From an optimization exercise on the open Yosys and OpenROAD flow, aimed at a short achievable clock period and few clock cycles; shortcuts taken in it are not production practice.
Where RTL was checked, it was by simulation tests only, not by an equivalence proof against the original.
Some runs may be left out. An edit can pass the tests and still lose a function that they never use.
Only the layout flow was run in runs 2 to 10; the RTL was not checked for function there.

==> flow/design.v <==
module RISCVBasicMMU32(
  input clk,
  input rst,
  output reg [31:0]ram_io_w_data,
  output reg [23:0]ram_io_addr,
  input wire [31:0]ram_io_r_data,
  output reg ram_io_w_we,
  input wire [31:0]addr,
  input wire [1:0]reqSize, 
  input wire [31:0]writeData,
  output reg [31:0]readData,
  input wire rw, 
  output reg [31:0]rdrAddr,
  output reg [31:0]wrrAddr,
  input activate,
  input TA,
  output reg oldTA
);
  reg [31:0]ram_io_w_data_r;
  reg [23:0]ram_io_addr_r;
  reg ram_io_w_we_r;
  reg [31:0]rdrAddr_r;
  reg [31:0]wrrAddr_r;
  reg oldTA_r;
  reg [7:0]Rcounter;
  reg [7:0]newRcounter;
  always @(posedge clk)
    begin
      if (rst)
        begin
          ram_io_w_data_r = 0;
          ram_io_addr_r = 0;
          ram_io_w_we_r = 0;
          rdrAddr_r = 0;
          wrrAddr_r = 0;
          oldTA_r = 0;
          Rcounter = 0;
          newRcounter = 0;
          readData <= 0;
        end
      else if (activate)
        begin
          if (rw == 0)
            begin
              if (Rcounter == 0 && oldTA_r != TA)
                begin
                  newRcounter = Rcounter + 1;
                  ram_io_w_we_r = 0;
                  ram_io_addr_r = addr >> 2; 
                  readData <= 0;
                end
              if (Rcounter == 1)
                begin
                  newRcounter = Rcounter + 1;
                  if (reqSize == 0) 
                    begin
                      if (addr[1:0] == 0)
                        begin
                          readData <= ram_io_r_data[7:0];
                        end
                      if (addr[1:0] == 1)
                        begin
                          readData <= ram_io_r_data[15:8];
                        end
                      if (addr[1:0] == 2)
                        begin
                          readData <= ram_io_r_data[23:16];
                        end
                      if (addr[1:0] == 3)
                        begin
                          readData <= ram_io_r_data[31:24];
                        end
                      rdrAddr_r = addr;
                      oldTA_r = TA;
                      newRcounter = 0;
                    end
                  if (reqSize == 1) 
                    begin
                      if (addr[1:0] == 0)
                        begin
                          readData[15:8] <= ram_io_r_data[7:0];
                          readData[7:0] <= ram_io_r_data[15:8];
                          newRcounter = 0;
                          rdrAddr_r = addr;
                          oldTA_r = TA;
                        end
                      if (addr[1:0] == 1)
                        begin
                          readData[15:8] <= ram_io_r_data[15:8];
                          readData[7:0] <= ram_io_r_data[23:16];
                          newRcounter = 0;
                          rdrAddr_r = addr;
                          oldTA_r = TA;
                        end
                      if (addr[1:0] == 2)
                        begin
                          readData[15:8] <= ram_io_r_data[23:16];
                          readData[7:0] <= ram_io_r_data[31:24];
                          newRcounter = 0;
                          rdrAddr_r = addr;
                          oldTA_r = TA;
                        end
                      if (addr[1:0] == 3)
                        begin
                          readData[15:8] <= ram_io_r_data[31:24];
                        end
                    end
                  if (reqSize == 2) 
                    begin
                      if (addr[1:0] == 0)
                        begin
                          readData[31:24] <= ram_io_r_data[7:0];
                          readData[23:16] <= ram_io_r_data[15:8];
                          readData[15:8] <= ram_io_r_data[23:16];
                          readData[7:0] <= ram_io_r_data[31:24];
                          newRcounter = 0;
                          rdrAddr_r = addr;
                      	  oldTA_r = TA;
                        end
                      if (addr[1:0] == 1)
                        begin
                          readData[31:24] <= ram_io_r_data[15:8];
                          readData[23:16] <= ram_io_r_data[23:16];
                          readData[15:8] <= ram_io_r_data[31:24];
                        end
                      if (addr[1:0] == 2)
                        begin
                          readData[31:24] <= ram_io_r_data[23:16];
                          readData[23:16] <= ram_io_r_data[31:24];
                        end
                      if (addr[1:0] == 3)
                        begin
                          readData[31:24] <= ram_io_r_data[31:24];
                        end
                    end
                  if (newRcounter != 0)
                    begin
                      ram_io_addr_r = (addr >> 2)+1;
                    end
                end
              if (Rcounter == 2)
                begin
                  if (reqSize == 1) 
                    begin
                      if (addr[1:0] == 3)
                        begin
                          readData[7:0] <= ram_io_r_data[7:0];
                        end
                    end
                  if (reqSize == 2) 
                    begin
                      if (addr[1:0] == 1)
                        begin
                          readData[7:0] <= ram_io_r_data[7:0];
                        end
                      if (addr[1:0] == 2)
                        begin
                          readData[15:8] <= ram_io_r_data[7:0];
                          readData[7:0] <= ram_io_r_data[15:8];
                        end
                      if (addr[1:0] == 3)
                        begin
                          readData[23:16] <= ram_io_r_data[7:0];
                          readData[15:8] <= ram_io_r_data[15:8];
                          readData[7:0] <= ram_io_r_data[23:16];
                        end
                    end
                  rdrAddr_r = addr;
                  oldTA_r = TA;
                  newRcounter = 0;
                end
              Rcounter = newRcounter;
            end
          else
            begin
              if (Rcounter == 0 && oldTA_r != TA)
                begin
                  newRcounter = Rcounter + 1;
                  if (reqSize == 2 && addr[1:0] == 0)
                    begin
                      ram_io_addr_r = addr >> 2;
                      ram_io_w_data_r = 0;
                      ram_io_w_data_r[31:24] = writeData[7:0];
                      ram_io_w_data_r[23:16] = writeData[15:8];
                      ram_io_w_data_r[15:8] = writeData[23:16];
                      ram_io_w_data_r[7:0] = writeData[31:24];
                      ram_io_w_we_r = 1;
                      wrrAddr_r = addr;
                      oldTA_r = TA;
                      newRcounter = 0;
                    end
                  else
                    begin
                      ram_io_w_we_r = 0;
                      ram_io_addr_r = addr >> 2;
                    end
                end
              if (Rcounter == 1)
                begin
                  ram_io_w_data_r = ram_io_r_data;
                  newRcounter = Rcounter + 1;
                  if (reqSize == 0)
                    begin
                      if (addr[1:0] == 0)
                        begin
                          ram_io_w_data_r[7:0] = writeData[7:0];
                        end
                      if (addr[1:0] == 1)
                        begin
                          ram_io_w_data_r[15:8] = writeData[7:0];
                        end
                      if (addr[1:0] == 2)
                        begin
                          ram_io_w_data_r[23:16] = writeData[7:0];
                        end
                      if (addr[1:0] == 3)
                        begin
                          ram_io_w_data_r[31:24] = writeData[7:0];
                        end
                      wrrAddr_r = addr;
                      oldTA_r = TA;
                      newRcounter = 0;
                      ram_io_addr_r = addr >> 2;
                  	  ram_io_w_we_r = 1;
                    end
                  if (reqSize == 1)
                    begin
                      if (addr[1:0] == 0)
                        begin
                          ram_io_w_data_r[7:0] = writeData[15:8];
                          ram_io_w_data_r[15:8] = writeData[7:0];
                          wrrAddr_r = addr;
                          oldTA_r = TA;
                          newRcounter = 0;
                          ram_io_addr_r = addr >> 2;
                  		  ram_io_w_we_r = 1;
                        end
                      if (addr[1:0] == 1)
                        begin
                          ram_io_w_data_r[15:8] = writeData[15:8];
                          ram_io_w_data_r[23:16] = writeData[7:0];
                          wrrAddr_r = addr;
                          oldTA_r = TA;
                          newRcounter = 0;
                          ram_io_addr_r = addr >> 2;
                  		  ram_io_w_we_r = 1;
                        end
                      if (addr[1:0] == 2)
                        begin
                          ram_io_w_data_r[23:16] = writeData[15:8];
                          ram_io_w_data_r[31:24] = writeData[7:0];
                          wrrAddr_r = addr;
                          oldTA_r = TA;
                          newRcounter = 0;
                          ram_io_addr_r = addr >> 2;
                  		  ram_io_w_we_r = 1;
                        end
                      if (addr[1:0] == 3)
                        begin
                          ram_io_w_data_r[31:24] = writeData[15:8];
                          ram_io_addr_r = addr >> 2;
                  		  ram_io_w_we_r = 1;
                        end
                    end
                  if (reqSize == 2)
                    begin
                      if (addr[1:0] == 1)
                        begin
                          ram_io_w_data_r[15:8] = writeData[31:24];
                          ram_io_w_data_r[23:16] = writeData[23:16];
                          ram_io_w_data_r[31:24] = writeData[15:8];
                          ram_io_addr_r = addr >> 2;
                  		  ram_io_w_we_r = 1;
                        end
                      if (addr[1:0] == 2)
                        begin
                          ram_io_w_data_r[23:16] = writeData[31:24];
                          ram_io_w_data_r[31:24] = writeData[23:16];
                          ram_io_addr_r = addr >> 2;
                  		  ram_io_w_we_r = 1;
                        end
                      if (addr[1:0] == 3)
                        begin
                          ram_io_w_data_r[31:24] = writeData[31:24];
                          ram_io_addr_r = addr >> 2;
                  		  ram_io_w_we_r = 1;
                        end
                    end
                end
              if (Rcounter == 2)
                begin
                  newRcounter = Rcounter + 1;
                  ram_io_w_we_r = 0;
                  ram_io_addr_r = (addr >> 2) + 1;
                end
              if (Rcounter == 3)
                begin
                  newRcounter = 0;
                  ram_io_w_data_r = ram_io_r_data;
                  if (reqSize == 1)
                    begin
                      if (addr[1:0] == 3)
                        begin
                          ram_io_w_data_r[7:0] = writeData[7:0];
                        end
                    end
                  if (reqSize == 2)
                    begin
                      if (addr[1:0] == 1)
                        begin
                          ram_io_w_data_r[7:0] = writeData[7:0];
                        end
                      if (addr[1:0] == 2)
                        begin
                          ram_io_w_data_r[7:0] = writeData[15:8];
                          ram_io_w_data_r[15:8] = writeData[7:0];
                        end
                      if (addr[1:0] == 3)
                        begin
                          ram_io_w_data_r[7:0] = writeData[23:16];
                          ram_io_w_data_r[15:8] = writeData[15:8];
                          ram_io_w_data_r[23:16] = writeData[7:0];
                        end
                    end
                  ram_io_addr_r = (addr >> 2)+1;
                  ram_io_w_we_r = 1;
                  wrrAddr_r = addr;
                  oldTA_r = TA;
                  newRcounter = 0;
                end
              Rcounter = newRcounter;
            end
        end
      else
        begin
          Rcounter = 0;
        end
      ram_io_w_data <= ram_io_w_data_r;
      ram_io_addr <= ram_io_addr_r;
      ram_io_w_we <= ram_io_w_we_r;
      rdrAddr <= rdrAddr_r;
      wrrAddr <= wrrAddr_r;
      oldTA <= oldTA_r;
    end
endmodule
module RISCVCore(
  input CLK,
  input rst, 
  output wire [23:0]mem_addr, 
  output wire [31:0]mem_wdata,
  output wire mem_we,
  input wire [31:0]mem_rdata, 
  output reg ebreak 
);
  reg [31:0]registers[0:31];
  reg [31:0]counter;
  reg [31:0]newCounter;
  reg [31:0]PC;
  reg [31:0]newPC;
  reg [31:0]instr;
  reg [6:0]op;
  reg [2:0]funct3;
  reg [6:0]funct7;
  reg [4:0]rd;
  reg [4:0]rs1;
  reg [4:0]rs2;
  reg [11:0]ItypeIMM;
  reg [20:0]JtypeIMM;
  reg [11:0]StypeIMM;
  reg [31:0]UtypeIMM;
  reg [12:0]BtypeIMMBranch;
  reg [31:0]ItypeIMMSignExtended;
  reg [31:0]JtypeIMMSignExtended;
  reg [31:0]StypeIMMSignExtended;
  reg [31:0]BtypeIMMBranchSignExtended;
  reg [31:0]rdReg;
  reg [31:0]rs1Reg;
  reg [31:0]rs2Reg;
  reg validInstr;
  reg EBREAKcalled;
  reg doneExecutingInstr;
  wire [31:0]ram_io_w_data;
  wire [23:0]ram_io_addr;
  wire [31:0]ram_io_r_data;
  wire ram_io_w_we;
  assign mem_addr = ram_io_addr;
  assign mem_wdata = ram_io_w_data;
  assign mem_we = ram_io_w_we;
  assign ram_io_r_data = mem_rdata;
  reg [31:0]addr;
  reg [1:0]reqSize; 
  reg [31:0]writeData;
  reg rw; 
  reg activate;
  reg TA;
  reg [31:0]addr_q;
  reg [1:0]reqSize_q;
  reg [31:0]writeData_q;
  reg rw_q;
  reg activate_q;
  reg TA_q;
  wire [31:0]readData;
  wire [31:0]rdrAddr;
  wire [31:0]wrrAddr;
  wire oldTA;
  RISCVBasicMMU32 rvmmu(
    CLK,
    rst,
    ram_io_w_data,
    ram_io_addr,
    ram_io_r_data,
    ram_io_w_we,
    addr_q,
    reqSize_q,
    writeData_q,
    readData,
    rw_q,
    rdrAddr,
    wrrAddr,
    activate_q,
    TA_q,
    oldTA
  );
  always @(posedge CLK)
    begin
      if (rst)
        begin
          counter = 0;
          newCounter = 0;
          PC = 0;
          newPC = 0;
          instr = 0;
          op <= 0;
          funct3 <= 0;
          funct7 <= 0;
          rd = 0;
          rs1 = 0;
          rs2 = 0;
          ItypeIMM = 0;
          JtypeIMM = 0;
          StypeIMM = 0;
          UtypeIMM = 0;
          BtypeIMMBranch = 0;
          ItypeIMMSignExtended = 0;
          JtypeIMMSignExtended = 0;
          StypeIMMSignExtended = 0;
          BtypeIMMBranchSignExtended = 0;
          rdReg = 0;
          rs1Reg = 0;
          rs2Reg = 0;
          validInstr = 0;
          EBREAKcalled = 0;
          doneExecutingInstr = 0;
          addr = 0;
          reqSize = 0;
          writeData = 0;
          rw = 0;
          activate = 0;
          TA = 0;
        end
      else
        begin
      if (counter == 0 && oldTA == TA) 
        begin
          addr = PC;
          reqSize = 2;
          rw = 0;
          activate = 1;
          TA = ~oldTA;
          newCounter = counter + 1;
        end
      if (counter == 1 && oldTA == TA)
        begin
          instr = {readData[7:0], readData[15:8], readData[23:16], readData[31:24]};
          op <= instr[6:0];
          funct3 <= instr[14:12];
          funct7 <= instr[31:25];
          rd = instr[11:7];
          rs1 = instr[19:15];
          rs2 = instr[24:20];
          ItypeIMM = instr[31:20];
          JtypeIMM = {instr[31], instr[19:12], instr[20], instr[30:21], 1'b0};
          StypeIMM = {instr[31:25], instr[11:7]};
          UtypeIMM[31:12] = instr[31:12]; 
          UtypeIMM[11:0] = 0;
          BtypeIMMBranch = {instr[31], instr[7], instr[30:25], instr[11:8], 1'b0};
          ItypeIMMSignExtended = {{20{ItypeIMM[11]}}, ItypeIMM};
          JtypeIMMSignExtended = {{11{JtypeIMM[20]}}, JtypeIMM};
          StypeIMMSignExtended = {{20{StypeIMM[11]}}, StypeIMM};
          BtypeIMMBranchSignExtended = {{20{BtypeIMMBranch[12]}}, BtypeIMMBranch};
          ;
;
          rdReg = (rd == 0) ? 32'd0 : registers[rd];
          rs1Reg = (rs1 == 0) ? 32'd0 : registers[rs1];
          rs2Reg = (rs2 == 0) ? 32'd0 : registers[rs2];
          newCounter = 2;
        end
      if (counter == 2)
        begin
          newPC = PC + 4;
          validInstr = 0;
          newCounter = 3;
          ;
          if (op == 7'b0010011) 
            begin
              if (funct3 == 3'b000) 
                begin
                  ;
                  rdReg = rs1Reg+ItypeIMMSignExtended;
                  validInstr = 1;
                end
              else if (funct3 == 3'b010) 
                begin
                  ;
                  rdReg = ($signed(rs1Reg) < $signed(ItypeIMMSignExtended));
                  validInstr = 1;
                end
              else if (funct3 == 3'b011) 
                begin
                  ;
                  rdReg = (rs1Reg<ItypeIMMSignExtended);
                  validInstr = 1;
                end
              else if (funct3 == 3'b100) 
                begin
                  ;
                  rdReg = (rs1Reg ^ ItypeIMMSignExtended);
                  validInstr = 1;
                end
              else if (funct3 == 3'b110) 
                begin
                  ;
                  rdReg = (rs1Reg | ItypeIMMSignExtended);
                  validInstr = 1;
                end
              else if (funct3 == 3'b111) 
                begin
                  ;
                  rdReg = (rs1Reg & ItypeIMMSignExtended);
                  validInstr = 1;
                end
              else if (funct3 == 3'b001) 
                begin
                  if (funct7 == 7'b0000000)
                    begin
                      ;
                      rdReg = (rs1Reg << ItypeIMMSignExtended[4:0]);
                      validInstr = 1;
                    end
                end
              else if (funct3 == 3'b101)
                begin
                  if (funct7 == 7'b0000000) 
                    begin
                      ;
                      rdReg = (rs1Reg >> ItypeIMMSignExtended[4:0]);
                      validInstr = 1;
                    end
                  else if (funct7 == 7'b0100000) 
                    begin
                      ;
                      rdReg = ($signed(rs1Reg) >>> ItypeIMMSignExtended[4:0]);
                      validInstr = 1;
                    end
                end
            end
          if (op == 7'b0110011) 
            begin
              if (funct3 == 3'b000)
                begin
                  if (funct7 == 7'b0000000) 
                	begin
                      ;
                      rdReg = rs1Reg+rs2Reg;
                      validInstr = 1;
                    end
                  else if (funct7 == 7'b0100000) 
                	begin
                      ;
                      rdReg = rs1Reg-rs2Reg;
                      validInstr = 1;
                    end
                end
              else if (funct3 == 3'b010)
                begin
                  if (funct7 == 7'b0000000) 
                	begin
                      ;
                      rdReg = ($signed(rs1Reg) < $signed(rs2Reg));
                      validInstr = 1;
                    end
                end
              else if (funct3 == 3'b011)
                begin
                  if (funct7 == 7'b0000000) 
                	begin
                      ;
                      rdReg = (rs1Reg < rs2Reg);
                      validInstr = 1;
                    end
                end
              else if (funct3 == 3'b001)
                begin
                  if (funct7 == 7'b0000000) 
                	begin
                      ;
                      rdReg = (rs1Reg << rs2Reg[4:0]);
                      validInstr = 1;
                    end
                end
              else if (funct3 == 3'b101)
                begin
                  if (funct7 == 7'b0000000) 
                	begin
                      ;
                      rdReg = (rs1Reg >> rs2Reg[4:0]);
                      validInstr = 1;
                    end
                  if (funct7 == 7'b0100000) 
                	begin
                      ;
                      rdReg = ($signed(rs1Reg) >>> rs2Reg[4:0]);
                      validInstr = 1;
                    end
                end
              else if (funct3 == 3'b100)
                begin
                  if (funct7 == 7'b0000000) 
                	begin
                      ;
                      rdReg = (rs1Reg ^ rs2Reg);
                      validInstr = 1;
                    end
                end
              else if (funct3 == 3'b110)
                begin
                  if (funct7 == 7'b0000000) 
                	begin
                      ;
                      rdReg = (rs1Reg | rs2Reg);
                      validInstr = 1;
                    end
                end
              else if (funct3 == 3'b111)
                begin
                  if (funct7 == 7'b0000000) 
                	begin
                      ;
                      rdReg = (rs1Reg & rs2Reg);
                      validInstr = 1;
                    end
                end
            end
          if (op == 7'b1100011) 
            begin
              if (funct3 == 3'b000) 
                begin
                  ;
                  if (rs1Reg == rs2Reg)
                    begin
                      newPC = PC + BtypeIMMBranchSignExtended;
                    end
                  validInstr = 1;
                end
              else if (funct3 == 3'b001) 
                begin
                  ;
                  if (rs1Reg != rs2Reg)
                    begin
                      newPC = PC + BtypeIMMBranchSignExtended;
                    end
                  validInstr = 1;
                end
              else if (funct3 == 3'b100) 
                begin
                  ;
                  if ($signed(rs1Reg) < $signed(rs2Reg))
                    begin
                      newPC = PC + BtypeIMMBranchSignExtended;
                    end
                  validInstr = 1;
                end
              else if (funct3 == 3'b101) 
                begin
                  ;
                  if ($signed(rs1Reg) >= $signed(rs2Reg))
                    begin
                      newPC = PC + BtypeIMMBranchSignExtended;
                    end
                  validInstr = 1;
                end
              else if (funct3 == 3'b110) 
                begin
                  ;
                  if (rs1Reg < rs2Reg)
                    begin
                      newPC = PC + BtypeIMMBranchSignExtended;
                    end
                  validInstr = 1;
                end
              else if (funct3 == 3'b111) 
                begin
                  ;
                  if (rs1Reg >= rs2Reg)
                    begin
                      newPC = PC + BtypeIMMBranchSignExtended;
                    end
                  validInstr = 1;
                end
            end
          else if (op == 7'b1101111) 
            begin
              ;
              rdReg = PC + 4;
              newPC = PC + JtypeIMMSignExtended;
              validInstr = 1;
            end
          else if (op == 7'b1100111) 
            begin
              if (funct3 == 3'b000)
                begin
                  ;
                  rdReg = PC + 4;
                  newPC = (rs1Reg + ItypeIMMSignExtended); 
                  validInstr = 1;
                end
            end
          else if (op == 7'b0100011) 
            begin
              if (funct3 == 3'b010) 
                begin
                  ;
                  addr = StypeIMMSignExtended+rs1Reg;
                  reqSize = 2;
                  rw = 1;
                  writeData = {rs2Reg[7:0], rs2Reg[15:8], rs2Reg[23:16], rs2Reg[31:24]};
                  activate = 1;
                  TA = ~oldTA;
                  validInstr = 1;
                end
              else if (funct3 == 3'b001) 
                begin
                  ;
                  addr = StypeIMMSignExtended+rs1Reg;
                  reqSize = 1;
                  rw = 1;
                  writeData = {rs2Reg[7:0], rs2Reg[15:8]};
                  activate = 1;
                  TA = ~oldTA;
                  validInstr = 1;
                end
              else if (funct3 == 3'b000) 
                begin
                  ;
                  addr = StypeIMMSignExtended+rs1Reg;
                  reqSize = 0;
                  rw = 1;
                  writeData = rs2Reg[7:0];
                  activate = 1;
                  TA = ~oldTA;
                  validInstr = 1;
                end
            end
          else if (op == 7'b0000011) 
            begin
              if (funct3 == 3'b010) 
                begin
                  ;
                  addr = ItypeIMMSignExtended+rs1Reg;
                  reqSize = 2;
                  rw = 0;
                  activate = 1;
                  TA = ~oldTA;
                  newCounter = 4;
                  validInstr = 1;
                end
              else if (funct3 == 3'b001) 
                begin
                  ;
                  addr = ItypeIMMSignExtended+rs1Reg;
                  reqSize = 1;
                  rw = 0;
                  activate = 1;
                  TA = ~oldTA;
                  newCounter = 4;
                  validInstr = 1;
                end
              else if (funct3 == 3'b000) 
                begin
                  ;
                  addr = ItypeIMMSignExtended+rs1Reg;
                  reqSize = 0;
                  rw = 0;
                  activate = 1;
                  TA = ~oldTA;
                  newCounter = 4;
                  validInstr = 1;
                end
              else if (funct3 == 3'b101) 
                begin
                  ;
                  addr = ItypeIMMSignExtended+rs1Reg;
                  reqSize = 1;
                  rw = 0;
                  activate = 1;
                  TA = ~oldTA;
                  newCounter = 4;
                  validInstr = 1;
                end
              else if (funct3 == 3'b100) 
                begin
                  ;
                  addr = ItypeIMMSignExtended+rs1Reg;
                  reqSize = 0;
                  rw = 0;
                  activate = 1;
                  TA = ~oldTA;
                  newCounter = 4;
                  validInstr = 1;
                end
            end
          else if (op == 7'b0110111) 
            begin
              ;
              rdReg[31:12] = UtypeIMM[31:12];
              rdReg[11:0] = 0;
              validInstr = 1;
            end
          else if (op == 7'b0010111) 
            begin
              ;
              rdReg = PC + UtypeIMM;
              validInstr = 1;
            end
          else if (instr == 32'b00000000000100000000000001110011) 
            begin
              ;
              EBREAKcalled = 1;
              validInstr = 1;
            end
          else if (instr == 32'b00000000000000000000000001110011) 
            begin
              ;
              validInstr = 1;
            end
          else if (op == 7'b0001111)
            begin
              if (funct3 == 3'b000) 
                begin
                  ;
                  validInstr = 1;
                end
              else if (funct3 == 3'b001) 
                begin
                  ;
                  validInstr = 1;
                end
            end
          if (!validInstr) 
            begin
              ;
            end
        end
      if (counter == 3)
        begin
          registers[rd] = rdReg;
          ;
          registers[0] = 0;
          doneExecutingInstr = ~doneExecutingInstr;
          newCounter = 0;
        end
      if (counter == 4 && oldTA == TA)
        begin
          newCounter = 0;
          if (op == 7'b0000011) 
            begin
              if (funct3 == 3'b010) 
                begin
                  rdReg = {readData[7:0], readData[15:8], readData[23:16], readData[31:24]};
                end
              else if (funct3 == 3'b001) 
                begin
                  rdReg = {{16{readData[7]}}, 
                           readData[7:0], 
                           readData[15:8]};
                end
              else if (funct3 == 3'b000) 
                begin
                  rdReg = {{24{readData[7]}}, 
                          readData[7:0]};
                end
              else if (funct3 == 3'b101) 
                begin
                  rdReg = {readData[7:0], readData[15:8]};
                end
              else if (funct3 == 3'b100) 
                begin
                  rdReg = readData[7:0];
                end
              else
                begin
                  ;
                end
            end
          else
            begin
              ;
            end
          registers[rd] = rdReg;
          ;
          doneExecutingInstr = ~doneExecutingInstr;
      end
      counter = newCounter;
      PC = newPC;
        end
      addr_q <= addr;
      reqSize_q <= reqSize;
      writeData_q <= writeData;
      rw_q <= rw;
      activate_q <= activate;
      TA_q <= TA;
      ebreak <= EBREAKcalled;
    end
endmodule
==> flow/run.sh <==
#!/bin/bash
# synth_recipe.tcl (not shown) runs the flow's synth.tcl, then flattens the netlist and writes it again
# the make line also repeats each setting of config.mk as NAME=value (left out here)
make -C /OpenROAD-flow-scripts/flow DESIGN_CONFIG=/design/flow/config.mk WORK_HOME=/design/flow/orfs CLKGATE_MAP_FILE= SYNTH_SCRIPT=/design/flow/synth_recipe.tcl finish
==> flow/config.mk <==
export PLATFORM = sky130hd
export DESIGN_NAME = RISCVCore
export DESIGN_NICKNAME = RISCVCore
export VERILOG_FILES = /design/flow/design.v
export SDC_FILE = /design/flow/constraint.sdc
export NUM_CORES = 4
export LEC_CHECK = 0
export CAP_MARGIN = 20
export CORE_MARGIN = 2
export CORE_UTILIZATION = 40
export SLEW_MARGIN = 20
==> flow/constraint.sdc <==
create_clock -name core_clock -period 10.0 [get_ports {CLK}]
set_input_delay 2.0000 -clock core_clock [delete_from_list [all_inputs] [get_ports {CLK}]]
set_output_delay 2.0000 -clock core_clock [all_outputs]
set_load 0.01 [all_outputs]
Run 1, congestion heat map:
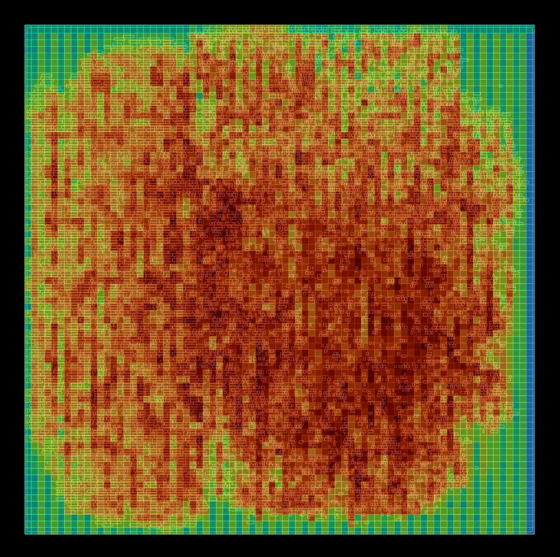
M1 GR Usage: 52.01%
Final Core Density: 45.01%
aggregate global-route resource usage: 42.21%
Avg WL per Cell: 41.88 microns

Run 1, sequential cells grouped by signal name:
Other sequential cells in the stronger gray, the rest of the logic in the fainter gray.
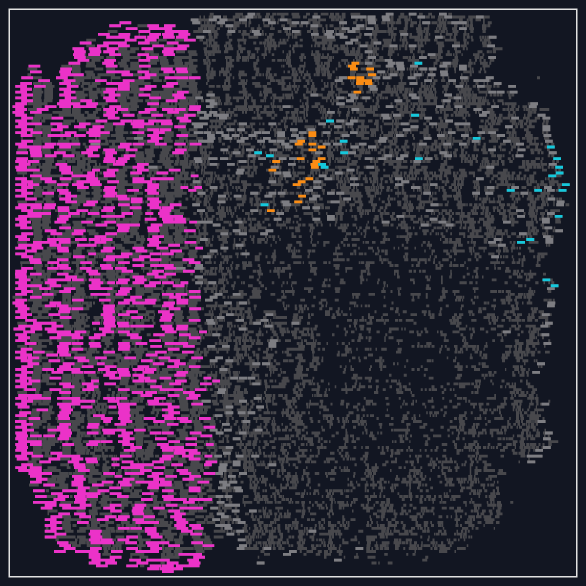
[magenta] `registers` | flops: 1024
[orange] `instr` | flops: 32 | where: north
[cyan] `StypeIMMSignExtended` | flops: 26

Run 1, port wiring:
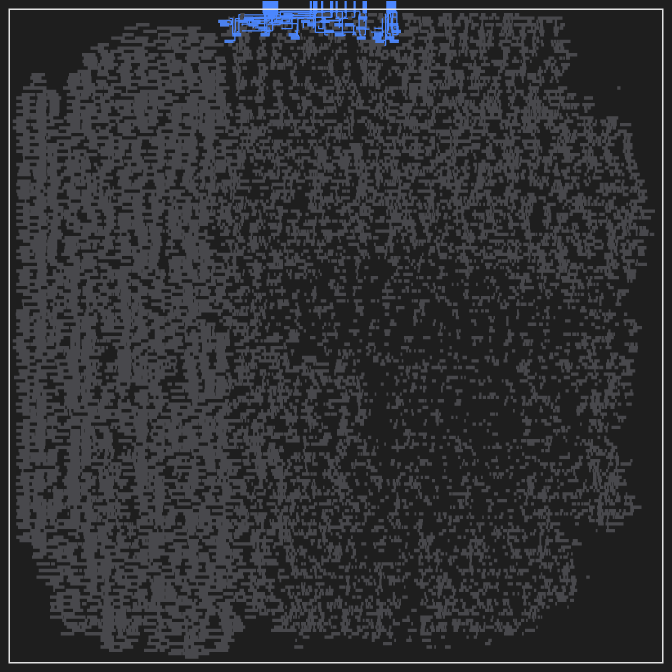
[blue] `mem_wdata` | direction: output | edge: north | end cells: 32 | buffers: 32 | wire: 1380 microns
Port Buffer Count: 91
I/O pins: 92

Run 1, cell area per tile:
The die is cut into 27 by 27 equal tiles; white is low, dark blue is high, 0 to 100% covered.
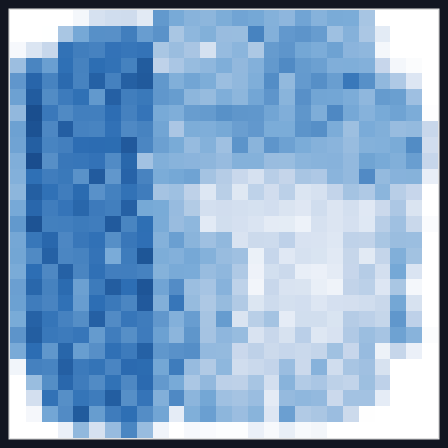
nearly empty tiles: 8.4%
fullest tile: 88%
emptiest ninth of the die: south-east
tiles over 75% full: 7.3%
core box area: 278900 sq um
Starting Density: 40.13%

==> impl_metrics.tcl, run 1 <==
set metrics [dict create \
    crit_end "registers[0][26]" \
    holdCritStartpoint "rvmmu.newRcounter[4]" \
    start_kind "flip-flop" \
    critPathArrivalTime_ns 10.41 \
    worstPathRequired_ns 10.84 \
    grt_pass1_vias 99210 \
    finalHoldViolCount 0 \
    clk_pin_slew_ns 0.07 \
    cts_max_level 4 \
    synth_seq_cells 1577 \
    synthMuxAreaShare_pct 22.07 \
    maxSlewViolCount 0 \
    post_cts_buffers 0 \
    min_to "rvmmu.newRcounter[4]" \
    area_growth_pct 12.17 \
    cap_viol_max_count 0 \
    postSynthAreaPerCell_sq_um 10.25 \
    drc 0 \
    cts_buffers 183 \
    stdcell_count 14800 \
    antenna_found_initial 57 \
    via_count 106800 \
    yosys_warnings 2 \
    status "finished clean" \
    num_rows 194 \
    cpPeakStageDelay_ns 1.01 \
    postSynthCellCount 10920 \
]
Testbench counts for the RTL of run 1, summed over its fixed seeds: cycles 480,746.
-- run 1: per-stage QoR --
step | instance area, sq um | hold WS [ns]
floorplan | 111900 | 0.4210
global placement | 119200 | 0.4338
detailed placement | 119300 | 0.4363
CTS | 125300 | 0.4516
global route | 125400 | 0.4734
finish | 125500 | 0.4473
-- run 1: per-layer routing --
metal | track usage, % | share of wire, %
met1 | 52.01 | 36
met3 | 13.50 | 13
met2 | 61.19 | 42
met5 | 0.04997 | 0.033
met4 | 32.82 | 9.7
-- run 1: layout make-up --
class | instances | area, sq um
multi-input cells | 8160 | 66240
flip-flops and latches | 1577 | 41570
fillers | 25890 | 153400
inverters | 251 | 942.2
diodes | 46 | 115.1
repair buffers | 707 | 5922
well taps | 3724 | 4659
clock inverters | 102 | 1082
clock buffers | 234 | 5005
## Run 2: files that changed since run 1, shown whole
==> flow/design.v <==
module RISCVCore(
  input CLK,
  input rst, 
  output wire [23:0]mem_addr, 
  output wire [31:0]mem_wdata,
  output wire mem_we,
  input wire [31:0]mem_rdata, 
  output reg ebreak 
);
  reg [23:0] maddr;
  reg [31:0] mwdata;
  reg        mwe;
  assign mem_addr  = maddr;
  assign mem_wdata = mwdata;
  assign mem_we    = mwe;
  reg [31:0] fpc;             
  reg        ir_valid;
  reg [31:0] ir;
  reg [31:0] ir_pc;
  reg        ex_valid;
  reg [31:0] ex_a, ex_b, ex_sd, ex_pre, ex_tgt;
  reg [4:0]  ex_rd;
  reg        ex_wr;           
  reg        ex_alu;          
  reg        ex_br, ex_jal, ex_jalr, ex_ld, ex_st, ex_brk;
  reg [2:0]  ex_f3;
  reg        ex_alt;          
  localparam M_IDLE = 3'd0, M_LD0 = 3'd1, M_LDL = 3'd2, M_SRD0 = 3'd3,
             M_SWR0 = 3'd4, M_SRD1 = 3'd5, M_SWL = 3'd6;
  reg [2:0]  mstate;
  reg        m_cross;
  reg [1:0]  m_off;
  reg [2:0]  m_f3;
  reg [4:0]  m_rd;
  reg [63:0] m_sd;            
  reg [7:0]  m_mask;          
  reg [31:0] ld_lo, ld_hi;
  reg        lwb_valid;
  reg [4:0]  lwb_rd;
  reg [31:0] rf [0:31];
  wire mbusy = (mstate != M_IDLE);
  wire [31:0] sum  = ex_a + ex_b;
  wire [31:0] diff = ex_a - ex_b;
  wire        eq   = (ex_a == ex_b);
  wire        lt   = ($signed(ex_a) < $signed(ex_b));
  wire        ltu  = (ex_a < ex_b);
  wire [31:0] sll  = ex_a << ex_b[4:0];
  wire [31:0] srl  = ex_a >> ex_b[4:0];
  wire [31:0] sra  = $signed(ex_a) >>> ex_b[4:0];
  reg [31:0] alu_out;
  always @(*) begin
    case (ex_f3)
      3'b000: alu_out = ex_alt ? diff : sum;
      3'b001: alu_out = sll;
      3'b010: alu_out = {31'd0, lt};
      3'b011: alu_out = {31'd0, ltu};
      3'b100: alu_out = ex_a ^ ex_b;
      3'b101: alu_out = ex_alt ? sra : srl;
      3'b110: alu_out = ex_a | ex_b;
      default: alu_out = ex_a & ex_b;
    endcase
  end
  wire [31:0] ex_result = ex_alu ? alu_out : ex_pre;
  reg taken;
  always @(*) begin
    case (ex_f3)
      3'b000: taken = eq;
      3'b001: taken = ~eq;
      3'b100: taken = lt;
      3'b101: taken = ~lt;
      3'b110: taken = ltu;
      default: taken = ~ltu;
    endcase
  end
  wire ex_fire  = ex_valid & ~mbusy;
  wire redirect = ex_fire & (ex_jal | ex_jalr | (ex_br & taken));
  wire [31:0] target = ex_jalr ? sum : ex_tgt;
  wire mem_start = ex_fire & (ex_ld | ex_st);
  wire [1:0]  a_off   = sum[1:0];
  wire [23:0] a_word  = sum[25:2];
  wire        a_cross = (ex_f3[1:0] == 2'b10 && a_off != 2'b00) ||
                        (ex_f3[1:0] == 2'b01 && a_off == 2'b11);
  wire [3:0]  a_bytes = (ex_f3[1:0] == 2'b00) ? 4'b0001 :
                        (ex_f3[1:0] == 2'b01) ? 4'b0011 : 4'b1111;
  wire [63:0] ld64 = {ld_hi, ld_lo} >> {m_off, 3'b000};
  reg  [31:0] lwb_val;
  always @(*) begin
    case (m_f3)
      3'b000: lwb_val = {{24{ld64[7]}}, ld64[7:0]};
      3'b001: lwb_val = {{16{ld64[15]}}, ld64[15:0]};
      3'b100: lwb_val = {24'd0, ld64[7:0]};
      3'b101: lwb_val = {16'd0, ld64[15:0]};
      default: lwb_val = ld64[31:0];
    endcase
  end
  wire [6:0] op  = ir[6:0];
  wire [2:0] f3  = ir[14:12];
  wire [6:0] f7  = ir[31:25];
  wire [4:0] rd  = ir[11:7];
  wire [4:0] rs1 = ir[19:15];
  wire [4:0] rs2 = ir[24:20];
  wire [31:0] immI = {{20{ir[31]}}, ir[31:20]};
  wire [31:0] immS = {{20{ir[31]}}, ir[31:25], ir[11:7]};
  wire [31:0] immB = {{19{ir[31]}}, ir[31], ir[7], ir[30:25], ir[11:8], 1'b0};
  wire [31:0] immJ = {{11{ir[31]}}, ir[31], ir[19:12], ir[20], ir[30:21], 1'b0};
  wire [31:0] immU = {ir[31:12], 12'd0};
  wire is_opimm = (op == 7'b0010011) &&
                  ((f3 != 3'b001 && f3 != 3'b101) ||
                   (f3 == 3'b001 && f7 == 7'b0000000) ||
                   (f3 == 3'b101 && (f7 == 7'b0000000 || f7 == 7'b0100000)));
  wire is_op    = (op == 7'b0110011) &&
                  (f7 == 7'b0000000 ||
                   (f7 == 7'b0100000 && (f3 == 3'b000 || f3 == 3'b101)));
  wire is_br    = (op == 7'b1100011) && (f3 != 3'b010) && (f3 != 3'b011);
  wire is_jal   = (op == 7'b1101111);
  wire is_jalr  = (op == 7'b1100111) && (f3 == 3'b000);
  wire is_ld    = (op == 7'b0000011) && (f3 != 3'b011) && (f3 != 3'b110) && (f3 != 3'b111);
  wire is_st    = (op == 7'b0100011) && (f3 == 3'b000 || f3 == 3'b001 || f3 == 3'b010);
  wire is_lui   = (op == 7'b0110111);
  wire is_auipc = (op == 7'b0010111);
  wire is_brk   = (ir == 32'h00100073);
  wire uses1 = ~(is_lui | is_auipc | is_jal);
  wire uses2 = is_op | is_br | is_st;
  wire hazard = ex_valid & ex_ld & (ex_rd != 5'd0) &
                ((uses1 & (rs1 == ex_rd)) | (uses2 & (rs2 == ex_rd)));
  wire [31:0] rv1 = (rs1 == 5'd0) ? 32'd0 :
                    (ex_valid && ex_wr && ex_rd == rs1) ? ex_result :
                    (lwb_valid && lwb_rd == rs1) ? lwb_val : rf[rs1];
  wire [31:0] rv2 = (rs2 == 5'd0) ? 32'd0 :
                    (ex_valid && ex_wr && ex_rd == rs2) ? ex_result :
                    (lwb_valid && lwb_rd == rs2) ? lwb_val : rf[rs2];
  wire [31:0] pc_imm = ir_pc + (is_jal ? immJ : is_auipc ? immU : immB);
  wire [31:0] pc_4   = ir_pc + 32'd4;
  wire id_adv  = ir_valid & ~mbusy & ~redirect & ~hazard;
  wire capture = ~mbusy & ~redirect & (~ir_valid | id_adv);
  wire [31:0] fpc_next = redirect ? target : capture ? fpc + 32'd4 : fpc;
  always @(posedge CLK) begin
    if (rst) begin
      maddr     <= 24'd0;
      mwe       <= 1'b0;
      fpc       <= 32'd0;
      ir_valid  <= 1'b0;
      ex_valid  <= 1'b0;
      mstate    <= M_IDLE;
      lwb_valid <= 1'b0;
      ebreak    <= 1'b0;
    end else begin
      if (redirect)
        ir_valid <= 1'b0;
      else if (capture) begin
        ir       <= mem_rdata;
        ir_pc    <= fpc;
        ir_valid <= 1'b1;
      end else if (id_adv)
        ir_valid <= 1'b0;
      fpc <= fpc_next;
      if (!mbusy) begin
        ex_valid <= id_adv;
        ex_a     <= rv1;
        ex_b     <= (is_op | is_br) ? rv2 : is_st ? immS : immI;
        ex_sd    <= rv2;
        ex_pre   <= is_lui ? immU : is_auipc ? pc_imm : pc_4;
        ex_tgt   <= pc_imm;
        ex_rd    <= rd;
        ex_wr    <= (is_opimm | is_op | is_lui | is_auipc | is_jal | is_jalr) & (rd != 5'd0);
        ex_alu   <= is_opimm | is_op;
        ex_br    <= is_br;
        ex_jal   <= is_jal;
        ex_jalr  <= is_jalr;
        ex_ld    <= is_ld;
        ex_st    <= is_st;
        ex_brk   <= is_brk;
        ex_f3    <= f3;
        ex_alt   <= ir[30] & (is_op | f3 == 3'b101);
      end
      if (ex_fire & ex_brk)
        ebreak <= 1'b1;
      lwb_valid <= 1'b0;
      case (mstate)
        M_IDLE: begin
          if (mem_start) begin
            maddr   <= a_word;
            m_cross <= a_cross;
            m_off   <= a_off;
            m_f3    <= ex_f3;
            m_rd    <= ex_rd;
            m_sd    <= {32'd0, ex_sd} << {a_off, 3'b000};
            m_mask  <= {4'd0, a_bytes} << a_off;
            if (ex_ld) begin
              mstate <= a_cross ? M_LD0 : M_LDL;
            end else if (ex_f3[1:0] == 2'b10 && a_off == 2'b00) begin
              mwdata <= ex_sd;
              mwe    <= 1'b1;
              mstate <= M_SWL;
            end else begin
              mstate <= M_SRD0;
            end
          end else begin
            maddr <= fpc_next[25:2];
          end
        end
        M_LD0: begin
          ld_lo  <= mem_rdata;
          maddr  <= maddr + 24'd1;
          mstate <= M_LDL;
        end
        M_LDL: begin
          if (m_cross) ld_hi <= mem_rdata;
          else         ld_lo <= mem_rdata;
          lwb_valid <= 1'b1;
          lwb_rd    <= m_rd;
          mstate    <= M_IDLE;
          maddr     <= fpc[25:2];
        end
        M_SRD0: begin
          mwdata <= {m_mask[3] ? m_sd[31:24] : mem_rdata[31:24],
                     m_mask[2] ? m_sd[23:16] : mem_rdata[23:16],
                     m_mask[1] ? m_sd[15:8]  : mem_rdata[15:8],
                     m_mask[0] ? m_sd[7:0]   : mem_rdata[7:0]};
          mwe    <= 1'b1;
          mstate <= m_cross ? M_SWR0 : M_SWL;
        end
        M_SWR0: begin
          mwe    <= 1'b0;
          maddr  <= maddr + 24'd1;
          mstate <= M_SRD1;
        end
        M_SRD1: begin
          mwdata <= {m_mask[7] ? m_sd[63:56] : mem_rdata[31:24],
                     m_mask[6] ? m_sd[55:48] : mem_rdata[23:16],
                     m_mask[5] ? m_sd[47:40] : mem_rdata[15:8],
                     m_mask[4] ? m_sd[39:32] : mem_rdata[7:0]};
          mwe    <= 1'b1;
          mstate <= M_SWL;
        end
        default: begin  
          mwe    <= 1'b0;
          mstate <= M_IDLE;
          maddr  <= fpc[25:2];
        end
      endcase
    end
  end
  always @(posedge CLK) begin
    if (lwb_valid && lwb_rd != 5'd0 && !(ex_fire && ex_wr && ex_rd == lwb_rd))
      rf[lwb_rd] <= lwb_val;
    if (ex_fire && ex_wr)
      rf[ex_rd] <= ex_result;
  end
endmodule
==> run 2 against run 1 <==
Still clean on timing, DRC and antenna. Sequential cell count decreased by 71. Final cell count decreased by 25%. Clock skew decreased by 0.035 ns. Register-to-register slack improved by 3.6 ns. Maximum frequency increased by 62%. Via count decreased by 31%. Worst hold slack got worse by 0.026 ns. Area after synthesis decreased by 17%. Critical path depth decreased by 11. Sequential share of layout area increased by 10 points.
==> impl_metrics.tcl, run 2 <==
set metrics [dict create \
    status "finished clean" \
    numPortBuffers 91 \
    start_util_pct 40.29 \
    hold-worst-slack_ns 0.4214 \
    start_kind "flip-flop" \
    antenna_found_initial 13 \
    boundaryPins 92 \
    finalHoldViolCount 0 \
    drc 0 \
    cts_buffers 170 \
    yosys_warnings 1 \
    core_sq_um 230300 \
    postSynthCellCount 8259 \
    critPathArrivalTime_ns 6.37 \
    num_rows 176 \
    post_cts_buffers 0 \
    clk_pin_slew_ns 0.06 \
    crit_end "ir_pc[23]" \
    fill_cells 20900 \
    worstPathRequired_ns 10.45 \
    min_to "lwb_rd[4]" \
    wl_per_cell_microns 33.64 \
    synth_seq_cells 1506 \
    synthMuxAreaShare_pct 20.00 \
    stdcell_count 11100 \
    post-route-util_pct 44.41 \
    cts_max_level 4 \
    cpPeakStageDelay_ns 0.75 \
    via_count 73670 \
    seqCellArea_sq_um 44520 \
    grt_pass1_vias 69240 \
    maxSlewViolCount 0 \
    postSynthAreaPerCell_sq_um 11.24 \
]
==> run 2: layer usage <==
metal	GRT usage (%)	vias up	wire length (microns)
met1	41.08	36680	137500
met4	15.93	4	23330
met2	47.80	5427	168200
met3	6.594	1030	44270
li1	-	30520	-
met5	0	-	28
==> run 2: layout make-up <==
| cell class | instances | share of cell area [%] |
|---|---|---|
| Timing Repair Buffer | 331 | 2.728 |
| Antenna cell | 3 | 0.007339 |
| Tap cell | 3026 | 3.701 |
| Inverter | 140 | 0.5223 |
| Multi-Input combinational cell | 5783 | 44.24 |
| Clock buffer | 210 | 4.376 |
| Sequential cell | 1506 | 43.52 |
| Clock inverter | 98 | 0.9026 |
Run 2, cell sizes after repair:
The bar under the picture is 100 microns long.
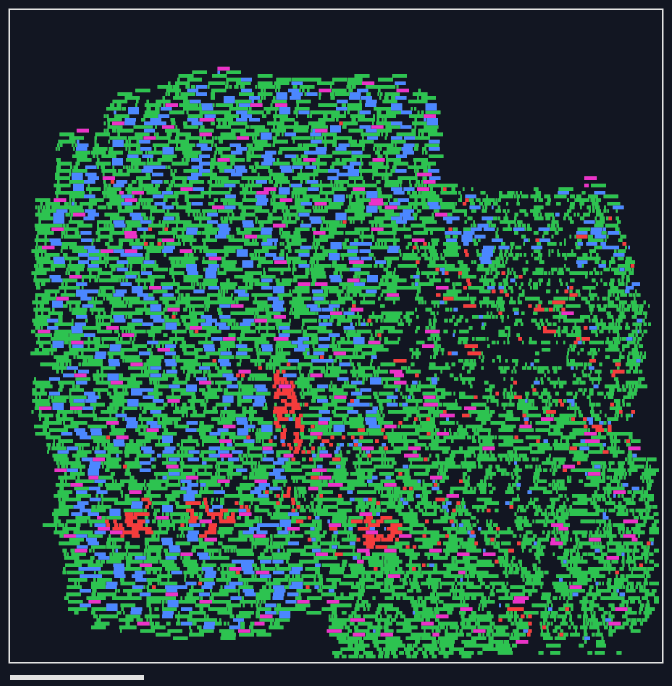
[red] _3 and _4 cells | cells: 345 | most used: buf_4
[green] _0 and _1 cells | cells: 6652 | most used: edfxtp_1
[magenta] _6 and larger | cells: 206 | most used: clkbuf_16
[blue] _2 cells | cells: 865 | most used: mux4_2
nonclk buf count: 331
design area: 102300 sq um
worst setup margin: 4.079 ns
Synth-to-Final Area Change: 10.24%

Run 2, congestion heat map:
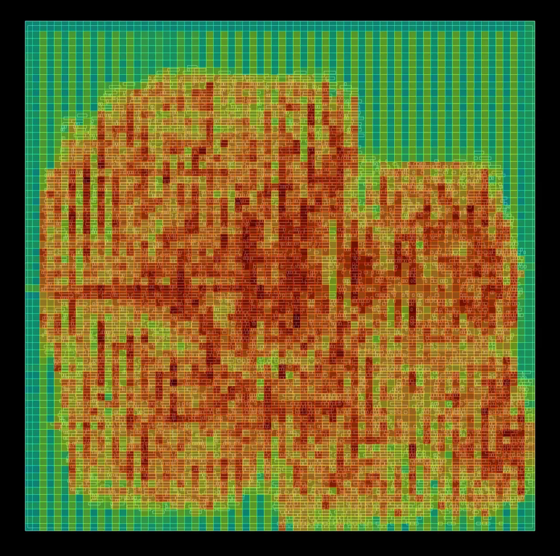
GR peak layer: met2
GR Util met2: 47.80%
aggregate global-route resource usage: 30.93%
M1 GR Usage: 41.08%

Run 2, port wiring:
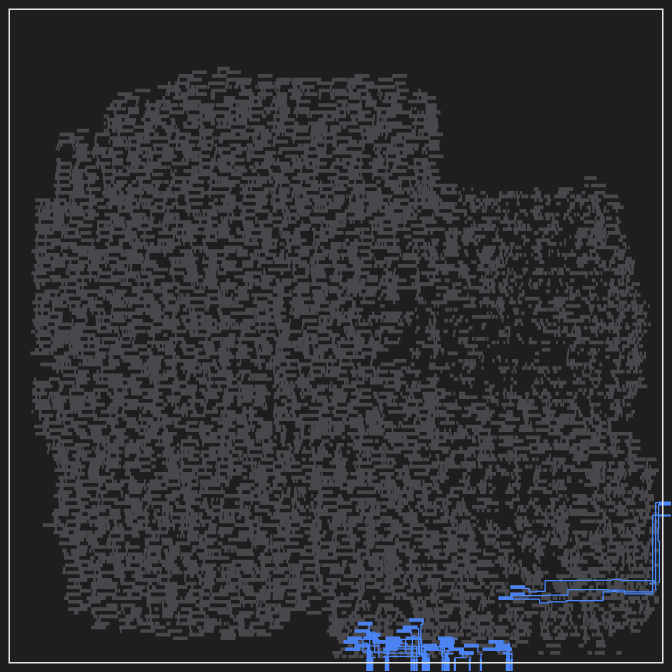
[blue] `mem_wdata` | direction: output | edge: 29 south, 3 east | end cells: 32 | buffers: 32 | wire: 1230 microns

==> run 3: changes to the inputs <==
--- a/flow/design.v
+++ b/flow/design.v
@@ -75,3 +75,3 @@
   wire ex_fire  = ex_valid & ~mbusy;
-  wire redirect = ex_fire & (ex_jal | ex_jalr | (ex_br & taken));
+  wire redirect = ex_fire & (ex_jalr | (ex_br & taken));
   wire [31:0] target = ex_jalr ? sum : ex_tgt;
@@ -131,7 +131,11 @@
                     (lwb_valid && lwb_rd == rs2) ? lwb_val : rf[rs2];
-  wire [31:0] pc_imm = ir_pc + (is_jal ? immJ : is_auipc ? immU : immB);
+  wire [31:0] pc_imm = ir_pc + (is_auipc ? immU : immB);
   wire [31:0] pc_4   = ir_pc + 32'd4;
+  wire [31:0] jal_tgt = ir_pc + immJ;
   wire id_adv  = ir_valid & ~mbusy & ~redirect & ~hazard;
-  wire capture = ~mbusy & ~redirect & (~ir_valid | id_adv);
-  wire [31:0] fpc_next = redirect ? target : capture ? fpc + 32'd4 : fpc;
+  wire id_jump = id_adv & is_jal;
+  wire capture = ~mbusy & ~redirect & ~id_jump & (~ir_valid | id_adv);
+  wire ir_load = ~mbusy & (~ir_valid | ~hazard);
+  wire [31:0] fpc_next = redirect ? target : id_jump ? jal_tgt :
+                         capture ? fpc + 32'd4 : fpc;
   always @(posedge CLK) begin
@@ -147,9 +151,11 @@
     end else begin
-      if (redirect)
+      if (ir_load) begin
+        ir    <= mem_rdata;
+        ir_pc <= fpc;
+      end
+      if (redirect | id_jump)
         ir_valid <= 1'b0;
-      else if (capture) begin
-        ir       <= mem_rdata;
-        ir_pc    <= fpc;
+      else if (capture)
         ir_valid <= 1'b1;
-      end else if (id_adv)
+      else if (id_adv)
         ir_valid <= 1'b0;
--- a/flow/config.mk
+++ b/flow/config.mk
@@ -7,2 +7,3 @@
 export LEC_CHECK = 0
+export ABC_CLOCK_PERIOD_IN_PS = 3000
 export CAP_MARGIN = 20
@@ -10,2 +11,3 @@
 export CORE_UTILIZATION = 40
+export SETUP_SLACK_MARGIN = 5
 export SLEW_MARGIN = 20
==> run 3 against run 2 <==
Final cell count up 3.6%. Core utilization up 0.72 points. Critical endpoint is now rf[2][26]. Cell area up 2.8%. Via count up 3.3%.
==> impl_metrics.tcl, run 3 <==
set metrics [dict create \
    nWellTaps 3132 \
    core_sq_um 233000 \
    grt_usage_pct 32.09 \
    multiInputGateArea_sq_um 47010 \
    multi_input_cells 6001 \
    n_clock_buffer 218 \
    via_count 76100 \
    maxSlewViolCount 0 \
    seq_share_pct 42.32 \
    grt_pass1_vias 71660 \
    start_util_pct 40.28 \
    clock_cell_area_share_pct 5.307 \
    cpPeakStageDelay_ns 1.03 \
    status "finished clean" \
    post_cts_buffers 24 \
    multi_input_area_share_pct 44.71 \
    design.seq.count 1505 \
    postSynthCellCount 8481 \
    cts_buffers 172 \
    numPortBuffers 91 \
    setup_viol 0 \
    inv_count 145 \
    hold-worst-slack_ns 0.4197 \
    overflow 0 \
    drc 0 \
    boundaryPins 92 \
    die_x_microns 488.4 \
    die_h_microns 488.4 \
    postSynthAreaPerCell_sq_um 11.07 \
    yosys_warnings 1 \
    largest_class "multi-input combinational cells" \
    stdcell_count 11490 \
    seqCellArea_sq_um 44490 \
    bufAreaShareNonClock_pct 3.377 \
    num_rows 177 \
    cts_max_level 4 \
    clk_pin_slew_ns 0.06 \
    fill_cells 21260 \
]
run 3: cell types whose count changed after synthesis, moves of 18 or more:
| cell | delta |
|---|---|
| buf_1 | +38 |
| buf_2 | -40 |
| clkbuf_1 | +39 |
| ha_1 | +30 |
| mux2i_1 | -26 |
| nand2_1 | +49 |
| o21ai_0 | +80 |
| xnor2_1 | +28 |
| xor2_1 | -18 |
run 3: worst paths after layout:
kind | startpoint | endpoint | slack, ns | cells past startpoint
setup / recovery | mstate[0] | rf[2][26] | 4.77 | 8
hold / removal | m_rd[2] | lwb_rd[2] | 0.42 | 0
setup reg to reg | mstate[0] | rf[2][26] | 4.77 | 8
hold reg to reg | m_rd[2] | lwb_rd[2] | 0.42 | 0
run 3: layer usage:
metal	share of wire, %	wire, microns	GRT usage (%)	vias to the layer above
met4	6.9	27080	18.90	16
li1	-	-	-	31530
met1	35	138700	40.49	37630
met3	13	50540	9.156	1237
met5	0.026	103	0	-
met2	45	175000	49.12	5694
run 3: kinds of logic after synthesis:
family	Yosys count	share of synthesized area, %
flops	1505	47.36
fa+ha+maj	182	2.410
xor+xnor	180	1.680
mux	963	19.45
buf+inv	983	4.078
compound gates	2270	14.19
simple gates	2398	10.83
Run 3, cell sizes after repair:
The bar under the picture is 100 microns long.
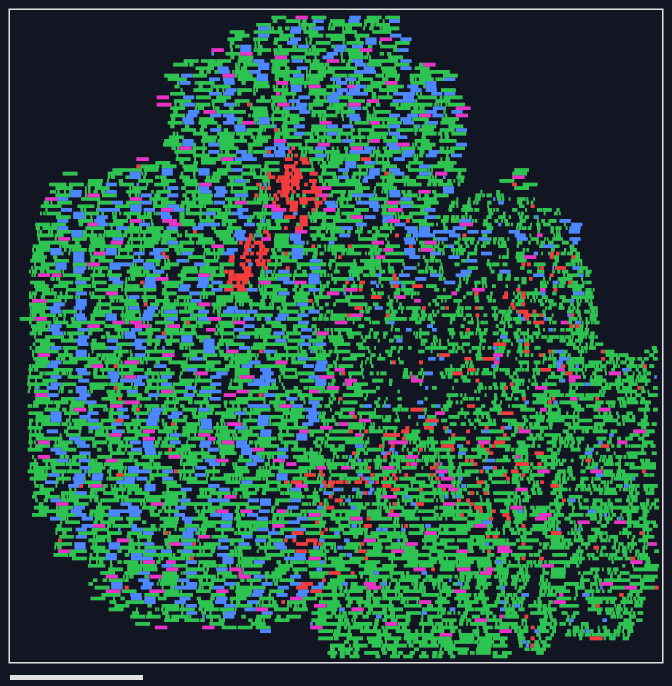
[green] _0 and _1 cells | cells: 6832 | most used: edfxtp_1
[red] _3 and _4 cells | cells: 395 | most used: buf_4
[magenta] _6 and larger | cells: 247 | most used: clkbuf_16
[blue] _2 cells | cells: 876 | most used: mux4_2
Synth-to-Final Area Change: 12.03%
worst setup margin: 4.772 ns
nonclk buf count: 387
design area: 105100 sq um

Run 3, cell area per tile:
The die is cut into 24 by 24 equal tiles; white is low, dark blue is high, 0 to 100% covered.
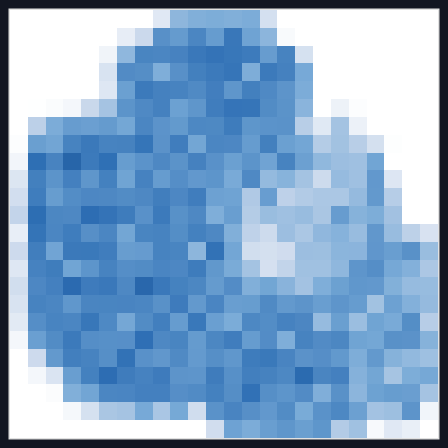
nearly empty tiles: 20%
mean over tiles: 42%
tiles over 75% full: 1.2%
fullest tile: 79%
emptiest ninth of the die: north-east

Run 3, congestion heat map:
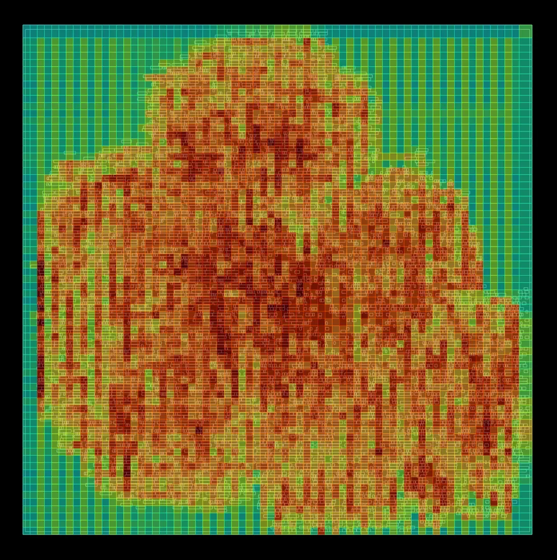
Avg WL per Cell: 34.06 microns
M1 GR Usage: 40.49%
Final Core Density: 45.13%
met3 usage: 9.156%

--- run 4 (changed files replaced; the others as in run 3) ---
removed: flow/run.sh
==> flow/design.v <==
module RISCVCore(
  input CLK,
  input rst, 
  output wire [23:0]mem_addr, 
  output wire [31:0]mem_wdata,
  output wire mem_we,
  input wire [31:0]mem_rdata, 
  output reg ebreak 
);
  reg [23:0] maddr;
  reg [31:0] mwdata;
  reg        mwe;
  assign mem_addr  = maddr;
  assign mem_wdata = mwdata;
  assign mem_we    = mwe;
  reg [31:0] fpc;             
  reg        ir_valid;
  reg [31:0] ir;
  reg [31:0] ir_pc;
  reg [31:0] ir_pc4;          
  reg        ex_valid;
  reg [31:0] ex_a, ex_b;      
  reg [31:0] ex_aa, ex_ai;    
  reg [4:0]  ex_sh;           
  reg [31:0] ex_sd;           
  reg [31:0] ex_pre;          
  reg [31:0] ex_tgt;          
  reg [31:0] ex_ft;           
  reg        ex_slot;         
  reg [4:0]  ex_rd;
  reg        ex_wr;           
  reg        ex_br, ex_jalr, ex_ld, ex_st, ex_brk;
  reg [2:0]  ex_f3;
  reg        s_add, s_sub, s_sll, s_slt, s_sltu, s_xor, s_srl, s_sra, s_or, s_and, s_pre;
  localparam M_IDLE = 3'd0, M_LD0 = 3'd1, M_LDL = 3'd2, M_SRD0 = 3'd3,
             M_SWR0 = 3'd4, M_SRD1 = 3'd5, M_SWL = 3'd6;
  reg [2:0]  mstate;
  reg        m_cross;
  reg [1:0]  m_off;
  reg [2:0]  m_f3;
  reg [4:0]  m_rd;
  reg [63:0] m_sd;            
  reg [7:0]  m_mask;          
  reg [31:0] ld_lo, ld_hi;
  reg        lwb_valid;       
  reg [4:0]  lwb_rd;
  reg        wb_valid;        
  reg [4:0]  wb_rd;
  reg [31:0] wb_val;
  reg [31:0] rf [0:31];
  wire mbusy = (mstate != M_IDLE);
  wire [31:0] sum  = ex_a + ex_b;
  wire [31:0] diff = ex_a - ex_b;
  wire        eq   = (ex_a == ex_b);
  wire        lt   = ($signed(ex_a) < $signed(ex_b));
  wire        ltu  = (ex_a < ex_b);
  wire [31:0] sll  = ex_a << ex_sh;
  wire [31:0] srl  = ex_a >> ex_sh;
  wire [31:0] sra  = $signed(ex_a) >>> ex_sh;
  wire [31:0] ex_result = ({32{s_add}}  & sum)  |
                          ({32{s_sub}}  & diff) |
                          ({32{s_sll}}  & sll)  |
                          ({32{s_slt}}  & {31'd0, lt})  |
                          ({32{s_sltu}} & {31'd0, ltu}) |
                          ({32{s_xor}}  & (ex_a ^ ex_b)) |
                          ({32{s_srl}}  & srl)  |
                          ({32{s_sra}}  & sra)  |
                          ({32{s_or}}   & (ex_a | ex_b)) |
                          ({32{s_and}}  & (ex_a & ex_b)) |
                          ({32{s_pre}}  & ex_pre);
  reg taken;
  always @(*) begin
    case (ex_f3)
      3'b000: taken = eq;
      3'b001: taken = ~eq;
      3'b100: taken = lt;
      3'b101: taken = ~lt;
      3'b110: taken = ltu;
      default: taken = ~ltu;
    endcase
  end
  wire [31:0] asum = ex_aa + ex_ai;    
  wire ex_fire  = ex_valid & ~mbusy;
  wire br_taken = ex_fire & ex_br & ~ex_slot & taken;
  wire redirect = br_taken | (ex_fire & ex_jalr);
  wire slot     = ex_fire & ex_slot;
  wire slot_t   = slot & taken;
  wire slot_n   = slot & ~taken;
  wire mem_start = ex_fire & (ex_ld | ex_st);
  wire [1:0]  a_off   = asum[1:0];
  wire        a_cross = (ex_f3[1:0] == 2'b10 && a_off != 2'b00) ||
                        (ex_f3[1:0] == 2'b01 && a_off == 2'b11);
  wire [3:0]  a_bytes = (ex_f3[1:0] == 2'b00) ? 4'b0001 :
                        (ex_f3[1:0] == 2'b01) ? 4'b0011 : 4'b1111;
  wire [63:0] ld64 = {ld_hi, ld_lo} >> {m_off, 3'b000};
  reg  [31:0] lwb_val;
  always @(*) begin
    case (m_f3)
      3'b000: lwb_val = {{24{ld64[7]}}, ld64[7:0]};
      3'b001: lwb_val = {{16{ld64[15]}}, ld64[15:0]};
      3'b100: lwb_val = {24'd0, ld64[7:0]};
      3'b101: lwb_val = {16'd0, ld64[15:0]};
      default: lwb_val = ld64[31:0];
    endcase
  end
  wire        rf_we    = wb_valid | (lwb_valid & (lwb_rd != 5'd0));
  wire [4:0]  rf_wa    = wb_valid ? wb_rd : lwb_rd;
  wire [31:0] rf_wd    = wb_valid ? wb_val : lwb_val;
  wire [6:0] op  = ir[6:0];
  wire [2:0] f3  = ir[14:12];
  wire [6:0] f7  = ir[31:25];
  wire [4:0] rd  = ir[11:7];
  wire [4:0] rs1 = ir[19:15];
  wire [4:0] rs2 = ir[24:20];
  wire [31:0] immI = {{20{ir[31]}}, ir[31:20]};
  wire [31:0] immS = {{20{ir[31]}}, ir[31:25], ir[11:7]};
  wire [31:0] immB = {{19{ir[31]}}, ir[31], ir[7], ir[30:25], ir[11:8], 1'b0};
  wire [31:0] immJ = {{11{ir[31]}}, ir[31], ir[19:12], ir[20], ir[30:21], 1'b0};
  wire [31:0] immU = {ir[31:12], 12'd0};
  wire is_opimm = (op == 7'b0010011) &&
                  ((f3 != 3'b001 && f3 != 3'b101) ||
                   (f3 == 3'b001 && f7 == 7'b0000000) ||
                   (f3 == 3'b101 && (f7 == 7'b0000000 || f7 == 7'b0100000)));
  wire is_op    = (op == 7'b0110011) &&
                  (f7 == 7'b0000000 ||
                   (f7 == 7'b0100000 && (f3 == 3'b000 || f3 == 3'b101)));
  wire is_br    = (op == 7'b1100011) && (f3 != 3'b010) && (f3 != 3'b011);
  wire is_jal   = (op == 7'b1101111);
  wire is_jalr  = (op == 7'b1100111) && (f3 == 3'b000);
  wire is_ld    = (op == 7'b0000011) && (f3 != 3'b011) && (f3 != 3'b110) && (f3 != 3'b111);
  wire is_st    = (op == 7'b0100011) && (f3 == 3'b000 || f3 == 3'b001 || f3 == 3'b010);
  wire is_lui   = (op == 7'b0110111);
  wire is_auipc = (op == 7'b0010111);
  wire is_brk   = (ir == 32'h00100073);
  wire is_alu   = is_opimm | is_op;
  wire is_addr  = is_ld | is_st | is_jalr;
  wire uses1 = ~(is_lui | is_auipc | is_jal);
  wire uses2 = is_op | is_br | is_st;
  wire hazard = ex_valid & ex_ld & (ex_rd != 5'd0) &
                ((uses1 & (rs1 == ex_rd)) | (uses2 & (rs2 == ex_rd)));
  wire byp1_ex = ex_valid & ex_wr & (ex_rd == rs1);
  wire byp2_ex = ex_valid & ex_wr & (ex_rd == rs2);
  wire [31:0] rf1 = (rs1 == 5'd0) ? 32'd0 :
                    (rf_we && rf_wa == rs1) ? rf_wd : rf[rs1];
  wire [31:0] rf2 = (rs2 == 5'd0) ? 32'd0 :
                    (rf_we && rf_wa == rs2) ? rf_wd : rf[rs2];
  wire [31:0] rv1 = byp1_ex ? ex_result : rf1;
  wire [31:0] rv2 = byp2_ex ? ex_result : rf2;
  wire [31:0] pc_b    = ir_pc + immB;
  wire [31:0] pc_u    = {ir_pc[31:12] + ir[31:12], ir_pc[11:0]};
  wire [31:0] jal_tgt = ir_pc + immJ;
  wire        jalr_fast = (rs1 == 5'd0) | (byp1_ex & s_pre);
  wire [31:0] jalr_tgt  = ((rs1 == 5'd0) ? 32'd0 : ex_pre) + immI;
  wire [31:0] id_tgt    = is_jal ? jal_tgt : jalr_tgt;
  wire id_go   = ir_valid & ~mbusy & ~hazard;                   
  wire id_adv  = id_go & ~redirect & ~slot_t;
  wire id_jump = id_go & (is_jal | (is_jalr & jalr_fast));      
  wire ir_free = ~ir_valid | (~hazard & ~id_jump);               
  wire ir_load = ~mbusy & (~ir_valid | ~hazard);
  wire slot_go = is_br & ir[31];                                 
  wire [31:0] fpc4 = fpc + 32'd4;
  wire [31:0] fpc_seq  = id_jump ? id_tgt :
                         (id_go & slot_go) ? pc_b :
                         ir_free ? fpc4 : fpc;
  wire [31:0] fpc_slot = taken ? fpc4 : id_jump ? id_tgt : ex_ft;
  wire [31:0] fpc_next = slot ? fpc_slot :
                         (ex_fire & ex_jalr) ? asum :
                         br_taken ? ex_tgt : fpc_seq;
  reg [2:0]  mstate_n;
  reg [23:0] maddr_n;
  reg        mwe_n;
  always @(*) begin
    mstate_n = mstate;
    maddr_n  = maddr;
    mwe_n    = mwe;
    case (mstate)
      M_IDLE: begin
        if (mem_start) begin
          maddr_n = asum[25:2];
          if (ex_ld) begin
            mstate_n = a_cross ? M_LD0 : M_LDL;
          end else if (ex_f3[1:0] == 2'b10 && a_off == 2'b00) begin
            mwe_n    = 1'b1;
            mstate_n = M_SWL;
          end else begin
            mstate_n = M_SRD0;
          end
        end else begin
          maddr_n = fpc_next[25:2];
        end
      end
      M_LD0: begin
        maddr_n  = maddr + 24'd1;
        mstate_n = M_LDL;
      end
      M_LDL: begin
        mstate_n = M_IDLE;
        maddr_n  = fpc[25:2];
      end
      M_SRD0: begin
        mwe_n    = 1'b1;
        mstate_n = m_cross ? M_SWR0 : M_SWL;
      end
      M_SWR0: begin
        mwe_n    = 1'b0;
        maddr_n  = maddr + 24'd1;
        mstate_n = M_SRD1;
      end
      M_SRD1: begin
        mwe_n    = 1'b1;
        mstate_n = M_SWL;
      end
      default: begin  
        mwe_n    = 1'b0;
        mstate_n = M_IDLE;
        maddr_n  = fpc[25:2];
      end
    endcase
  end
  always @(posedge CLK) begin
    if (rst) begin
      maddr     <= 24'd0;
      mwe       <= 1'b0;
      fpc       <= 32'd0;
      ir_valid  <= 1'b0;
      ex_valid  <= 1'b0;
      mstate    <= M_IDLE;
      lwb_valid <= 1'b0;
      wb_valid  <= 1'b0;
      ebreak    <= 1'b0;
    end else begin
      maddr     <= maddr_n;
      mwe       <= mwe_n;
      mstate    <= mstate_n;
      if (!mbusy) begin
        ir_valid <= slot_t | ~(redirect | slot_n | id_jump);
        fpc      <= fpc_next;
        ex_valid <= id_adv;
      end
      if ((ex_fire & ex_brk) | (id_adv & is_brk & ~(ex_valid & ex_st)))
        ebreak <= 1'b1;
      wb_valid  <= ex_fire & ex_wr;
      lwb_valid <= (mstate == M_LDL);
    end
  end
  always @(posedge CLK) begin
    if (ir_load) begin
      ir    <= mem_rdata;
      ir_pc <= fpc;
      ir_pc4 <= fpc4;
    end
    if (!mbusy) begin
      ex_a     <= rv1;
      ex_b     <= (is_op | is_br) ? rv2 : immI;
      ex_aa    <= is_addr ? rv1 : 32'd0;
      ex_ai    <= is_st ? immS : immI;
      ex_sh    <= is_op ? rv2[4:0] : ir[24:20];
      ex_sd    <= rv2;
      ex_pre   <= is_lui ? immU : is_auipc ? pc_u : ir_pc4;
      ex_tgt   <= pc_b;
      ex_ft    <= fpc4;
      ex_slot  <= slot_go & ~slot_n;
      ex_rd    <= rd;
      ex_wr    <= (is_alu | is_lui | is_auipc | is_jal | is_jalr) & (rd != 5'd0);
      ex_br    <= is_br;
      ex_jalr  <= is_jalr & ~jalr_fast;
      ex_ld    <= is_ld;
      ex_st    <= is_st;
      ex_brk   <= is_brk;
      ex_f3    <= f3;
      s_add    <= is_alu & (f3 == 3'b000) & ~(is_op & ir[30]);
      s_sub    <= is_alu & (f3 == 3'b000) &  (is_op & ir[30]);
      s_sll    <= is_alu & (f3 == 3'b001);
      s_slt    <= is_alu & (f3 == 3'b010);
      s_sltu   <= is_alu & (f3 == 3'b011);
      s_xor    <= is_alu & (f3 == 3'b100);
      s_srl    <= is_alu & (f3 == 3'b101) & ~ir[30];
      s_sra    <= is_alu & (f3 == 3'b101) &  ir[30];
      s_or     <= is_alu & (f3 == 3'b110);
      s_and    <= is_alu & (f3 == 3'b111);
      s_pre    <= ~is_alu;
    end
    wb_rd  <= ex_rd;
    wb_val <= ex_result;
    case (mstate)
      M_IDLE: begin
        if (mem_start) begin
          m_cross <= a_cross;
          m_off   <= a_off;
          m_f3    <= ex_f3;
          m_rd    <= ex_rd;
          m_sd    <= {32'd0, ex_sd} << {a_off, 3'b000};
          m_mask  <= {4'd0, a_bytes} << a_off;
          mwdata  <= ex_sd;
        end
      end
      M_LD0: ld_lo <= mem_rdata;
      M_LDL: begin
        if (m_cross) ld_hi <= mem_rdata;
        else         ld_lo <= mem_rdata;
        lwb_rd <= m_rd;
      end
      M_SRD0:
        mwdata <= {m_mask[3] ? m_sd[31:24] : mem_rdata[31:24],
                   m_mask[2] ? m_sd[23:16] : mem_rdata[23:16],
                   m_mask[1] ? m_sd[15:8]  : mem_rdata[15:8],
                   m_mask[0] ? m_sd[7:0]   : mem_rdata[7:0]};
      M_SRD1:
        mwdata <= {m_mask[7] ? m_sd[63:56] : mem_rdata[31:24],
                   m_mask[6] ? m_sd[55:48] : mem_rdata[23:16],
                   m_mask[5] ? m_sd[47:40] : mem_rdata[15:8],
                   m_mask[4] ? m_sd[39:32] : mem_rdata[7:0]};
      default: ;
    endcase
  end
  always @(posedge CLK) begin
    if (rf_we)
      rf[rf_wa] <= rf_wd;
  end
endmodule
==> flow/flow/run.sh <==
#!/bin/bash
set -euo pipefail
bash standard.sh SETUP_SLACK_MARGIN=7 ABC_CLOCK_PERIOD_IN_PS=3000 finish > standard_flow.log 2>&1
==> flow/standard.sh <==
#!/bin/bash
# synth_recipe.tcl (not shown) runs the flow's synth.tcl, then flattens the netlist and writes it again
# the make line also repeats each setting of config.mk as NAME=value (left out here)
make -C /OpenROAD-flow-scripts/flow DESIGN_CONFIG=/design/flow/config.mk WORK_HOME=/design/flow/orfs CLKGATE_MAP_FILE= SYNTH_SCRIPT=/design/flow/synth_recipe.tcl "${@:-finish}"
==> flow/config.mk <==
export PLATFORM = sky130hd
export DESIGN_NAME = RISCVCore
export DESIGN_NICKNAME = RISCVCore
export VERILOG_FILES = /design/flow/design.v
export SDC_FILE = /design/flow/constraint.sdc
export NUM_CORES = 4
export LEC_CHECK = 0
export CAP_MARGIN = 20
export CORE_MARGIN = 2
export CORE_UTILIZATION = 40
export SLEW_MARGIN = 20
==> run 4 against run 3 <==
Critical path type unchanged. Worst hold slack is essentially flat. Wire length decreased by 4.8%. Synthesized cell count is 20% lower. Sequential cell count up 159. Still clean on timing, DRC and antenna.
==> impl_metrics.tcl, run 4 <==
set metrics [dict create \
    cpPeakStageDelay_ns 0.51 \
    overflow 0 \
    clk_pin_slew_ns 0.06 \
    via_count 69610 \
    numPortBuffers 91 \
    timing.final.ws_setup_ns 5.751 \
    boundaryPins 92 \
    synthMuxAreaShare_pct 19.94 \
    final_area_sq_um 114200 \
    status "finished clean" \
    grt_usage_pct 31.07 \
    synthDistinctLibCells 107 \
    start_util_pct 40.26 \
    yosys.area_share.simple_pct 7.974 \
    wl_per_cell_microns 35.43 \
    core_sq_um 227700 \
    synth_compound_area_share_pct 10.76 \
    num_rows 175 \
    synthAdderAreaFrac_pct 3.114 \
    post-route-util_pct 50.16 \
    synth_xor_area_share_pct 2.054 \
    postSynthCellCount 6813 \
    cts_max_level 4 \
    nNetsFinal 7611 \
    grt_pass1_vias 66610 \
    maxSlewViolCount 0 \
    stdcell_count 10510 \
    die_x_microns 482.8 \
    setup_viol 0 \
    synth_top_family_by_area "multiplexers" \
    yosys_warnings 1 \
    cts_tree "done" \
    area_growth_pct 24.60 \
    cts_buffers 178 \
    post_cts_buffers 347 \
]
-- run 4: routing by layer --
layer | global-route usage (%) | vias up | part of all wire (%)
li1 | - | 28170 | -
met3 | 6.476 | 1090 | 10
met5 | 0 | - | 0.012
met4 | 18.76 | 8 | 7.5
met1 | 39.78 | 35800 | 36
met2 | 48.70 | 4548 | 46
-- run 4: layout make-up --
type                       instances  area [sq um]
timing repair inverter            18         176.4
inverter                         198         864.6
sequential                      1664         48980
fill                           19220        113500
antenna                            3         7.507
tap                             3009          3765
multi-input combinational       4492         45870
clock inverter                    94          1049
timing repair buffer             801          8733
clock buffer                     233          4786
-- run 4: path summary, 6_finish.rpt --
check,from,end,cells after the start
max,ir[17],fpc[14],18
min,m_rd[1],lwb_rd[1],0
max reg2reg,ir[17],fpc[14],18
min reg2reg,m_rd[1],lwb_rd[1],0
Run 4, sequential cells grouped by signal name:
Other sequential cells in the stronger gray, the rest of the logic in the fainter gray.
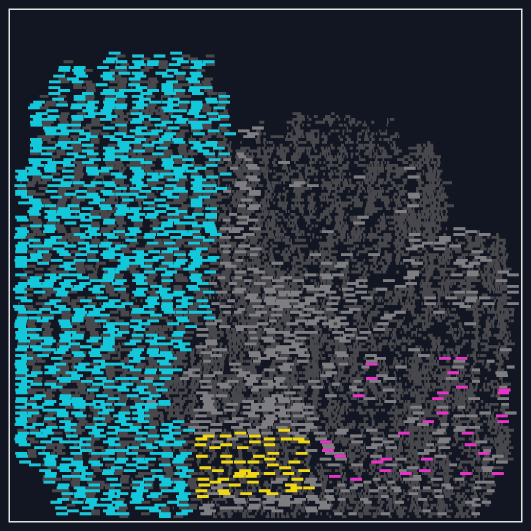
[magenta] `ex_ft` | flops: 32 | where: south-east
[cyan] `rf` | flops: 1024
[yellow] `m_sd` | flops: 56 | where: south
sequential share of cell area: 42.88%

Run 4, cell area per tile:
The die is cut into 24 by 24 equal tiles; white is low, dark blue is high, 0 to 100% covered.
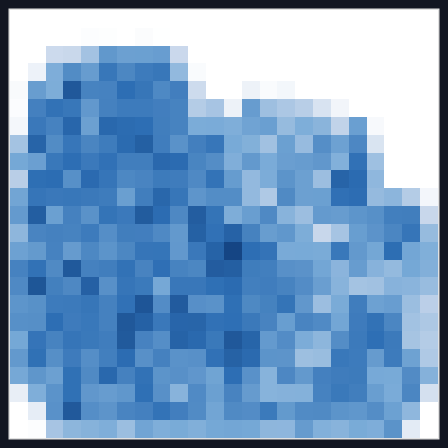
emptiest ninth of the die: north-east
fullest tile: 92%
mean over tiles: 47%
nearly empty tiles: 19%
tiles over 75% full: 8.7%

Run 4, cell sizes after repair:
The bar under the picture is 100 microns long.
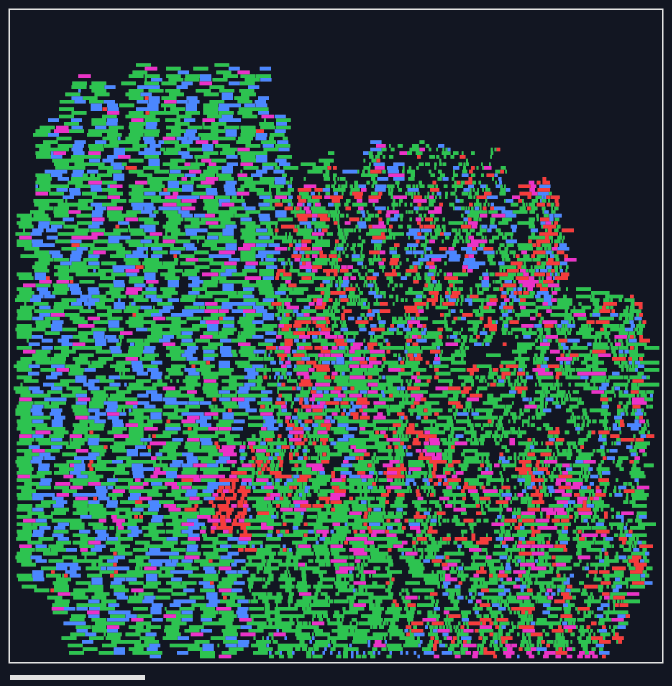
[red] _3 and _4 cells | cells: 830 | most used: buf_4
[green] _0 and _1 cells | cells: 4845 | most used: edfxtp_1
[blue] _2 cells | cells: 1266 | most used: mux4_2
[magenta] _6 and larger | cells: 559 | most used: buf_6

==> run 5: changes to the inputs <==
--- a/flow/design.v
+++ b/flow/design.v
@@ -7,3 +7,3 @@
   input wire [31:0]mem_rdata, 
-  output reg ebreak 
+  output wire ebreak 
 );
@@ -14,3 +14,7 @@
   assign mem_wdata = mwdata;
-  assign mem_we    = mwe;
+  reg  rst_q, rst_qq;
+  wire boot = rst_q & rst_qq & ~rst;
+  reg  ebreak_r;
+  assign ebreak = ebreak_r & ~rst_q;
+  assign mem_we = mwe & ~rst_q;
   reg [31:0] fpc;             
@@ -51,7 +55,45 @@
   wire mbusy = (mstate != M_IDLE);
-  wire [31:0] sum  = ex_a + ex_b;
-  wire [31:0] diff = ex_a - ex_b;
-  wire        eq   = (ex_a == ex_b);
-  wire        lt   = ($signed(ex_a) < $signed(ex_b));
-  wire        ltu  = (ex_a < ex_b);
+  function [31:0] ks_add;
+    input [31:0] a;
+    input [31:0] b;
+    input        cin;
+    reg   [31:0] g, p, gg, pp;
+    integer i, d;
+    begin
+      g = a & b;
+      p = a ^ b;
+      gg = g;
+      gg[0] = g[0] | (p[0] & cin);
+      pp = p;
+      for (d = 1; d < 32; d = d * 2)
+        for (i = 31; i >= d; i = i - 1) begin
+          gg[i] = gg[i] | (pp[i] & gg[i - d]);
+          pp[i] = pp[i] & pp[i - d];
+        end
+      ks_add = p ^ {gg[30:0], cin};
+    end
+  endfunction
+  function [1:0] cmp_tree;
+    input [31:0] a;
+    input [31:0] b;
+    reg   [31:0] l, e;
+    integer i, w;
+    begin
+      l = ~a & b;
+      e = ~(a ^ b);
+      for (w = 1; w < 32; w = w * 2)
+        for (i = 0; i < 32; i = i + 2 * w) begin
+          l[i] = l[i + w] | (e[i + w] & l[i]);
+          e[i] = e[i + w] & e[i];
+        end
+      cmp_tree = {l[0], e[0]};
+    end
+  endfunction
+  wire [31:0] sum  = ks_add(ex_a, ex_b, 1'b0);
+  wire [31:0] diff = ks_add(ex_a, ~ex_b, 1'b1);
+  wire [1:0]  cu   = cmp_tree(ex_a, ex_b);
+  wire [1:0]  cs   = cmp_tree({~ex_a[31], ex_a[30:0]}, {~ex_b[31], ex_b[30:0]});
+  wire        eq   = cu[0];
+  wire        lt   = cs[1];
+  wire        ltu  = cu[1];
   wire [31:0] sll  = ex_a << ex_sh;
@@ -81,3 +123,3 @@
   end
-  wire [31:0] asum = ex_aa + ex_ai;    
+  wire [31:0] asum = ks_add(ex_aa, ex_ai, 1'b0);    
   wire ex_fire  = ex_valid & ~mbusy;
@@ -152,3 +194,4 @@
   wire        jalr_fast = (rs1 == 5'd0) | (byp1_ex & s_pre);
-  wire [31:0] jalr_tgt  = ((rs1 == 5'd0) ? 32'd0 : ex_pre) + immI;
+  wire [31:0] jalr_sum  = ks_add(ex_pre, immI, 1'b0);
+  wire [31:0] jalr_tgt  = (rs1 == 5'd0) ? immI : jalr_sum;
   wire [31:0] id_tgt    = is_jal ? jal_tgt : jalr_tgt;
@@ -164,6 +207,8 @@
                          ir_free ? fpc4 : fpc;
-  wire [31:0] fpc_slot = taken ? fpc4 : id_jump ? id_tgt : ex_ft;
-  wire [31:0] fpc_next = slot ? fpc_slot :
-                         (ex_fire & ex_jalr) ? asum :
-                         br_taken ? ex_tgt : fpc_seq;
+  wire [31:0] fpc_nt   = slot ? (id_jump ? id_tgt : ex_ft) :
+                         (ex_fire & ex_jalr) ? asum : fpc_seq;
+  wire [31:0] fpc_tk   = ex_slot ? fpc4 : ex_tgt;
+  wire        brt      = ex_fire & ex_br & taken;
+  wire [31:0] fpc_next = brt ? fpc_tk : fpc_nt;
+  wire [23:0] maddr_nt = mem_start ? asum[25:2] : fpc_nt[25:2];
   reg [2:0]  mstate_n;
@@ -177,4 +222,4 @@
       M_IDLE: begin
+        maddr_n = brt ? fpc_tk[25:2] : maddr_nt;
         if (mem_start) begin
-          maddr_n = asum[25:2];
           if (ex_ld) begin
@@ -187,4 +232,2 @@
           end
-        end else begin
-          maddr_n = fpc_next[25:2];
         end
@@ -220,7 +263,9 @@
   always @(posedge CLK) begin
-    if (rst) begin
-      maddr     <= 24'd0;
+    rst_q  <= rst;
+    rst_qq <= rst_q;
+    if (rst_q) begin
+      maddr     <= {23'd0, boot};
       mwe       <= 1'b0;
-      fpc       <= 32'd0;
-      ir_valid  <= 1'b0;
+      fpc       <= {29'd0, boot, 2'b00};
+      ir_valid  <= boot;
       ex_valid  <= 1'b0;
@@ -229,3 +274,3 @@
       wb_valid  <= 1'b0;
-      ebreak    <= 1'b0;
+      ebreak_r  <= 1'b0;
     end else begin
@@ -240,3 +285,3 @@
       if ((ex_fire & ex_brk) | (id_adv & is_brk & ~(ex_valid & ex_st)))
-        ebreak <= 1'b1;
+        ebreak_r <= 1'b1;
       wb_valid  <= ex_fire & ex_wr;
==> flow/flow/run.sh (replaced) <==
#!/bin/bash
# The standard layout (standard.sh), with two settings changed:
#  - Yosys leaves adders to ABC instead of mapping them onto full-adder
#    cells (ADDER_MAP_FILE empty); registers are untouched.
set -euo pipefail
bash standard.sh SETUP_SLACK_MARGIN=7 ADDER_MAP_FILE= finish > standard_flow.log 2>&1
==> run 5 against run 4 <==
Still clean. Register-to-register slack better by 0.15 ns. Critical path depth is 4 lower. Worst setup slack better by 0.15 ns. Via count is 2.2% higher. Non-clock buffer count is 245 higher. Maximum frequency is 3.7% higher. Clock-buffer cell count is 13 lower. Wire length is 0.24% higher. Clock skew is 0.0063 ns higher. Largest cell class unchanged.
==> impl_metrics.tcl, run 5 <==
set metrics [dict create \
    timing.final.ws_setup_ns 5.902 \
    synth_compound_area_share_pct 10.55 \
    dr_wl_met3_microns 38410 \
    overflow 0 \
    cts_max_level 4 \
    seqCellArea_sq_um 49050 \
    wl_met1_microns 135500 \
    status "finished clean" \
    die_x_microns 481.4 \
    holdCritStartpoint "m_rd[3]" \
    grt.met1_usage_pct 40.12 \
    yosys.area_share.simple_pct 8.180 \
    synthDistinctLibCells 109 \
    num_rows 175 \
    via_count 71110 \
    min_to "lwb_rd[3]" \
    cts_tree "done" \
    grt_busiest_layer "met2" \
    cts_buffers 178 \
    yosys_warnings 1 \
    setup_viol 0 \
    top_layer "met5" \
    hold_depth 0 \
    synth_xor_area_share_pct 3.436 \
    synth_top_family_by_area "multiplexers" \
    synthAdderAreaFrac_pct 0.8741 \
    maxSlewViolCount 0 \
    numPortBuffers 91 \
    boundaryPins 92 \
    clk_pin_slew_ns 0.06 \
    area_growth_pct 27.86 \
    cp-startpoint "ex_b[24]" \
    stdcell_count 10720 \
]
-- run 5: cell type report --
class                           instances  area share [%]
Sequential cell                      1666           42.07
Multi-Input combinational cell       4501           38.92
Timing Repair Buffer                 1046           9.898
Clock buffer                          220           4.052
Tap cell                             3009           3.229
Clock inverter                        110           1.163
Inverter                              147          0.5560
Timing Repair inverter                 16          0.1052
Antenna cell                            2        0.004293
-- run 5: stage by stage --
step                cell area [sq um]  hold WS, ns
floorplan                       92270       0.3290
global placement                95890       0.4041
detailed placement              95920       0.4045
CTS                            113000       0.4207
global route                   116600       0.4275
finish                         116600       0.4182
-- run 5: worst max-delay path: stages (launching register included) --
cell      delay [ns]
edfxtp_1        0.42
nor2b_4         0.15
maj3_2          0.31
maj3_2          0.33
maj3_2          0.32
a21oi_2         0.12
maj3_2          0.27
or2_4           0.22
a31oi_4         0.13
or3_4           0.39
a31o_4          0.30
buf_4           0.16
a31oi_4         0.26
o221ai_1        0.19
a221oi_1        0.37
-- run 5: what timing repair did --
action	in CTS	in global routing
gates resized for setup	1400	373
pin swaps	260	231
setup buffers	513	209
setup endpoints to repair	2344	996
gates cloned	80	14
hold buffers	0	0
Run 5, port wiring:
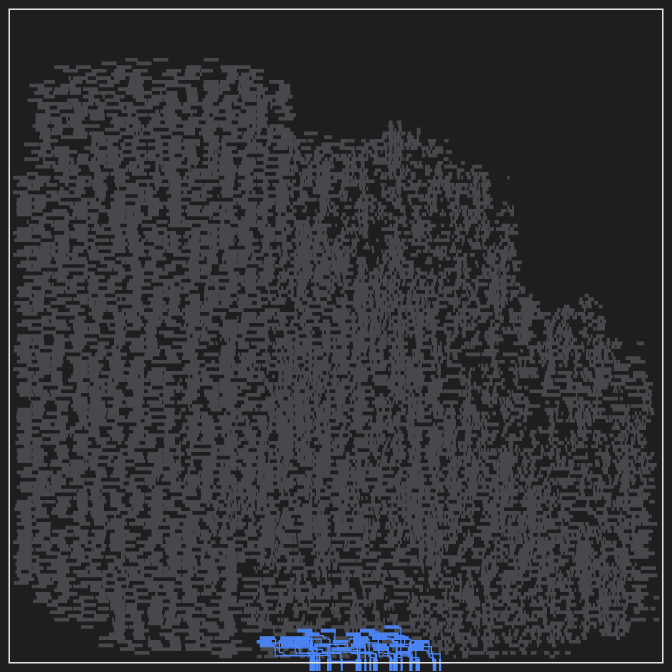
[blue] `mem_wdata` | direction: output | edge: south | end cells: 32 | buffers: 32 | wire: 950 microns

Run 5, cell area per tile:
The die is cut into 24 by 24 equal tiles; white is low, dark blue is high, 0 to 100% covered.
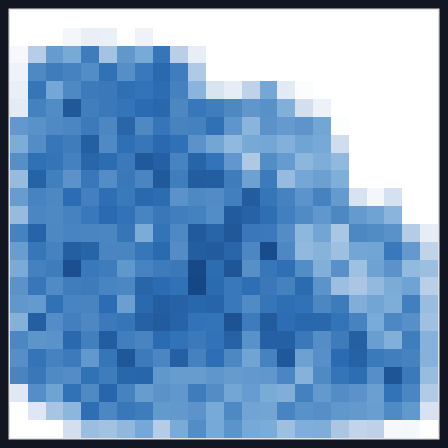
fullest tile: 91%
emptiest ninth of the die: north-east
mean over tiles: 49%
nearly empty tiles: 20%
tiles over 75% full: 13%
core box area: 227100 sq um
Starting Density: 40.16%

Run 5, congestion heat map:
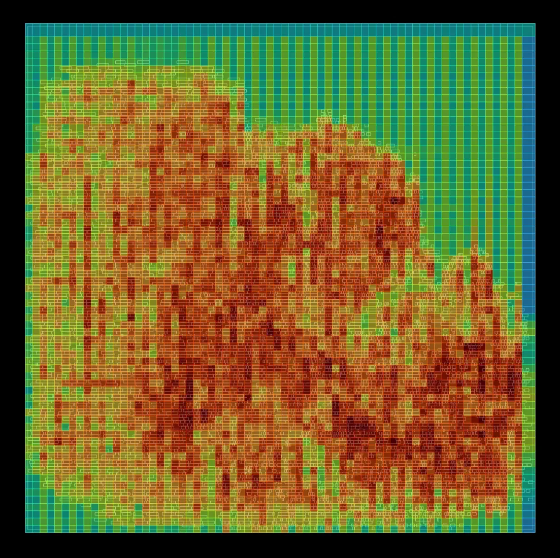
aggregate global-route resource usage: 31.15%
met3 usage: 5.818%
Avg WL per Cell: 34.84 microns
GR Util met2: 49.04%
Final Core Density: 51.34%

==> run 6: changes to the inputs <==
--- a/flow/design.v
+++ b/flow/design.v
@@ -28,2 +28,4 @@
   reg [4:0]  ex_sh;           
+  reg [31:0] ex_sa;           
+  reg [31:0] ex_ca, ex_cb;    
   reg [31:0] ex_sd;           
@@ -93,4 +95,4 @@
   wire [31:0] diff = ks_add(ex_a, ~ex_b, 1'b1);
-  wire [1:0]  cu   = cmp_tree(ex_a, ex_b);
-  wire [1:0]  cs   = cmp_tree({~ex_a[31], ex_a[30:0]}, {~ex_b[31], ex_b[30:0]});
+  wire [1:0]  cu   = cmp_tree(ex_ca, ex_cb);
+  wire [1:0]  cs   = cmp_tree({~ex_ca[31], ex_ca[30:0]}, {~ex_cb[31], ex_cb[30:0]});
   wire        eq   = cu[0];
@@ -98,5 +100,5 @@
   wire        ltu  = cu[1];
-  wire [31:0] sll  = ex_a << ex_sh;
-  wire [31:0] srl  = ex_a >> ex_sh;
-  wire [31:0] sra  = $signed(ex_a) >>> ex_sh;
+  wire [31:0] sll  = ex_sa << ex_sh;
+  wire [31:0] srl  = ex_sa >> ex_sh;
+  wire [31:0] sra  = $signed(ex_sa) >>> ex_sh;
   wire [31:0] ex_result = ({32{s_add}}  & sum)  |
@@ -178,2 +180,4 @@
   wire is_addr  = is_ld | is_st | is_jalr;
+  wire is_shift = is_alu & (f3[1:0] == 2'b01);
+  wire is_cmp   = is_br | (is_alu & (f3[2:1] == 2'b01));
   wire uses1 = ~(is_lui | is_auipc | is_jal);
@@ -299,2 +303,5 @@
       ex_b     <= (is_op | is_br) ? rv2 : immI;
+      ex_sa    <= is_shift ? rv1 : 32'd0;
+      ex_ca    <= is_cmp ? rv1 : 32'd0;
+      ex_cb    <= is_cmp ? ((is_op | is_br) ? rv2 : immI) : 32'd0;
       ex_aa    <= is_addr ? rv1 : 32'd0;
==> run 6 against run 5 <==
Still clean on timing, DRC and antenna. Sequential cell count increased by 96. Global-route usage decreased by 1.4 points. Area after synthesis increased by 4.9%. Synthesized cell count increased by 4.3%. Highest routed layer unchanged. Via count increased by 2.2%. Non-clock buffer count decreased by 170.
==> impl_metrics.tcl, run 6 <==
set metrics [dict create \
    status "finished clean" \
    clock_skew_ns 0.1032 \
    synthDistinctLibCells 106 \
    cts_buffers 183 \
    timing.final.ws_setup_ns 5.877 \
    n_clock_buffer 244 \
    worst-path-stages 14 \
    yosys_warnings 1 \
    critPathMostFrequentCell "xor2_4" \
    signal_buffers 876 \
    hold_depth 0 \
    grt_usage_pct 29.72 \
    slowest_stage "edfxtp_1" \
    cts_hold_buf 0 \
    clock_cell_area_share_pct 5.018 \
    hold-worst-slack_ns 0.4177 \
    path_delay_family "simple AND/OR/NAND/NOR gates" \
    die_x_microns 493.0 \
    bufAreaShareNonClock_pct 8.270 \
    core_sq_um 237900 \
    multi_input_cells 4665 \
    antenna_cells 5 \
    clk_pin_slew_ns 0.06 \
    post-route-util_pct 50.00 \
    wl_per_cell_microns 33.96 \
    final_area_sq_um 118900 \
    grt_max_degree 90 \
    maxSlewViolCount 0 \
    multi_input_area_share_pct 38.88 \
    largest_class "sequential cells" \
    stdcell_count 11020 \
    cp-startpoint "ex_cb[31]" \
    inv_count 208 \
    boundaryPins 92 \
    numPortBuffers 91 \
    async_reset_ff_share_pct 0 \
    setup_viol 0 \
    overflow 0 \
    area_growth_pct 24.35 \
    crit_chain "xor2_4, or4_4, and4b_2, nand3_2, nor4_4, o22ai_2, xor2_4, a21o_1, or3_4, buf_12, clkbuf_16, o311ai_2, a21oi_1, o21a_1" \
    min_to "lwb_rd[2]" \
    via_count 72660 \
]
run 6: what timing repair did:
| action | in CTS | in global routing |
|---|---|---|
| setup buffers | 417 | 151 |
| pin swaps | 252 | 273 |
| setup endpoints to repair | 2510 | 1434 |
| cloned | 58 | 14 |
| gates resized for setup | 1264 | 500 |
run 6: layer usage:
layer | up-vias | share of wire (%) | GRT usage [%]
met1 | 37030 | 36 | 38.02
met5 | - | 0.021 | 0
met3 | 1142 | 11 | 6.690
li1 | 29360 | - | -
met4 | 12 | 6.7 | 15.69
met2 | 5111 | 46 | 47.28
run 6: logic make-up (layout without fill, tap and decap cells):
kind of cell / Yosys count / after routing / synth area share, %
other: 0 / 5 / 0
buffers and inverters: 751 / 1425 / 3.038
multiplexers: 995 / 995 / 19.88
AND/OR/NAND/NOR: 1783 / 1787 / 8.633
adder cells (fa/ha/maj): 74 / 74 / 0.7798
XOR/XNOR: 396 / 396 / 3.627
AO/OA/AOI/OAI: 1411 / 1413 / 9.874
flip-flops: 1762 / 1762 / 54.17
Run 6, sequential cells grouped by signal name:
Other sequential cells in the stronger gray, the rest of the logic in the fainter gray.
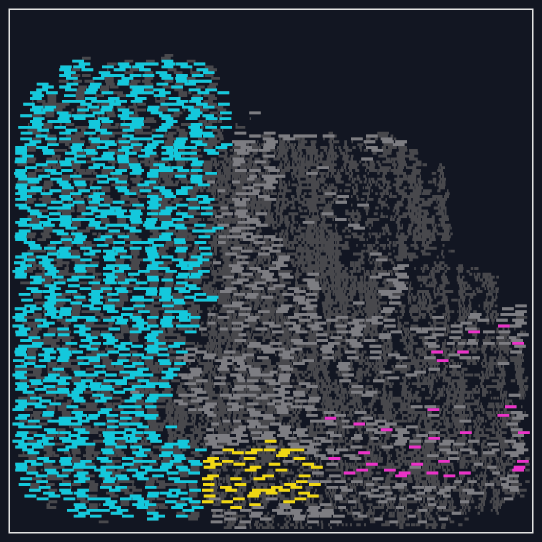
[yellow] `m_sd` | flops: 56 | where: south
[cyan] `rf` | flops: 1024
[magenta] `ex_ft` | flops: 32 | where: south-east
not colored: 650
Seq. cell area: 51920 sq um
sequential share of cell area: 43.66%

Run 6, cell area per tile:
The die is cut into 25 by 25 equal tiles; white is low, dark blue is high, 0 to 100% covered.
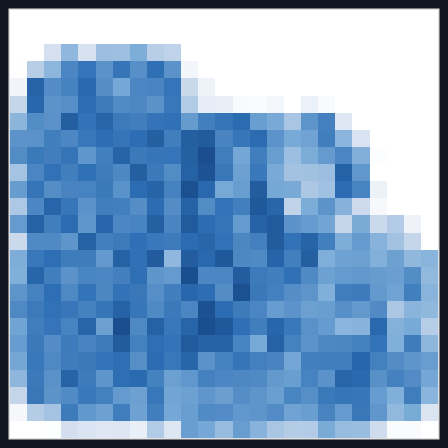
mean over tiles: 47%
fullest tile: 88%
emptiest ninth of the die: north-east
nearly empty tiles: 21%
tiles over 75% full: 13%

Run 6, port wiring:
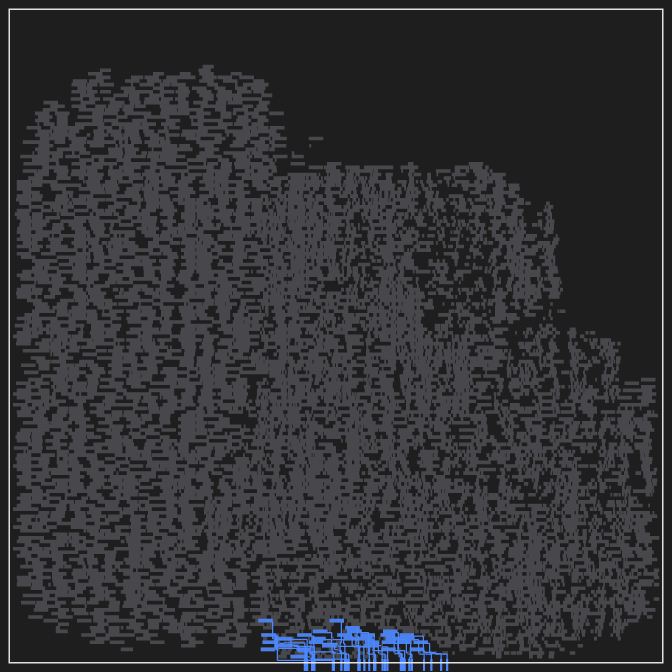
[blue] `mem_wdata` | direction: output | edge: south | end cells: 32 | buffers: 32 | wire: 926 microns

==> run 7: changes to the inputs <==
--- a/flow/flow/run.sh
+++ b/flow/flow/run.sh
@@ -5,2 +5,2 @@
 set -euo pipefail
-bash standard.sh SETUP_SLACK_MARGIN=7 ADDER_MAP_FILE= finish > standard_flow.log 2>&1
+bash standard.sh SETUP_SLACK_MARGIN=7 ADDER_MAP_FILE= CORE_UTILIZATION=60 PLACE_DENSITY=0.72 finish > standard_flow.log 2>&1
==> run 7 against run 6 <==
Still clean. First-iteration DRC count rose by 38%. Final cell count fell by 8.8%. Cell area rose by 0.48%. Sequential share of layout area fell by 0.22 points. Non-clock buffer count rose by 131. Die area fell by 33%. Via count rose by 9.0%. Critical path type unchanged.
==> impl_metrics.tcl, run 7 <==
set metrics [dict create \
    wl_met1_microns 122600 \
    synthMuxAreaShare_pct 19.88 \
    cts_hold_buf 0 \
    signal_buffers 1007 \
    dr_wl_met3_microns 63660 \
    largest_class "sequential cells" \
    globalRouteMet2Util_pct 72.68 \
    area_growth_pct 24.95 \
    final_area_sq_um 119500 \
    wl_met2_microns 178400 \
    synthDistinctLibCells 106 \
    overflow 0 \
    async_reset_ff_share_pct 0 \
    via_count 79200 \
    n_clock_buffer 237 \
    cts_buffers 181 \
    path_delay_family "simple AND/OR/NAND/NOR gates" \
    bufAreaShareNonClock_pct 9.411 \
    grt_usage_pct 49.22 \
    clk_pin_slew_ns 0.07 \
    cp_max_fo 8 \
    synth_xor_area_share_pct 3.627 \
    grt_busiest_layer "met2" \
    seq_share_pct 43.44 \
    grt.met1_usage_pct 57.23 \
    die_x_microns 403.2 \
    stdcell_count 10060 \
    setup_viol 0 \
    slowest_stage "edfxtp_1" \
    yosys_warnings 1 \
    critPathMostFrequentCell "buf_4" \
    finalCritPeriodShare_pct 40.30 \
    synth_top_family_by_area "multiplexers" \
    clock_skew_ns 0.06193 \
    wl_per_cell_microns 40.96 \
    yosys.area_share.simple_pct 8.633 \
    numPortBuffers 91 \
    antenna_found_initial 13 \
    antenna_cells 11 \
    inv_count 210 \
    multi_input_cells 4663 \
    seqCellArea_sq_um 51910 \
    timing.final.ws_setup_ns 5.970 \
    top_layer "met5" \
    synthAdderAreaFrac_pct 0.7798 \
    grt_max_degree 76 \
    status "finished clean" \
    boundaryPins 92 \
    synth_compound_area_share_pct 9.874 \
    met3_usage_pct 17.40 \
    crit_chain "buf_4, nor2b_1, nor2_1, nand2_1, nor4_2, nand4_1, buf_4, a31oi_4, o211ai_1, buf_4, mux2i_4, o2111ai_4, a22oi_2, buf_6, nor2_1" \
]
-- run 7: what timing repair did --
item                       in CTS  in global routing
buffers inserted              479                193
resized for setup            1385                495
pin swaps                     321                261
cloned                         83                 12
setup endpoints to repair    2423               1594
-- run 7: path summary, 6_finish.rpt --
| check | to | slack, ns | startpoint | depth (start not counted) |
|---|---|---|---|---|
| worst max-delay path | ex_sa[29] | 5.97 | ex_a[19] | 15 |
| worst min register to register | lwb_rd[4] | 0.43 | m_rd[4] | 0 |
| worst max register to register | ex_sa[29] | 5.97 | ex_a[19] | 15 |
| worst min-delay path | lwb_rd[4] | 0.43 | m_rd[4] | 0 |
-- run 7: logic make-up (layout without fill, tap and decap cells) --
group / count (synthesis) / after routing
AND/OR/NAND/NOR: 1783 / 1785
flip-flops: 1762 / 1762
AO/OA/AOI/OAI: 1411 / 1413
adder cells (fa/ha/maj): 74 / 74
XOR/XNOR: 396 / 396
multiplexers: 995 / 995
buffers and inverters: 751 / 1551
other: 0 / 11
Run 7, cell area per tile:
The die is cut into 20 by 20 equal tiles; white is low, dark blue is high, 0 to 100% covered.
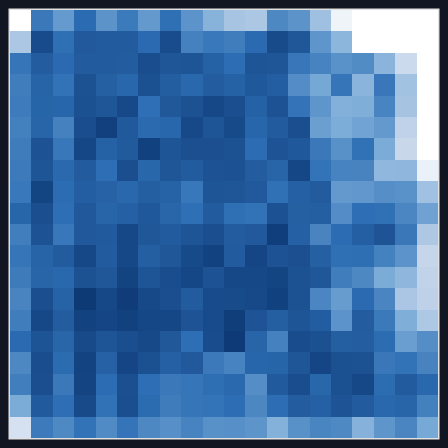
mean over tiles: 72%
tiles over 75% full: 58%
emptiest ninth of the die: north-east
fullest tile: 97%
nearly empty tiles: 3.5%
Final Core Density: 75.45%
core box area: 158400 sq um

Run 7, cell sizes after repair:
The bar under the picture is 100 microns long.
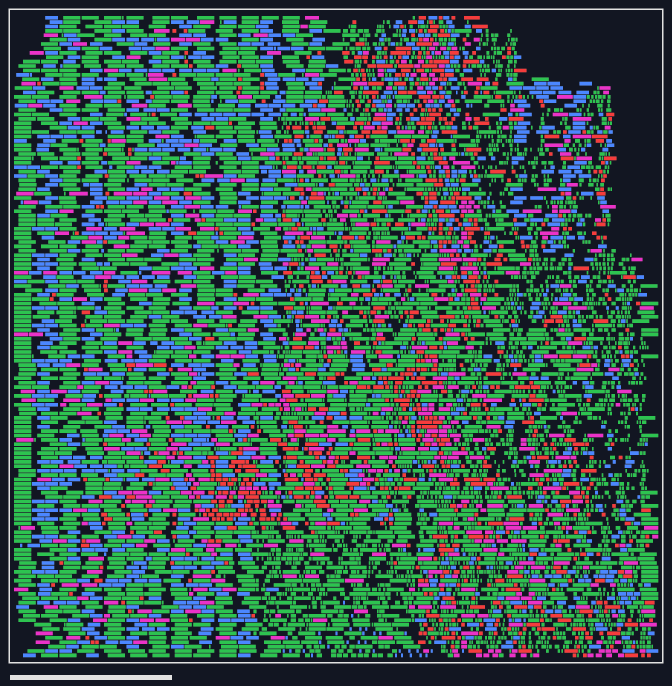
[red] _3 and _4 cells | cells: 1015 | most used: buf_4
[green] _0 and _1 cells | cells: 4943 | most used: edfxtp_1
[blue] _2 cells | cells: 1413 | most used: mux4_2
[magenta] _6 and larger | cells: 605 | most used: buf_6

Run 7, sequential cells grouped by signal name:
Other sequential cells in the stronger gray, the rest of the logic in the fainter gray.
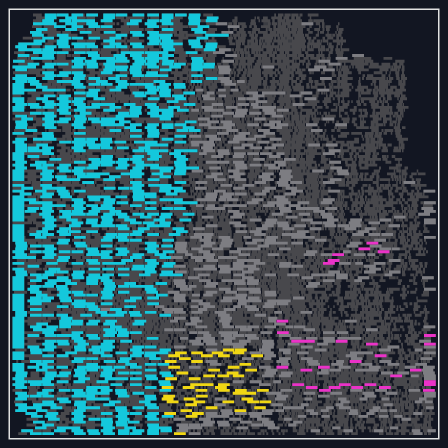
[magenta] `ex_ft` | flops: 32 | where: south-east
[cyan] `rf` | flops: 1024
[yellow] `m_sd` | flops: 56 | where: south

==> run 8: changes to the inputs <==
--- a/flow/design.v
+++ b/flow/design.v
@@ -9,3 +9,5 @@
 );
-  reg [23:0] maddr;
+  reg [23:0] maddr_a, maddr_b;
+  reg        psel;
+  wire [23:0] maddr = psel ? maddr_b : maddr_a;
   reg [31:0] mwdata;
@@ -19,3 +21,4 @@
   assign mem_we = mwe & ~rst_q;
-  reg [31:0] fpc;             
+  reg [31:0] fpc_a, fpc_b;    
+  wire [31:0] fpc = psel ? fpc_b : fpc_a;
   reg        ir_valid;
@@ -207,3 +210,5 @@
   wire slot_go = is_br & ir[31];                                 
-  wire [31:0] fpc4 = fpc + 32'd4;
+  wire [31:0] fpc_a4 = fpc_a + 32'd4;
+  wire [31:0] fpc_b4 = fpc_b + 32'd4;
+  wire [31:0] fpc4 = psel ? fpc_b4 : fpc_a4;
   wire [31:0] fpc_seq  = id_jump ? id_tgt :
@@ -215,3 +220,2 @@
   wire        brt      = ex_fire & ex_br & taken;
-  wire [31:0] fpc_next = brt ? fpc_tk : fpc_nt;
   wire [23:0] maddr_nt = mem_start ? asum[25:2] : fpc_nt[25:2];
@@ -222,3 +226,3 @@
     mstate_n = mstate;
-    maddr_n  = maddr;
+    maddr_n  = maddr_a;
     mwe_n    = mwe;
@@ -226,3 +230,3 @@
       M_IDLE: begin
-        maddr_n = brt ? fpc_tk[25:2] : maddr_nt;
+        maddr_n = maddr_nt;
         if (mem_start) begin
@@ -239,3 +243,3 @@
       M_LD0: begin
-        maddr_n  = maddr + 24'd1;
+        maddr_n  = maddr_a + 24'd1;
         mstate_n = M_LDL;
@@ -252,3 +256,3 @@
         mwe_n    = 1'b0;
-        maddr_n  = maddr + 24'd1;
+        maddr_n  = maddr_a + 24'd1;
         mstate_n = M_SRD1;
@@ -270,5 +274,6 @@
     if (rst_q) begin
-      maddr     <= {23'd0, boot};
+      maddr_a   <= {23'd0, boot};
+      psel      <= 1'b0;
       mwe       <= 1'b0;
-      fpc       <= {29'd0, boot, 2'b00};
+      fpc_a     <= {29'd0, boot, 2'b00};
       ir_valid  <= boot;
@@ -280,3 +285,3 @@
     end else begin
-      maddr     <= maddr_n;
+      maddr_a   <= maddr_n;
       mwe       <= mwe_n;
@@ -285,3 +290,4 @@
         ir_valid <= slot_t | ~(redirect | slot_n | id_jump);
-        fpc      <= fpc_next;
+        fpc_a    <= fpc_nt;
+        psel     <= brt;
         ex_valid <= id_adv;
@@ -295,2 +301,6 @@
   always @(posedge CLK) begin
+    if (!mbusy) begin
+      fpc_b   <= fpc_tk;
+      maddr_b <= fpc_tk[25:2];
+    end
     if (ir_load) begin
==> run 8 against run 7 <==
Area after synthesis rose by 1.7%. Sequential cell count rose by 33. First-iteration DRC count down 3.7%. Highest routed layer unchanged. Critical endpoint is now maddr_a[4]. Clock skew up 0.033 ns. Critical path depth down 5. Largest cell class unchanged. Worst hold slack got worse by 0.018 ns. Via count up 0.70%.
==> impl_metrics.tcl, run 8 <==
set metrics [dict create \
    status "finished clean" \
    r2r_setup_slack_ns 5.74 \
    path_delay_family "compound AO/OA/AOI/OAI gates" \
    die_x_microns 406.6 \
    cts_buffers 187 \
    antenna_cells 9 \
    n_clock_buffer 227 \
    via_count 79760 \
    netlist_top_cells_count "1683 x edfxtp_1, 710 x mux4_2, 591 x nor2_1, 562 x nand2_1, 409 x clkbuf_1" \
    grt_max_degree 80 \
    finalCritPeriodShare_pct 42.57 \
    cts_hold_buf 0 \
    inv_count 254 \
    bufAreaShareNonClock_pct 8.934 \
    slowest_stage "xor2_1" \
    post_cts_buffers 371 \
    wl_per_cell_microns 39.92 \
    area_growth_pct 24.79 \
    yosys_warnings 1 \
    ctsResizeCount 1247 \
    multi_input_cells 4759 \
    clk_pin_slew_ns 0.06 \
    crit_chain "a21oi_1, o31ai_2, maj3_2, maj3_1, maj3_1, xor2_1, a21oi_1, a211oi_1, o21ai_1, a211oi_2" \
    cp_max_fo 4 \
]
-- run 8: cell count changes after synthesis, sizes merged, moves of 14 or more --
cell,delta
a221oi,-16
edfxtp,+32
inv,+44
mux2,+33
mux2i,+37
nand2,+38
nand2b,-28
o21ai,+53
o22ai,-14
o31ai,+28
xor2,-24
-- run 8: cells by family (layout without fill, tap and decap cells) --
logic type	after synthesis	count (layout)	synth area share [%]
other cells	0	9	0
xor+xnor	374	374	3.369
flops	1795	1795	54.28
mux	1060	1060	20.20
fa+ha+maj	77	77	0.8017
buf+inv	784	1564	3.102
simple gates	1824	1825	8.694
compound gates	1414	1423	9.548
-- run 8: layer usage --
metal | vias up | GRT usage [%] | share of wire, %
li1 | 30020 | - | -
met1 | 38670 | 57.10 | 30
met4 | 16 | 39.64 | 11
met2 | 8570 | 70.50 | 44
met3 | 2483 | 14.54 | 15
met5 | - | 0.08921 | 0.022
-- run 8: path summary, 6_finish.rpt --
check | startpoint | to | depth (start not counted)
worst max-delay path | ex_aa[1] | maddr_a[4] | 10
worst min-delay path | m_rd[1] | lwb_rd[1] | 0
worst max register to register | ex_aa[1] | maddr_a[4] | 10
worst min register to register | m_rd[1] | lwb_rd[1] | 0
Run 8, cell area per tile:
The die is cut into 20 by 20 equal tiles; white is low, dark blue is high, 0 to 100% covered.
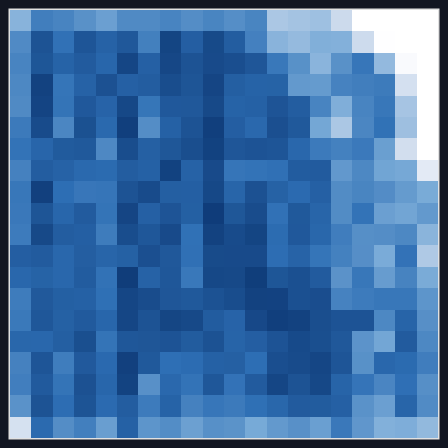
tiles over 75% full: 56%
nearly empty tiles: 3.0%
emptiest ninth of the die: north-east
mean over tiles: 72%
core box area: 160800 sq um
Starting Density: 60.49%

Run 8, congestion heat map:
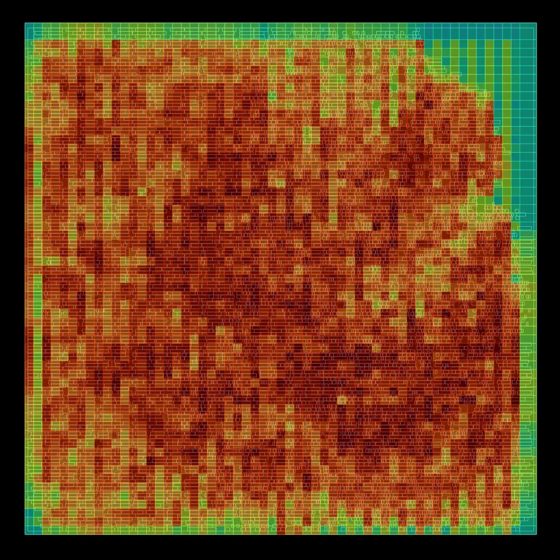
Final Core Density: 75.48%
GR Util met2: 70.50%
met3 usage: 14.54%
aggregate global-route resource usage: 47.47%

Run 8, sequential cells grouped by signal name:
Other sequential cells in the stronger gray, the rest of the logic in the fainter gray.
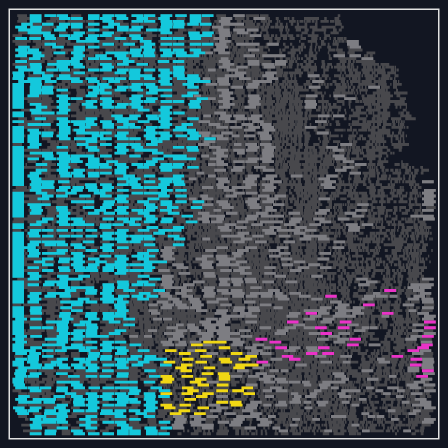
[yellow] `m_sd` | flops: 56 | where: south
[cyan] `rf` | flops: 1024
[magenta] `ex_ft` | flops: 32 | where: south-east
not colored: 683
sequential share of cell area: 43.54%
Seq. cell area: 52840 sq um

==> run 9: changes to the inputs <==
--- a/flow/design.v
+++ b/flow/design.v
@@ -60,45 +60,7 @@
   wire mbusy = (mstate != M_IDLE);
-  function [31:0] ks_add;
-    input [31:0] a;
-    input [31:0] b;
-    input        cin;
-    reg   [31:0] g, p, gg, pp;
-    integer i, d;
-    begin
-      g = a & b;
-      p = a ^ b;
-      gg = g;
-      gg[0] = g[0] | (p[0] & cin);
-      pp = p;
-      for (d = 1; d < 32; d = d * 2)
-        for (i = 31; i >= d; i = i - 1) begin
-          gg[i] = gg[i] | (pp[i] & gg[i - d]);
-          pp[i] = pp[i] & pp[i - d];
-        end
-      ks_add = p ^ {gg[30:0], cin};
-    end
-  endfunction
-  function [1:0] cmp_tree;
-    input [31:0] a;
-    input [31:0] b;
-    reg   [31:0] l, e;
-    integer i, w;
-    begin
-      l = ~a & b;
-      e = ~(a ^ b);
-      for (w = 1; w < 32; w = w * 2)
-        for (i = 0; i < 32; i = i + 2 * w) begin
-          l[i] = l[i + w] | (e[i + w] & l[i]);
-          e[i] = e[i + w] & e[i];
-        end
-      cmp_tree = {l[0], e[0]};
-    end
-  endfunction
-  wire [31:0] sum  = ks_add(ex_a, ex_b, 1'b0);
-  wire [31:0] diff = ks_add(ex_a, ~ex_b, 1'b1);
-  wire [1:0]  cu   = cmp_tree(ex_ca, ex_cb);
-  wire [1:0]  cs   = cmp_tree({~ex_ca[31], ex_ca[30:0]}, {~ex_cb[31], ex_cb[30:0]});
-  wire        eq   = cu[0];
-  wire        lt   = cs[1];
-  wire        ltu  = cu[1];
+  wire [31:0] sum  = ex_a + ex_b;
+  wire [31:0] diff = ex_a - ex_b;
+  wire        eq   = (ex_ca == ex_cb);
+  wire        lt   = ($signed(ex_ca) < $signed(ex_cb));
+  wire        ltu  = (ex_ca < ex_cb);
   wire [31:0] sll  = ex_sa << ex_sh;
@@ -128,3 +90,3 @@
   end
-  wire [31:0] asum = ks_add(ex_aa, ex_ai, 1'b0);    
+  wire [31:0] asum = ex_aa + ex_ai;    
   wire ex_fire  = ex_valid & ~mbusy;
@@ -201,3 +163,3 @@
   wire        jalr_fast = (rs1 == 5'd0) | (byp1_ex & s_pre);
-  wire [31:0] jalr_sum  = ks_add(ex_pre, immI, 1'b0);
+  wire [31:0] jalr_sum  = ex_pre + immI;
   wire [31:0] jalr_tgt  = (rs1 == 5'd0) ? immI : jalr_sum;
==> flow/flow/run.sh (replaced) <==
#!/bin/bash

# Synthesis is the standard one, unchanged. The full tool output goes to
# standard_flow.log in this folder.
set -euo pipefail
bash standard.sh SETUP_SLACK_MARGIN=7 finish > standard_flow.log 2>&1
==> run 9 against run 8 <==
Critical path depth up 5. Cell area is 1.7% higher. Critical path type unchanged. Largest cell class unchanged. Highest routed layer unchanged.
==> impl_metrics.tcl, run 9 <==
set metrics [dict create \
    worst-path-stages 15 \
    crit_end "ex_aa[24]" \
    cts_hold_buf 0 \
    multiInputGateArea_sq_um 48790 \
    netlist_top_cells_count "1683 x edfxtp_1, 711 x mux4_2, 539 x nor2_1, 473 x nand2_1, 358 x a21oi_1" \
    cts_buffers 190 \
    grt_max_degree 182 \
    r2r_setup_slack_ns 5.96 \
    path_delay_family "compound AO/OA/AOI/OAI gates" \
    viasPerCell 6.535 \
    inv_count 334 \
    slowest_stage "edfxtp_1" \
    syn-num-nets 7510 \
    core_sq_um 243500 \
    firstDrtPassIters 8 \
    seqCellArea_sq_um 52840 \
    routed_wl_microns 384200 \
    reg2reg_from "ex_b[0]" \
    nWellTaps 3202 \
    multi_input_cells 4632 \
    seq_share_pct 42.81 \
    fin_crit_ns 4.044 \
    die_x_microns 499.2 \
    start_util_pct 40.29 \
    hold_depth 0 \
    crit_chain "ha_4, fa_2, a211oi_4, o21bai_1, a21o_1, a2111oi_4, buf_4, nor2_4, a31oi_4, mux2i_1, a221oi_2, o21ai_4, a22oi_2, buf_12, nor2_1" \
    via_count 73160 \
    synthDistinctLibCells 111 \
    min_to "lwb_rd[2]" \
    reg2reg_depth 15 \
    cp-startpoint "ex_b[0]" \
    status "finished clean" \
    yosys_warnings 1 \
    rr_endpoint "ex_aa[24]" \
    boundaryPins 92 \
    finalCritPeriodShare_pct 40.44 \
    n_clock_buffer 249 \
    cp_max_fo 4 \
    cpPeakStageDelay_ns 0.49 \
    area_growth_pct 25.82 \
    grt_pass1_wl_microns 530900 \
    grt_usage_pct 29.83 \
    grt_busiest_layer "met2" \
    setup_viol 0 \
    nNetsFinal 8110 \
    clk_pin_slew_ns 0.07 \
    holdCritStartpoint "m_rd[2]" \
    antenna_cells 4 \
    bufAreaShareNonClock_pct 8.075 \
]
==> run 9: stage by stage <==
| step | cell area (sq um) | cells | util [%] |
|---|---|---|---|
| finish | 123400 | 11200 | 50.69 |
| global route | 123400 | 11190 | 50.69 |
| CTS | 120200 | 11060 | 49.36 |
| detailed placement | 103400 | 10220 | 42.48 |
| global placement | 103400 | 10220 | 42.47 |
| floorplan | 98710 | 7224 | - |
==> run 9: cell families after synthesis <==
| family | share of synthesized area (%) |
|---|---|
| flops | 53.81 |
| fa+ha+maj | 3.268 |
| buf+inv | 3.216 |
| xor+xnor | 2.054 |
| simple gates | 7.549 |
| compound gates | 10.30 |
| mux | 19.80 |
==> run 9: repair_timing <==
| action | CTS | global route |
|---|---|---|
| resized for setup | 1542 | 442 |
| pin swaps | 394 | 295 |
| cloned | 65 | 8 |
| endpoints found under the setup margin | 2445 | 1099 |
| buffers inserted | 414 | 125 |
==> run 9: per-layer routing <==
metal  up-vias  wire, microns
li1      29830              -
met5         -             11
met2      4597         176700
met3      1053          38300
met1     37680         141600
met4         2          27680
Run 9, cell sizes after repair:
The bar under the picture is 100 microns long.
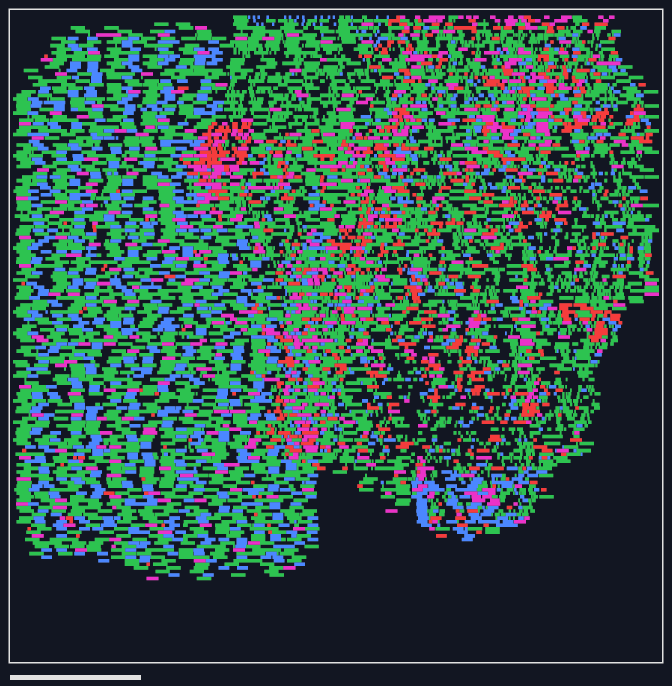
[red] _3 and _4 cells | cells: 917 | most used: buf_4
[magenta] _6 and larger | cells: 651 | most used: buf_6
[green] _0 and _1 cells | cells: 5019 | most used: edfxtp_1
[blue] _2 cells | cells: 1403 | most used: mux4_2

Run 9, congestion heat map:
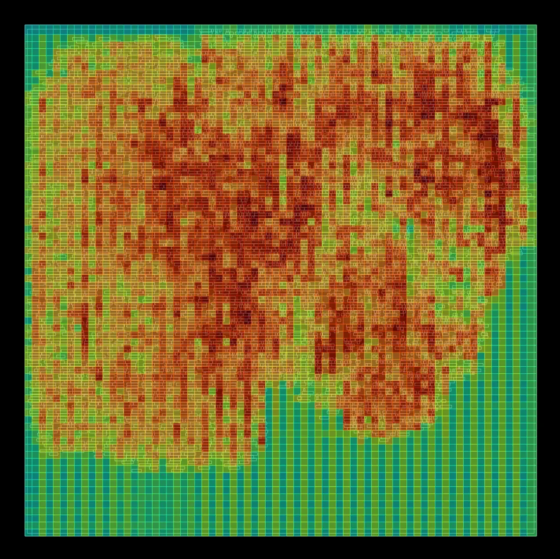
M1 GR Usage: 38.29%
Avg WL per Cell: 34.32 microns
Final Core Density: 50.69%
met3 usage: 6.107%
GR Util met2: 46.84%

Run 9, cell area per tile:
The die is cut into 25 by 25 equal tiles; white is low, dark blue is high, 0 to 100% covered.
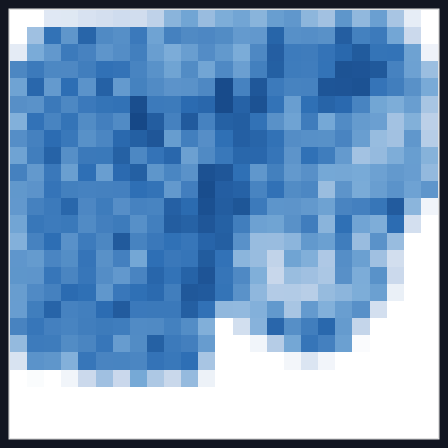
tiles over 75% full: 13%
nearly empty tiles: 21%
emptiest ninth of the die: south-east
fullest tile: 90%
mean over tiles: 48%

==> run 10: changes to the inputs <==
--- a/flow/design.v
+++ b/flow/design.v
@@ -9,5 +9,4 @@
 );
-  reg [23:0] maddr_a, maddr_b;
+  reg [23:0] maddr;
   reg        psel;
-  wire [23:0] maddr = psel ? maddr_b : maddr_a;
   reg [31:0] mwdata;
@@ -188,3 +187,3 @@
     mstate_n = mstate;
-    maddr_n  = maddr_a;
+    maddr_n  = maddr;
     mwe_n    = mwe;
@@ -192,3 +191,3 @@
       M_IDLE: begin
-        maddr_n = maddr_nt;
+        maddr_n = brt ? fpc_tk[25:2] : maddr_nt;
         if (mem_start) begin
@@ -205,3 +204,3 @@
       M_LD0: begin
-        maddr_n  = maddr_a + 24'd1;
+        maddr_n  = maddr + 24'd1;
         mstate_n = M_LDL;
@@ -218,3 +217,3 @@
         mwe_n    = 1'b0;
-        maddr_n  = maddr_a + 24'd1;
+        maddr_n  = maddr + 24'd1;
         mstate_n = M_SRD1;
@@ -236,3 +235,3 @@
     if (rst_q) begin
-      maddr_a   <= {23'd0, boot};
+      maddr     <= {23'd0, boot};
       psel      <= 1'b0;
@@ -247,3 +246,3 @@
     end else begin
-      maddr_a   <= maddr_n;
+      maddr     <= maddr_n;
       mwe       <= mwe_n;
@@ -265,3 +264,2 @@
       fpc_b   <= fpc_tk;
-      maddr_b <= fpc_tk[25:2];
     end
==> run 10 against run 9 <==
Sequential cell count is the same. Sequential share of layout area down 0.54 points. First-iteration DRC count grew 7.2%. Worst hold slack got worse by 0.021 ns. Largest cell class unchanged.
==> impl_metrics.tcl, run 10 <==
set metrics [dict create \
    status "finished clean" \
    synth_top_family_by_area "multiplexers" \
    final_area_sq_um 125100 \
    area_growth_pct 27.95 \
    grt_max_degree 72 \
    fin_crit_ns 3.988 \
    cts_hold_buf 0 \
    multiInputGateArea_sq_um 48960 \
    reg2reg_depth 15 \
    clk_pin_slew_ns 0.07 \
    cp_max_fo 4 \
    holdCritStartpoint "m_rd[1]" \
    core_sq_um 243200 \
    seqCellArea_sq_um 52900 \
    synthMuxAreaShare_pct 20.03 \
    hold_depth 0 \
    routed_wl_microns 395400 \
    netlist_top_cells_count "1683 x edfxtp_1, 708 x mux4_2, 524 x nor2_1, 507 x nand2_1, 388 x a21oi_1" \
    stdcell_count 11300 \
    crit_chain "ha_4, inv_2, fa_2, nor2b_4, o221ai_2, o211ai_1, o32ai_2, buf_4, a211oi_4, nor2_2, o221ai_2, mux2_4, a221o_2, a21oi_4, nor2_1" \
    yosys.area_share.simple_pct 7.487 \
    dp_cells 10190 \
    placed_cell_area_sq_um 102800 \
    via_count 74210 \
]
==> run 10: routing by layer <==
layer	GRT usage, %	wire length [microns]
met3	6.360	41420
met4	16.96	27540
met5	0	89
met1	39.74	144400
met2	48.51	182000
==> run 10: worst max-delay path, delay by kind of cell (launching register included) <==
family | cells | cell delay (ns)
multiplexers | 1 | 0.34
AND/OR/NAND/NOR | 3 | 0.33
adder cells (fa/ha/maj) | 2 | 0.41
flip-flops | 1 | 0.47
buffers and inverters | 2 | 0.23
AO/OA/AOI/OAI | 7 | 1.88
==> run 10: cell type report <==
cell class                 instances  area share, %
timing repair buffer             997          9.211
tap                             3202          3.202
inverter                         283         0.9549
clock inverter                   123          1.101
sequential                      1795          42.27
timing repair inverter            14        0.08599
antenna                            6        0.01200
clock buffer                     234          4.037
multi-input combinational       4646          39.12
==> run 10: how the worst max path moves through the flow <==
stage                   start        end  slack (ns)  cells past startpoint
finish                ex_b[0]  ex_aa[28]        6.01                     15
global route          ex_b[0]  ex_aa[28]        5.94                     15
CTS                   ex_a[1]  ex_aa[19]        6.00                     13
detailed placement   ex_sh[0]   ex_sa[8]        4.34                     11
global placement    flip-flop  ex_sa[10]        3.88                      8
floorplan              ir[31]      ir[0]        6.10                      7
Run 10, congestion heat map:
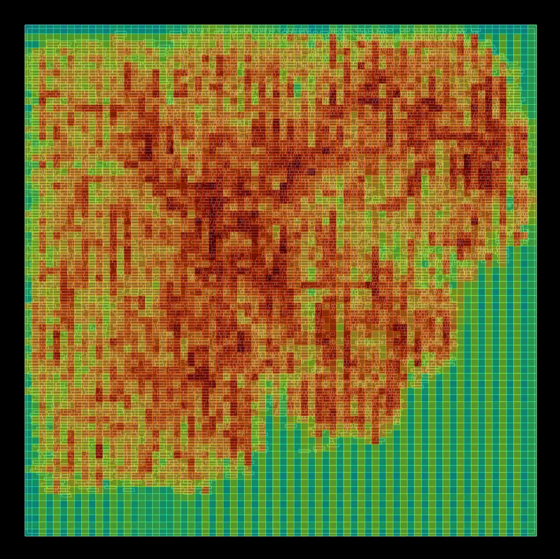
Final Core Density: 51.45%
M1 GR Usage: 39.74%
met3 usage: 6.360%

Run 10, sequential cells grouped by signal name:
Other sequential cells in the stronger gray, the rest of the logic in the fainter gray.
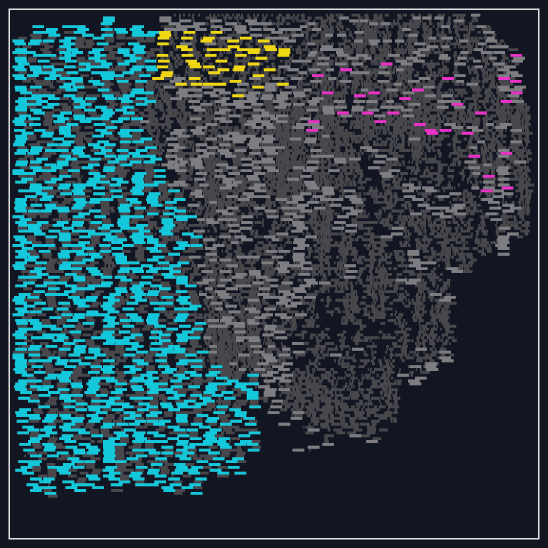
[cyan] `rf` | flops: 1024
[magenta] `ex_ft` | flops: 32 | where: north-east
[yellow] `m_sd` | flops: 56 | where: north

Run 10, cell area per tile:
The die is cut into 25 by 25 equal tiles; white is low, dark blue is high, 0 to 100% covered.
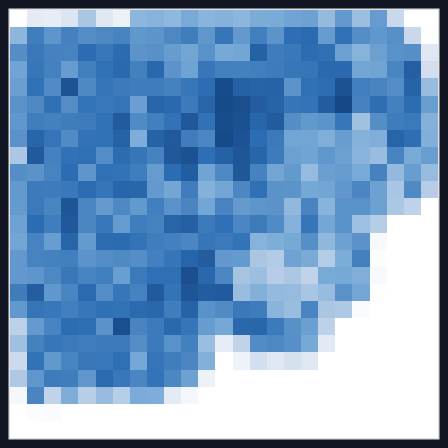
mean over tiles: 49%
tiles over 75% full: 14%
emptiest ninth of the die: south-east
fullest tile: 91%
nearly empty tiles: 20%

==> static timing again, ports no longer ideal <==
No port has a modelled driver above. Below, the same layouts with a new extraction and two added sets of constraints. Step 1: set_driving_cell puts a clkbuf_16 on CLK and a buf_2 on each other input, an assumption about the parent block. Step 2, shift: input delay + t, output delay - t, t = (earliest + latest rising clock arrival at the registers) / 2. This alone moves slack from input paths to output paths. Three values: no drivers, after step 1, after step 2; two values: the first two.
| run | shift t [ns] | slack for setup (ns) | slew at the worst register clock pin (ns) |
|---|---|---|---|
| run 1 | 1.026 | 0.432 / 0.432 / 0.432 | 0.07 / 0.07 |
| run 2 | 0.897 | 4.079 / 4.079 / 4.079 | 0.07 / 0.07 |
| run 3 | 0.950 | 4.772 / 4.772 / 4.772 | 0.07 / 0.07 |
| run 4 | 0.917 | 5.751 / 5.751 / 5.504 | 0.07 / 0.07 |
| run 5 | 0.914 | 5.902 / 5.902 / 5.902 | 0.07 / 0.07 |
| run 6 | 0.918 | 5.877 / 5.877 / 5.877 | 0.07 / 0.07 |
| run 7 | 0.957 | 5.970 / 5.970 / 5.970 | 0.08 / 0.08 |
| run 8 | 0.966 | 5.743 / 5.743 / 5.743 | 0.07 / 0.07 |
| run 9 | 0.930 | 5.956 / 5.888 / 5.956 | 0.07 / 0.07 |
| run 10 | 0.929 | 6.012 / 6.012 / 6.012 | 0.07 / 0.07 |
After both steps setup and hold are still met in every run listed. For run 4, which loses most, drivers alone change the setup slack by 0.000 ns; drivers and shift together by -0.247 ns.
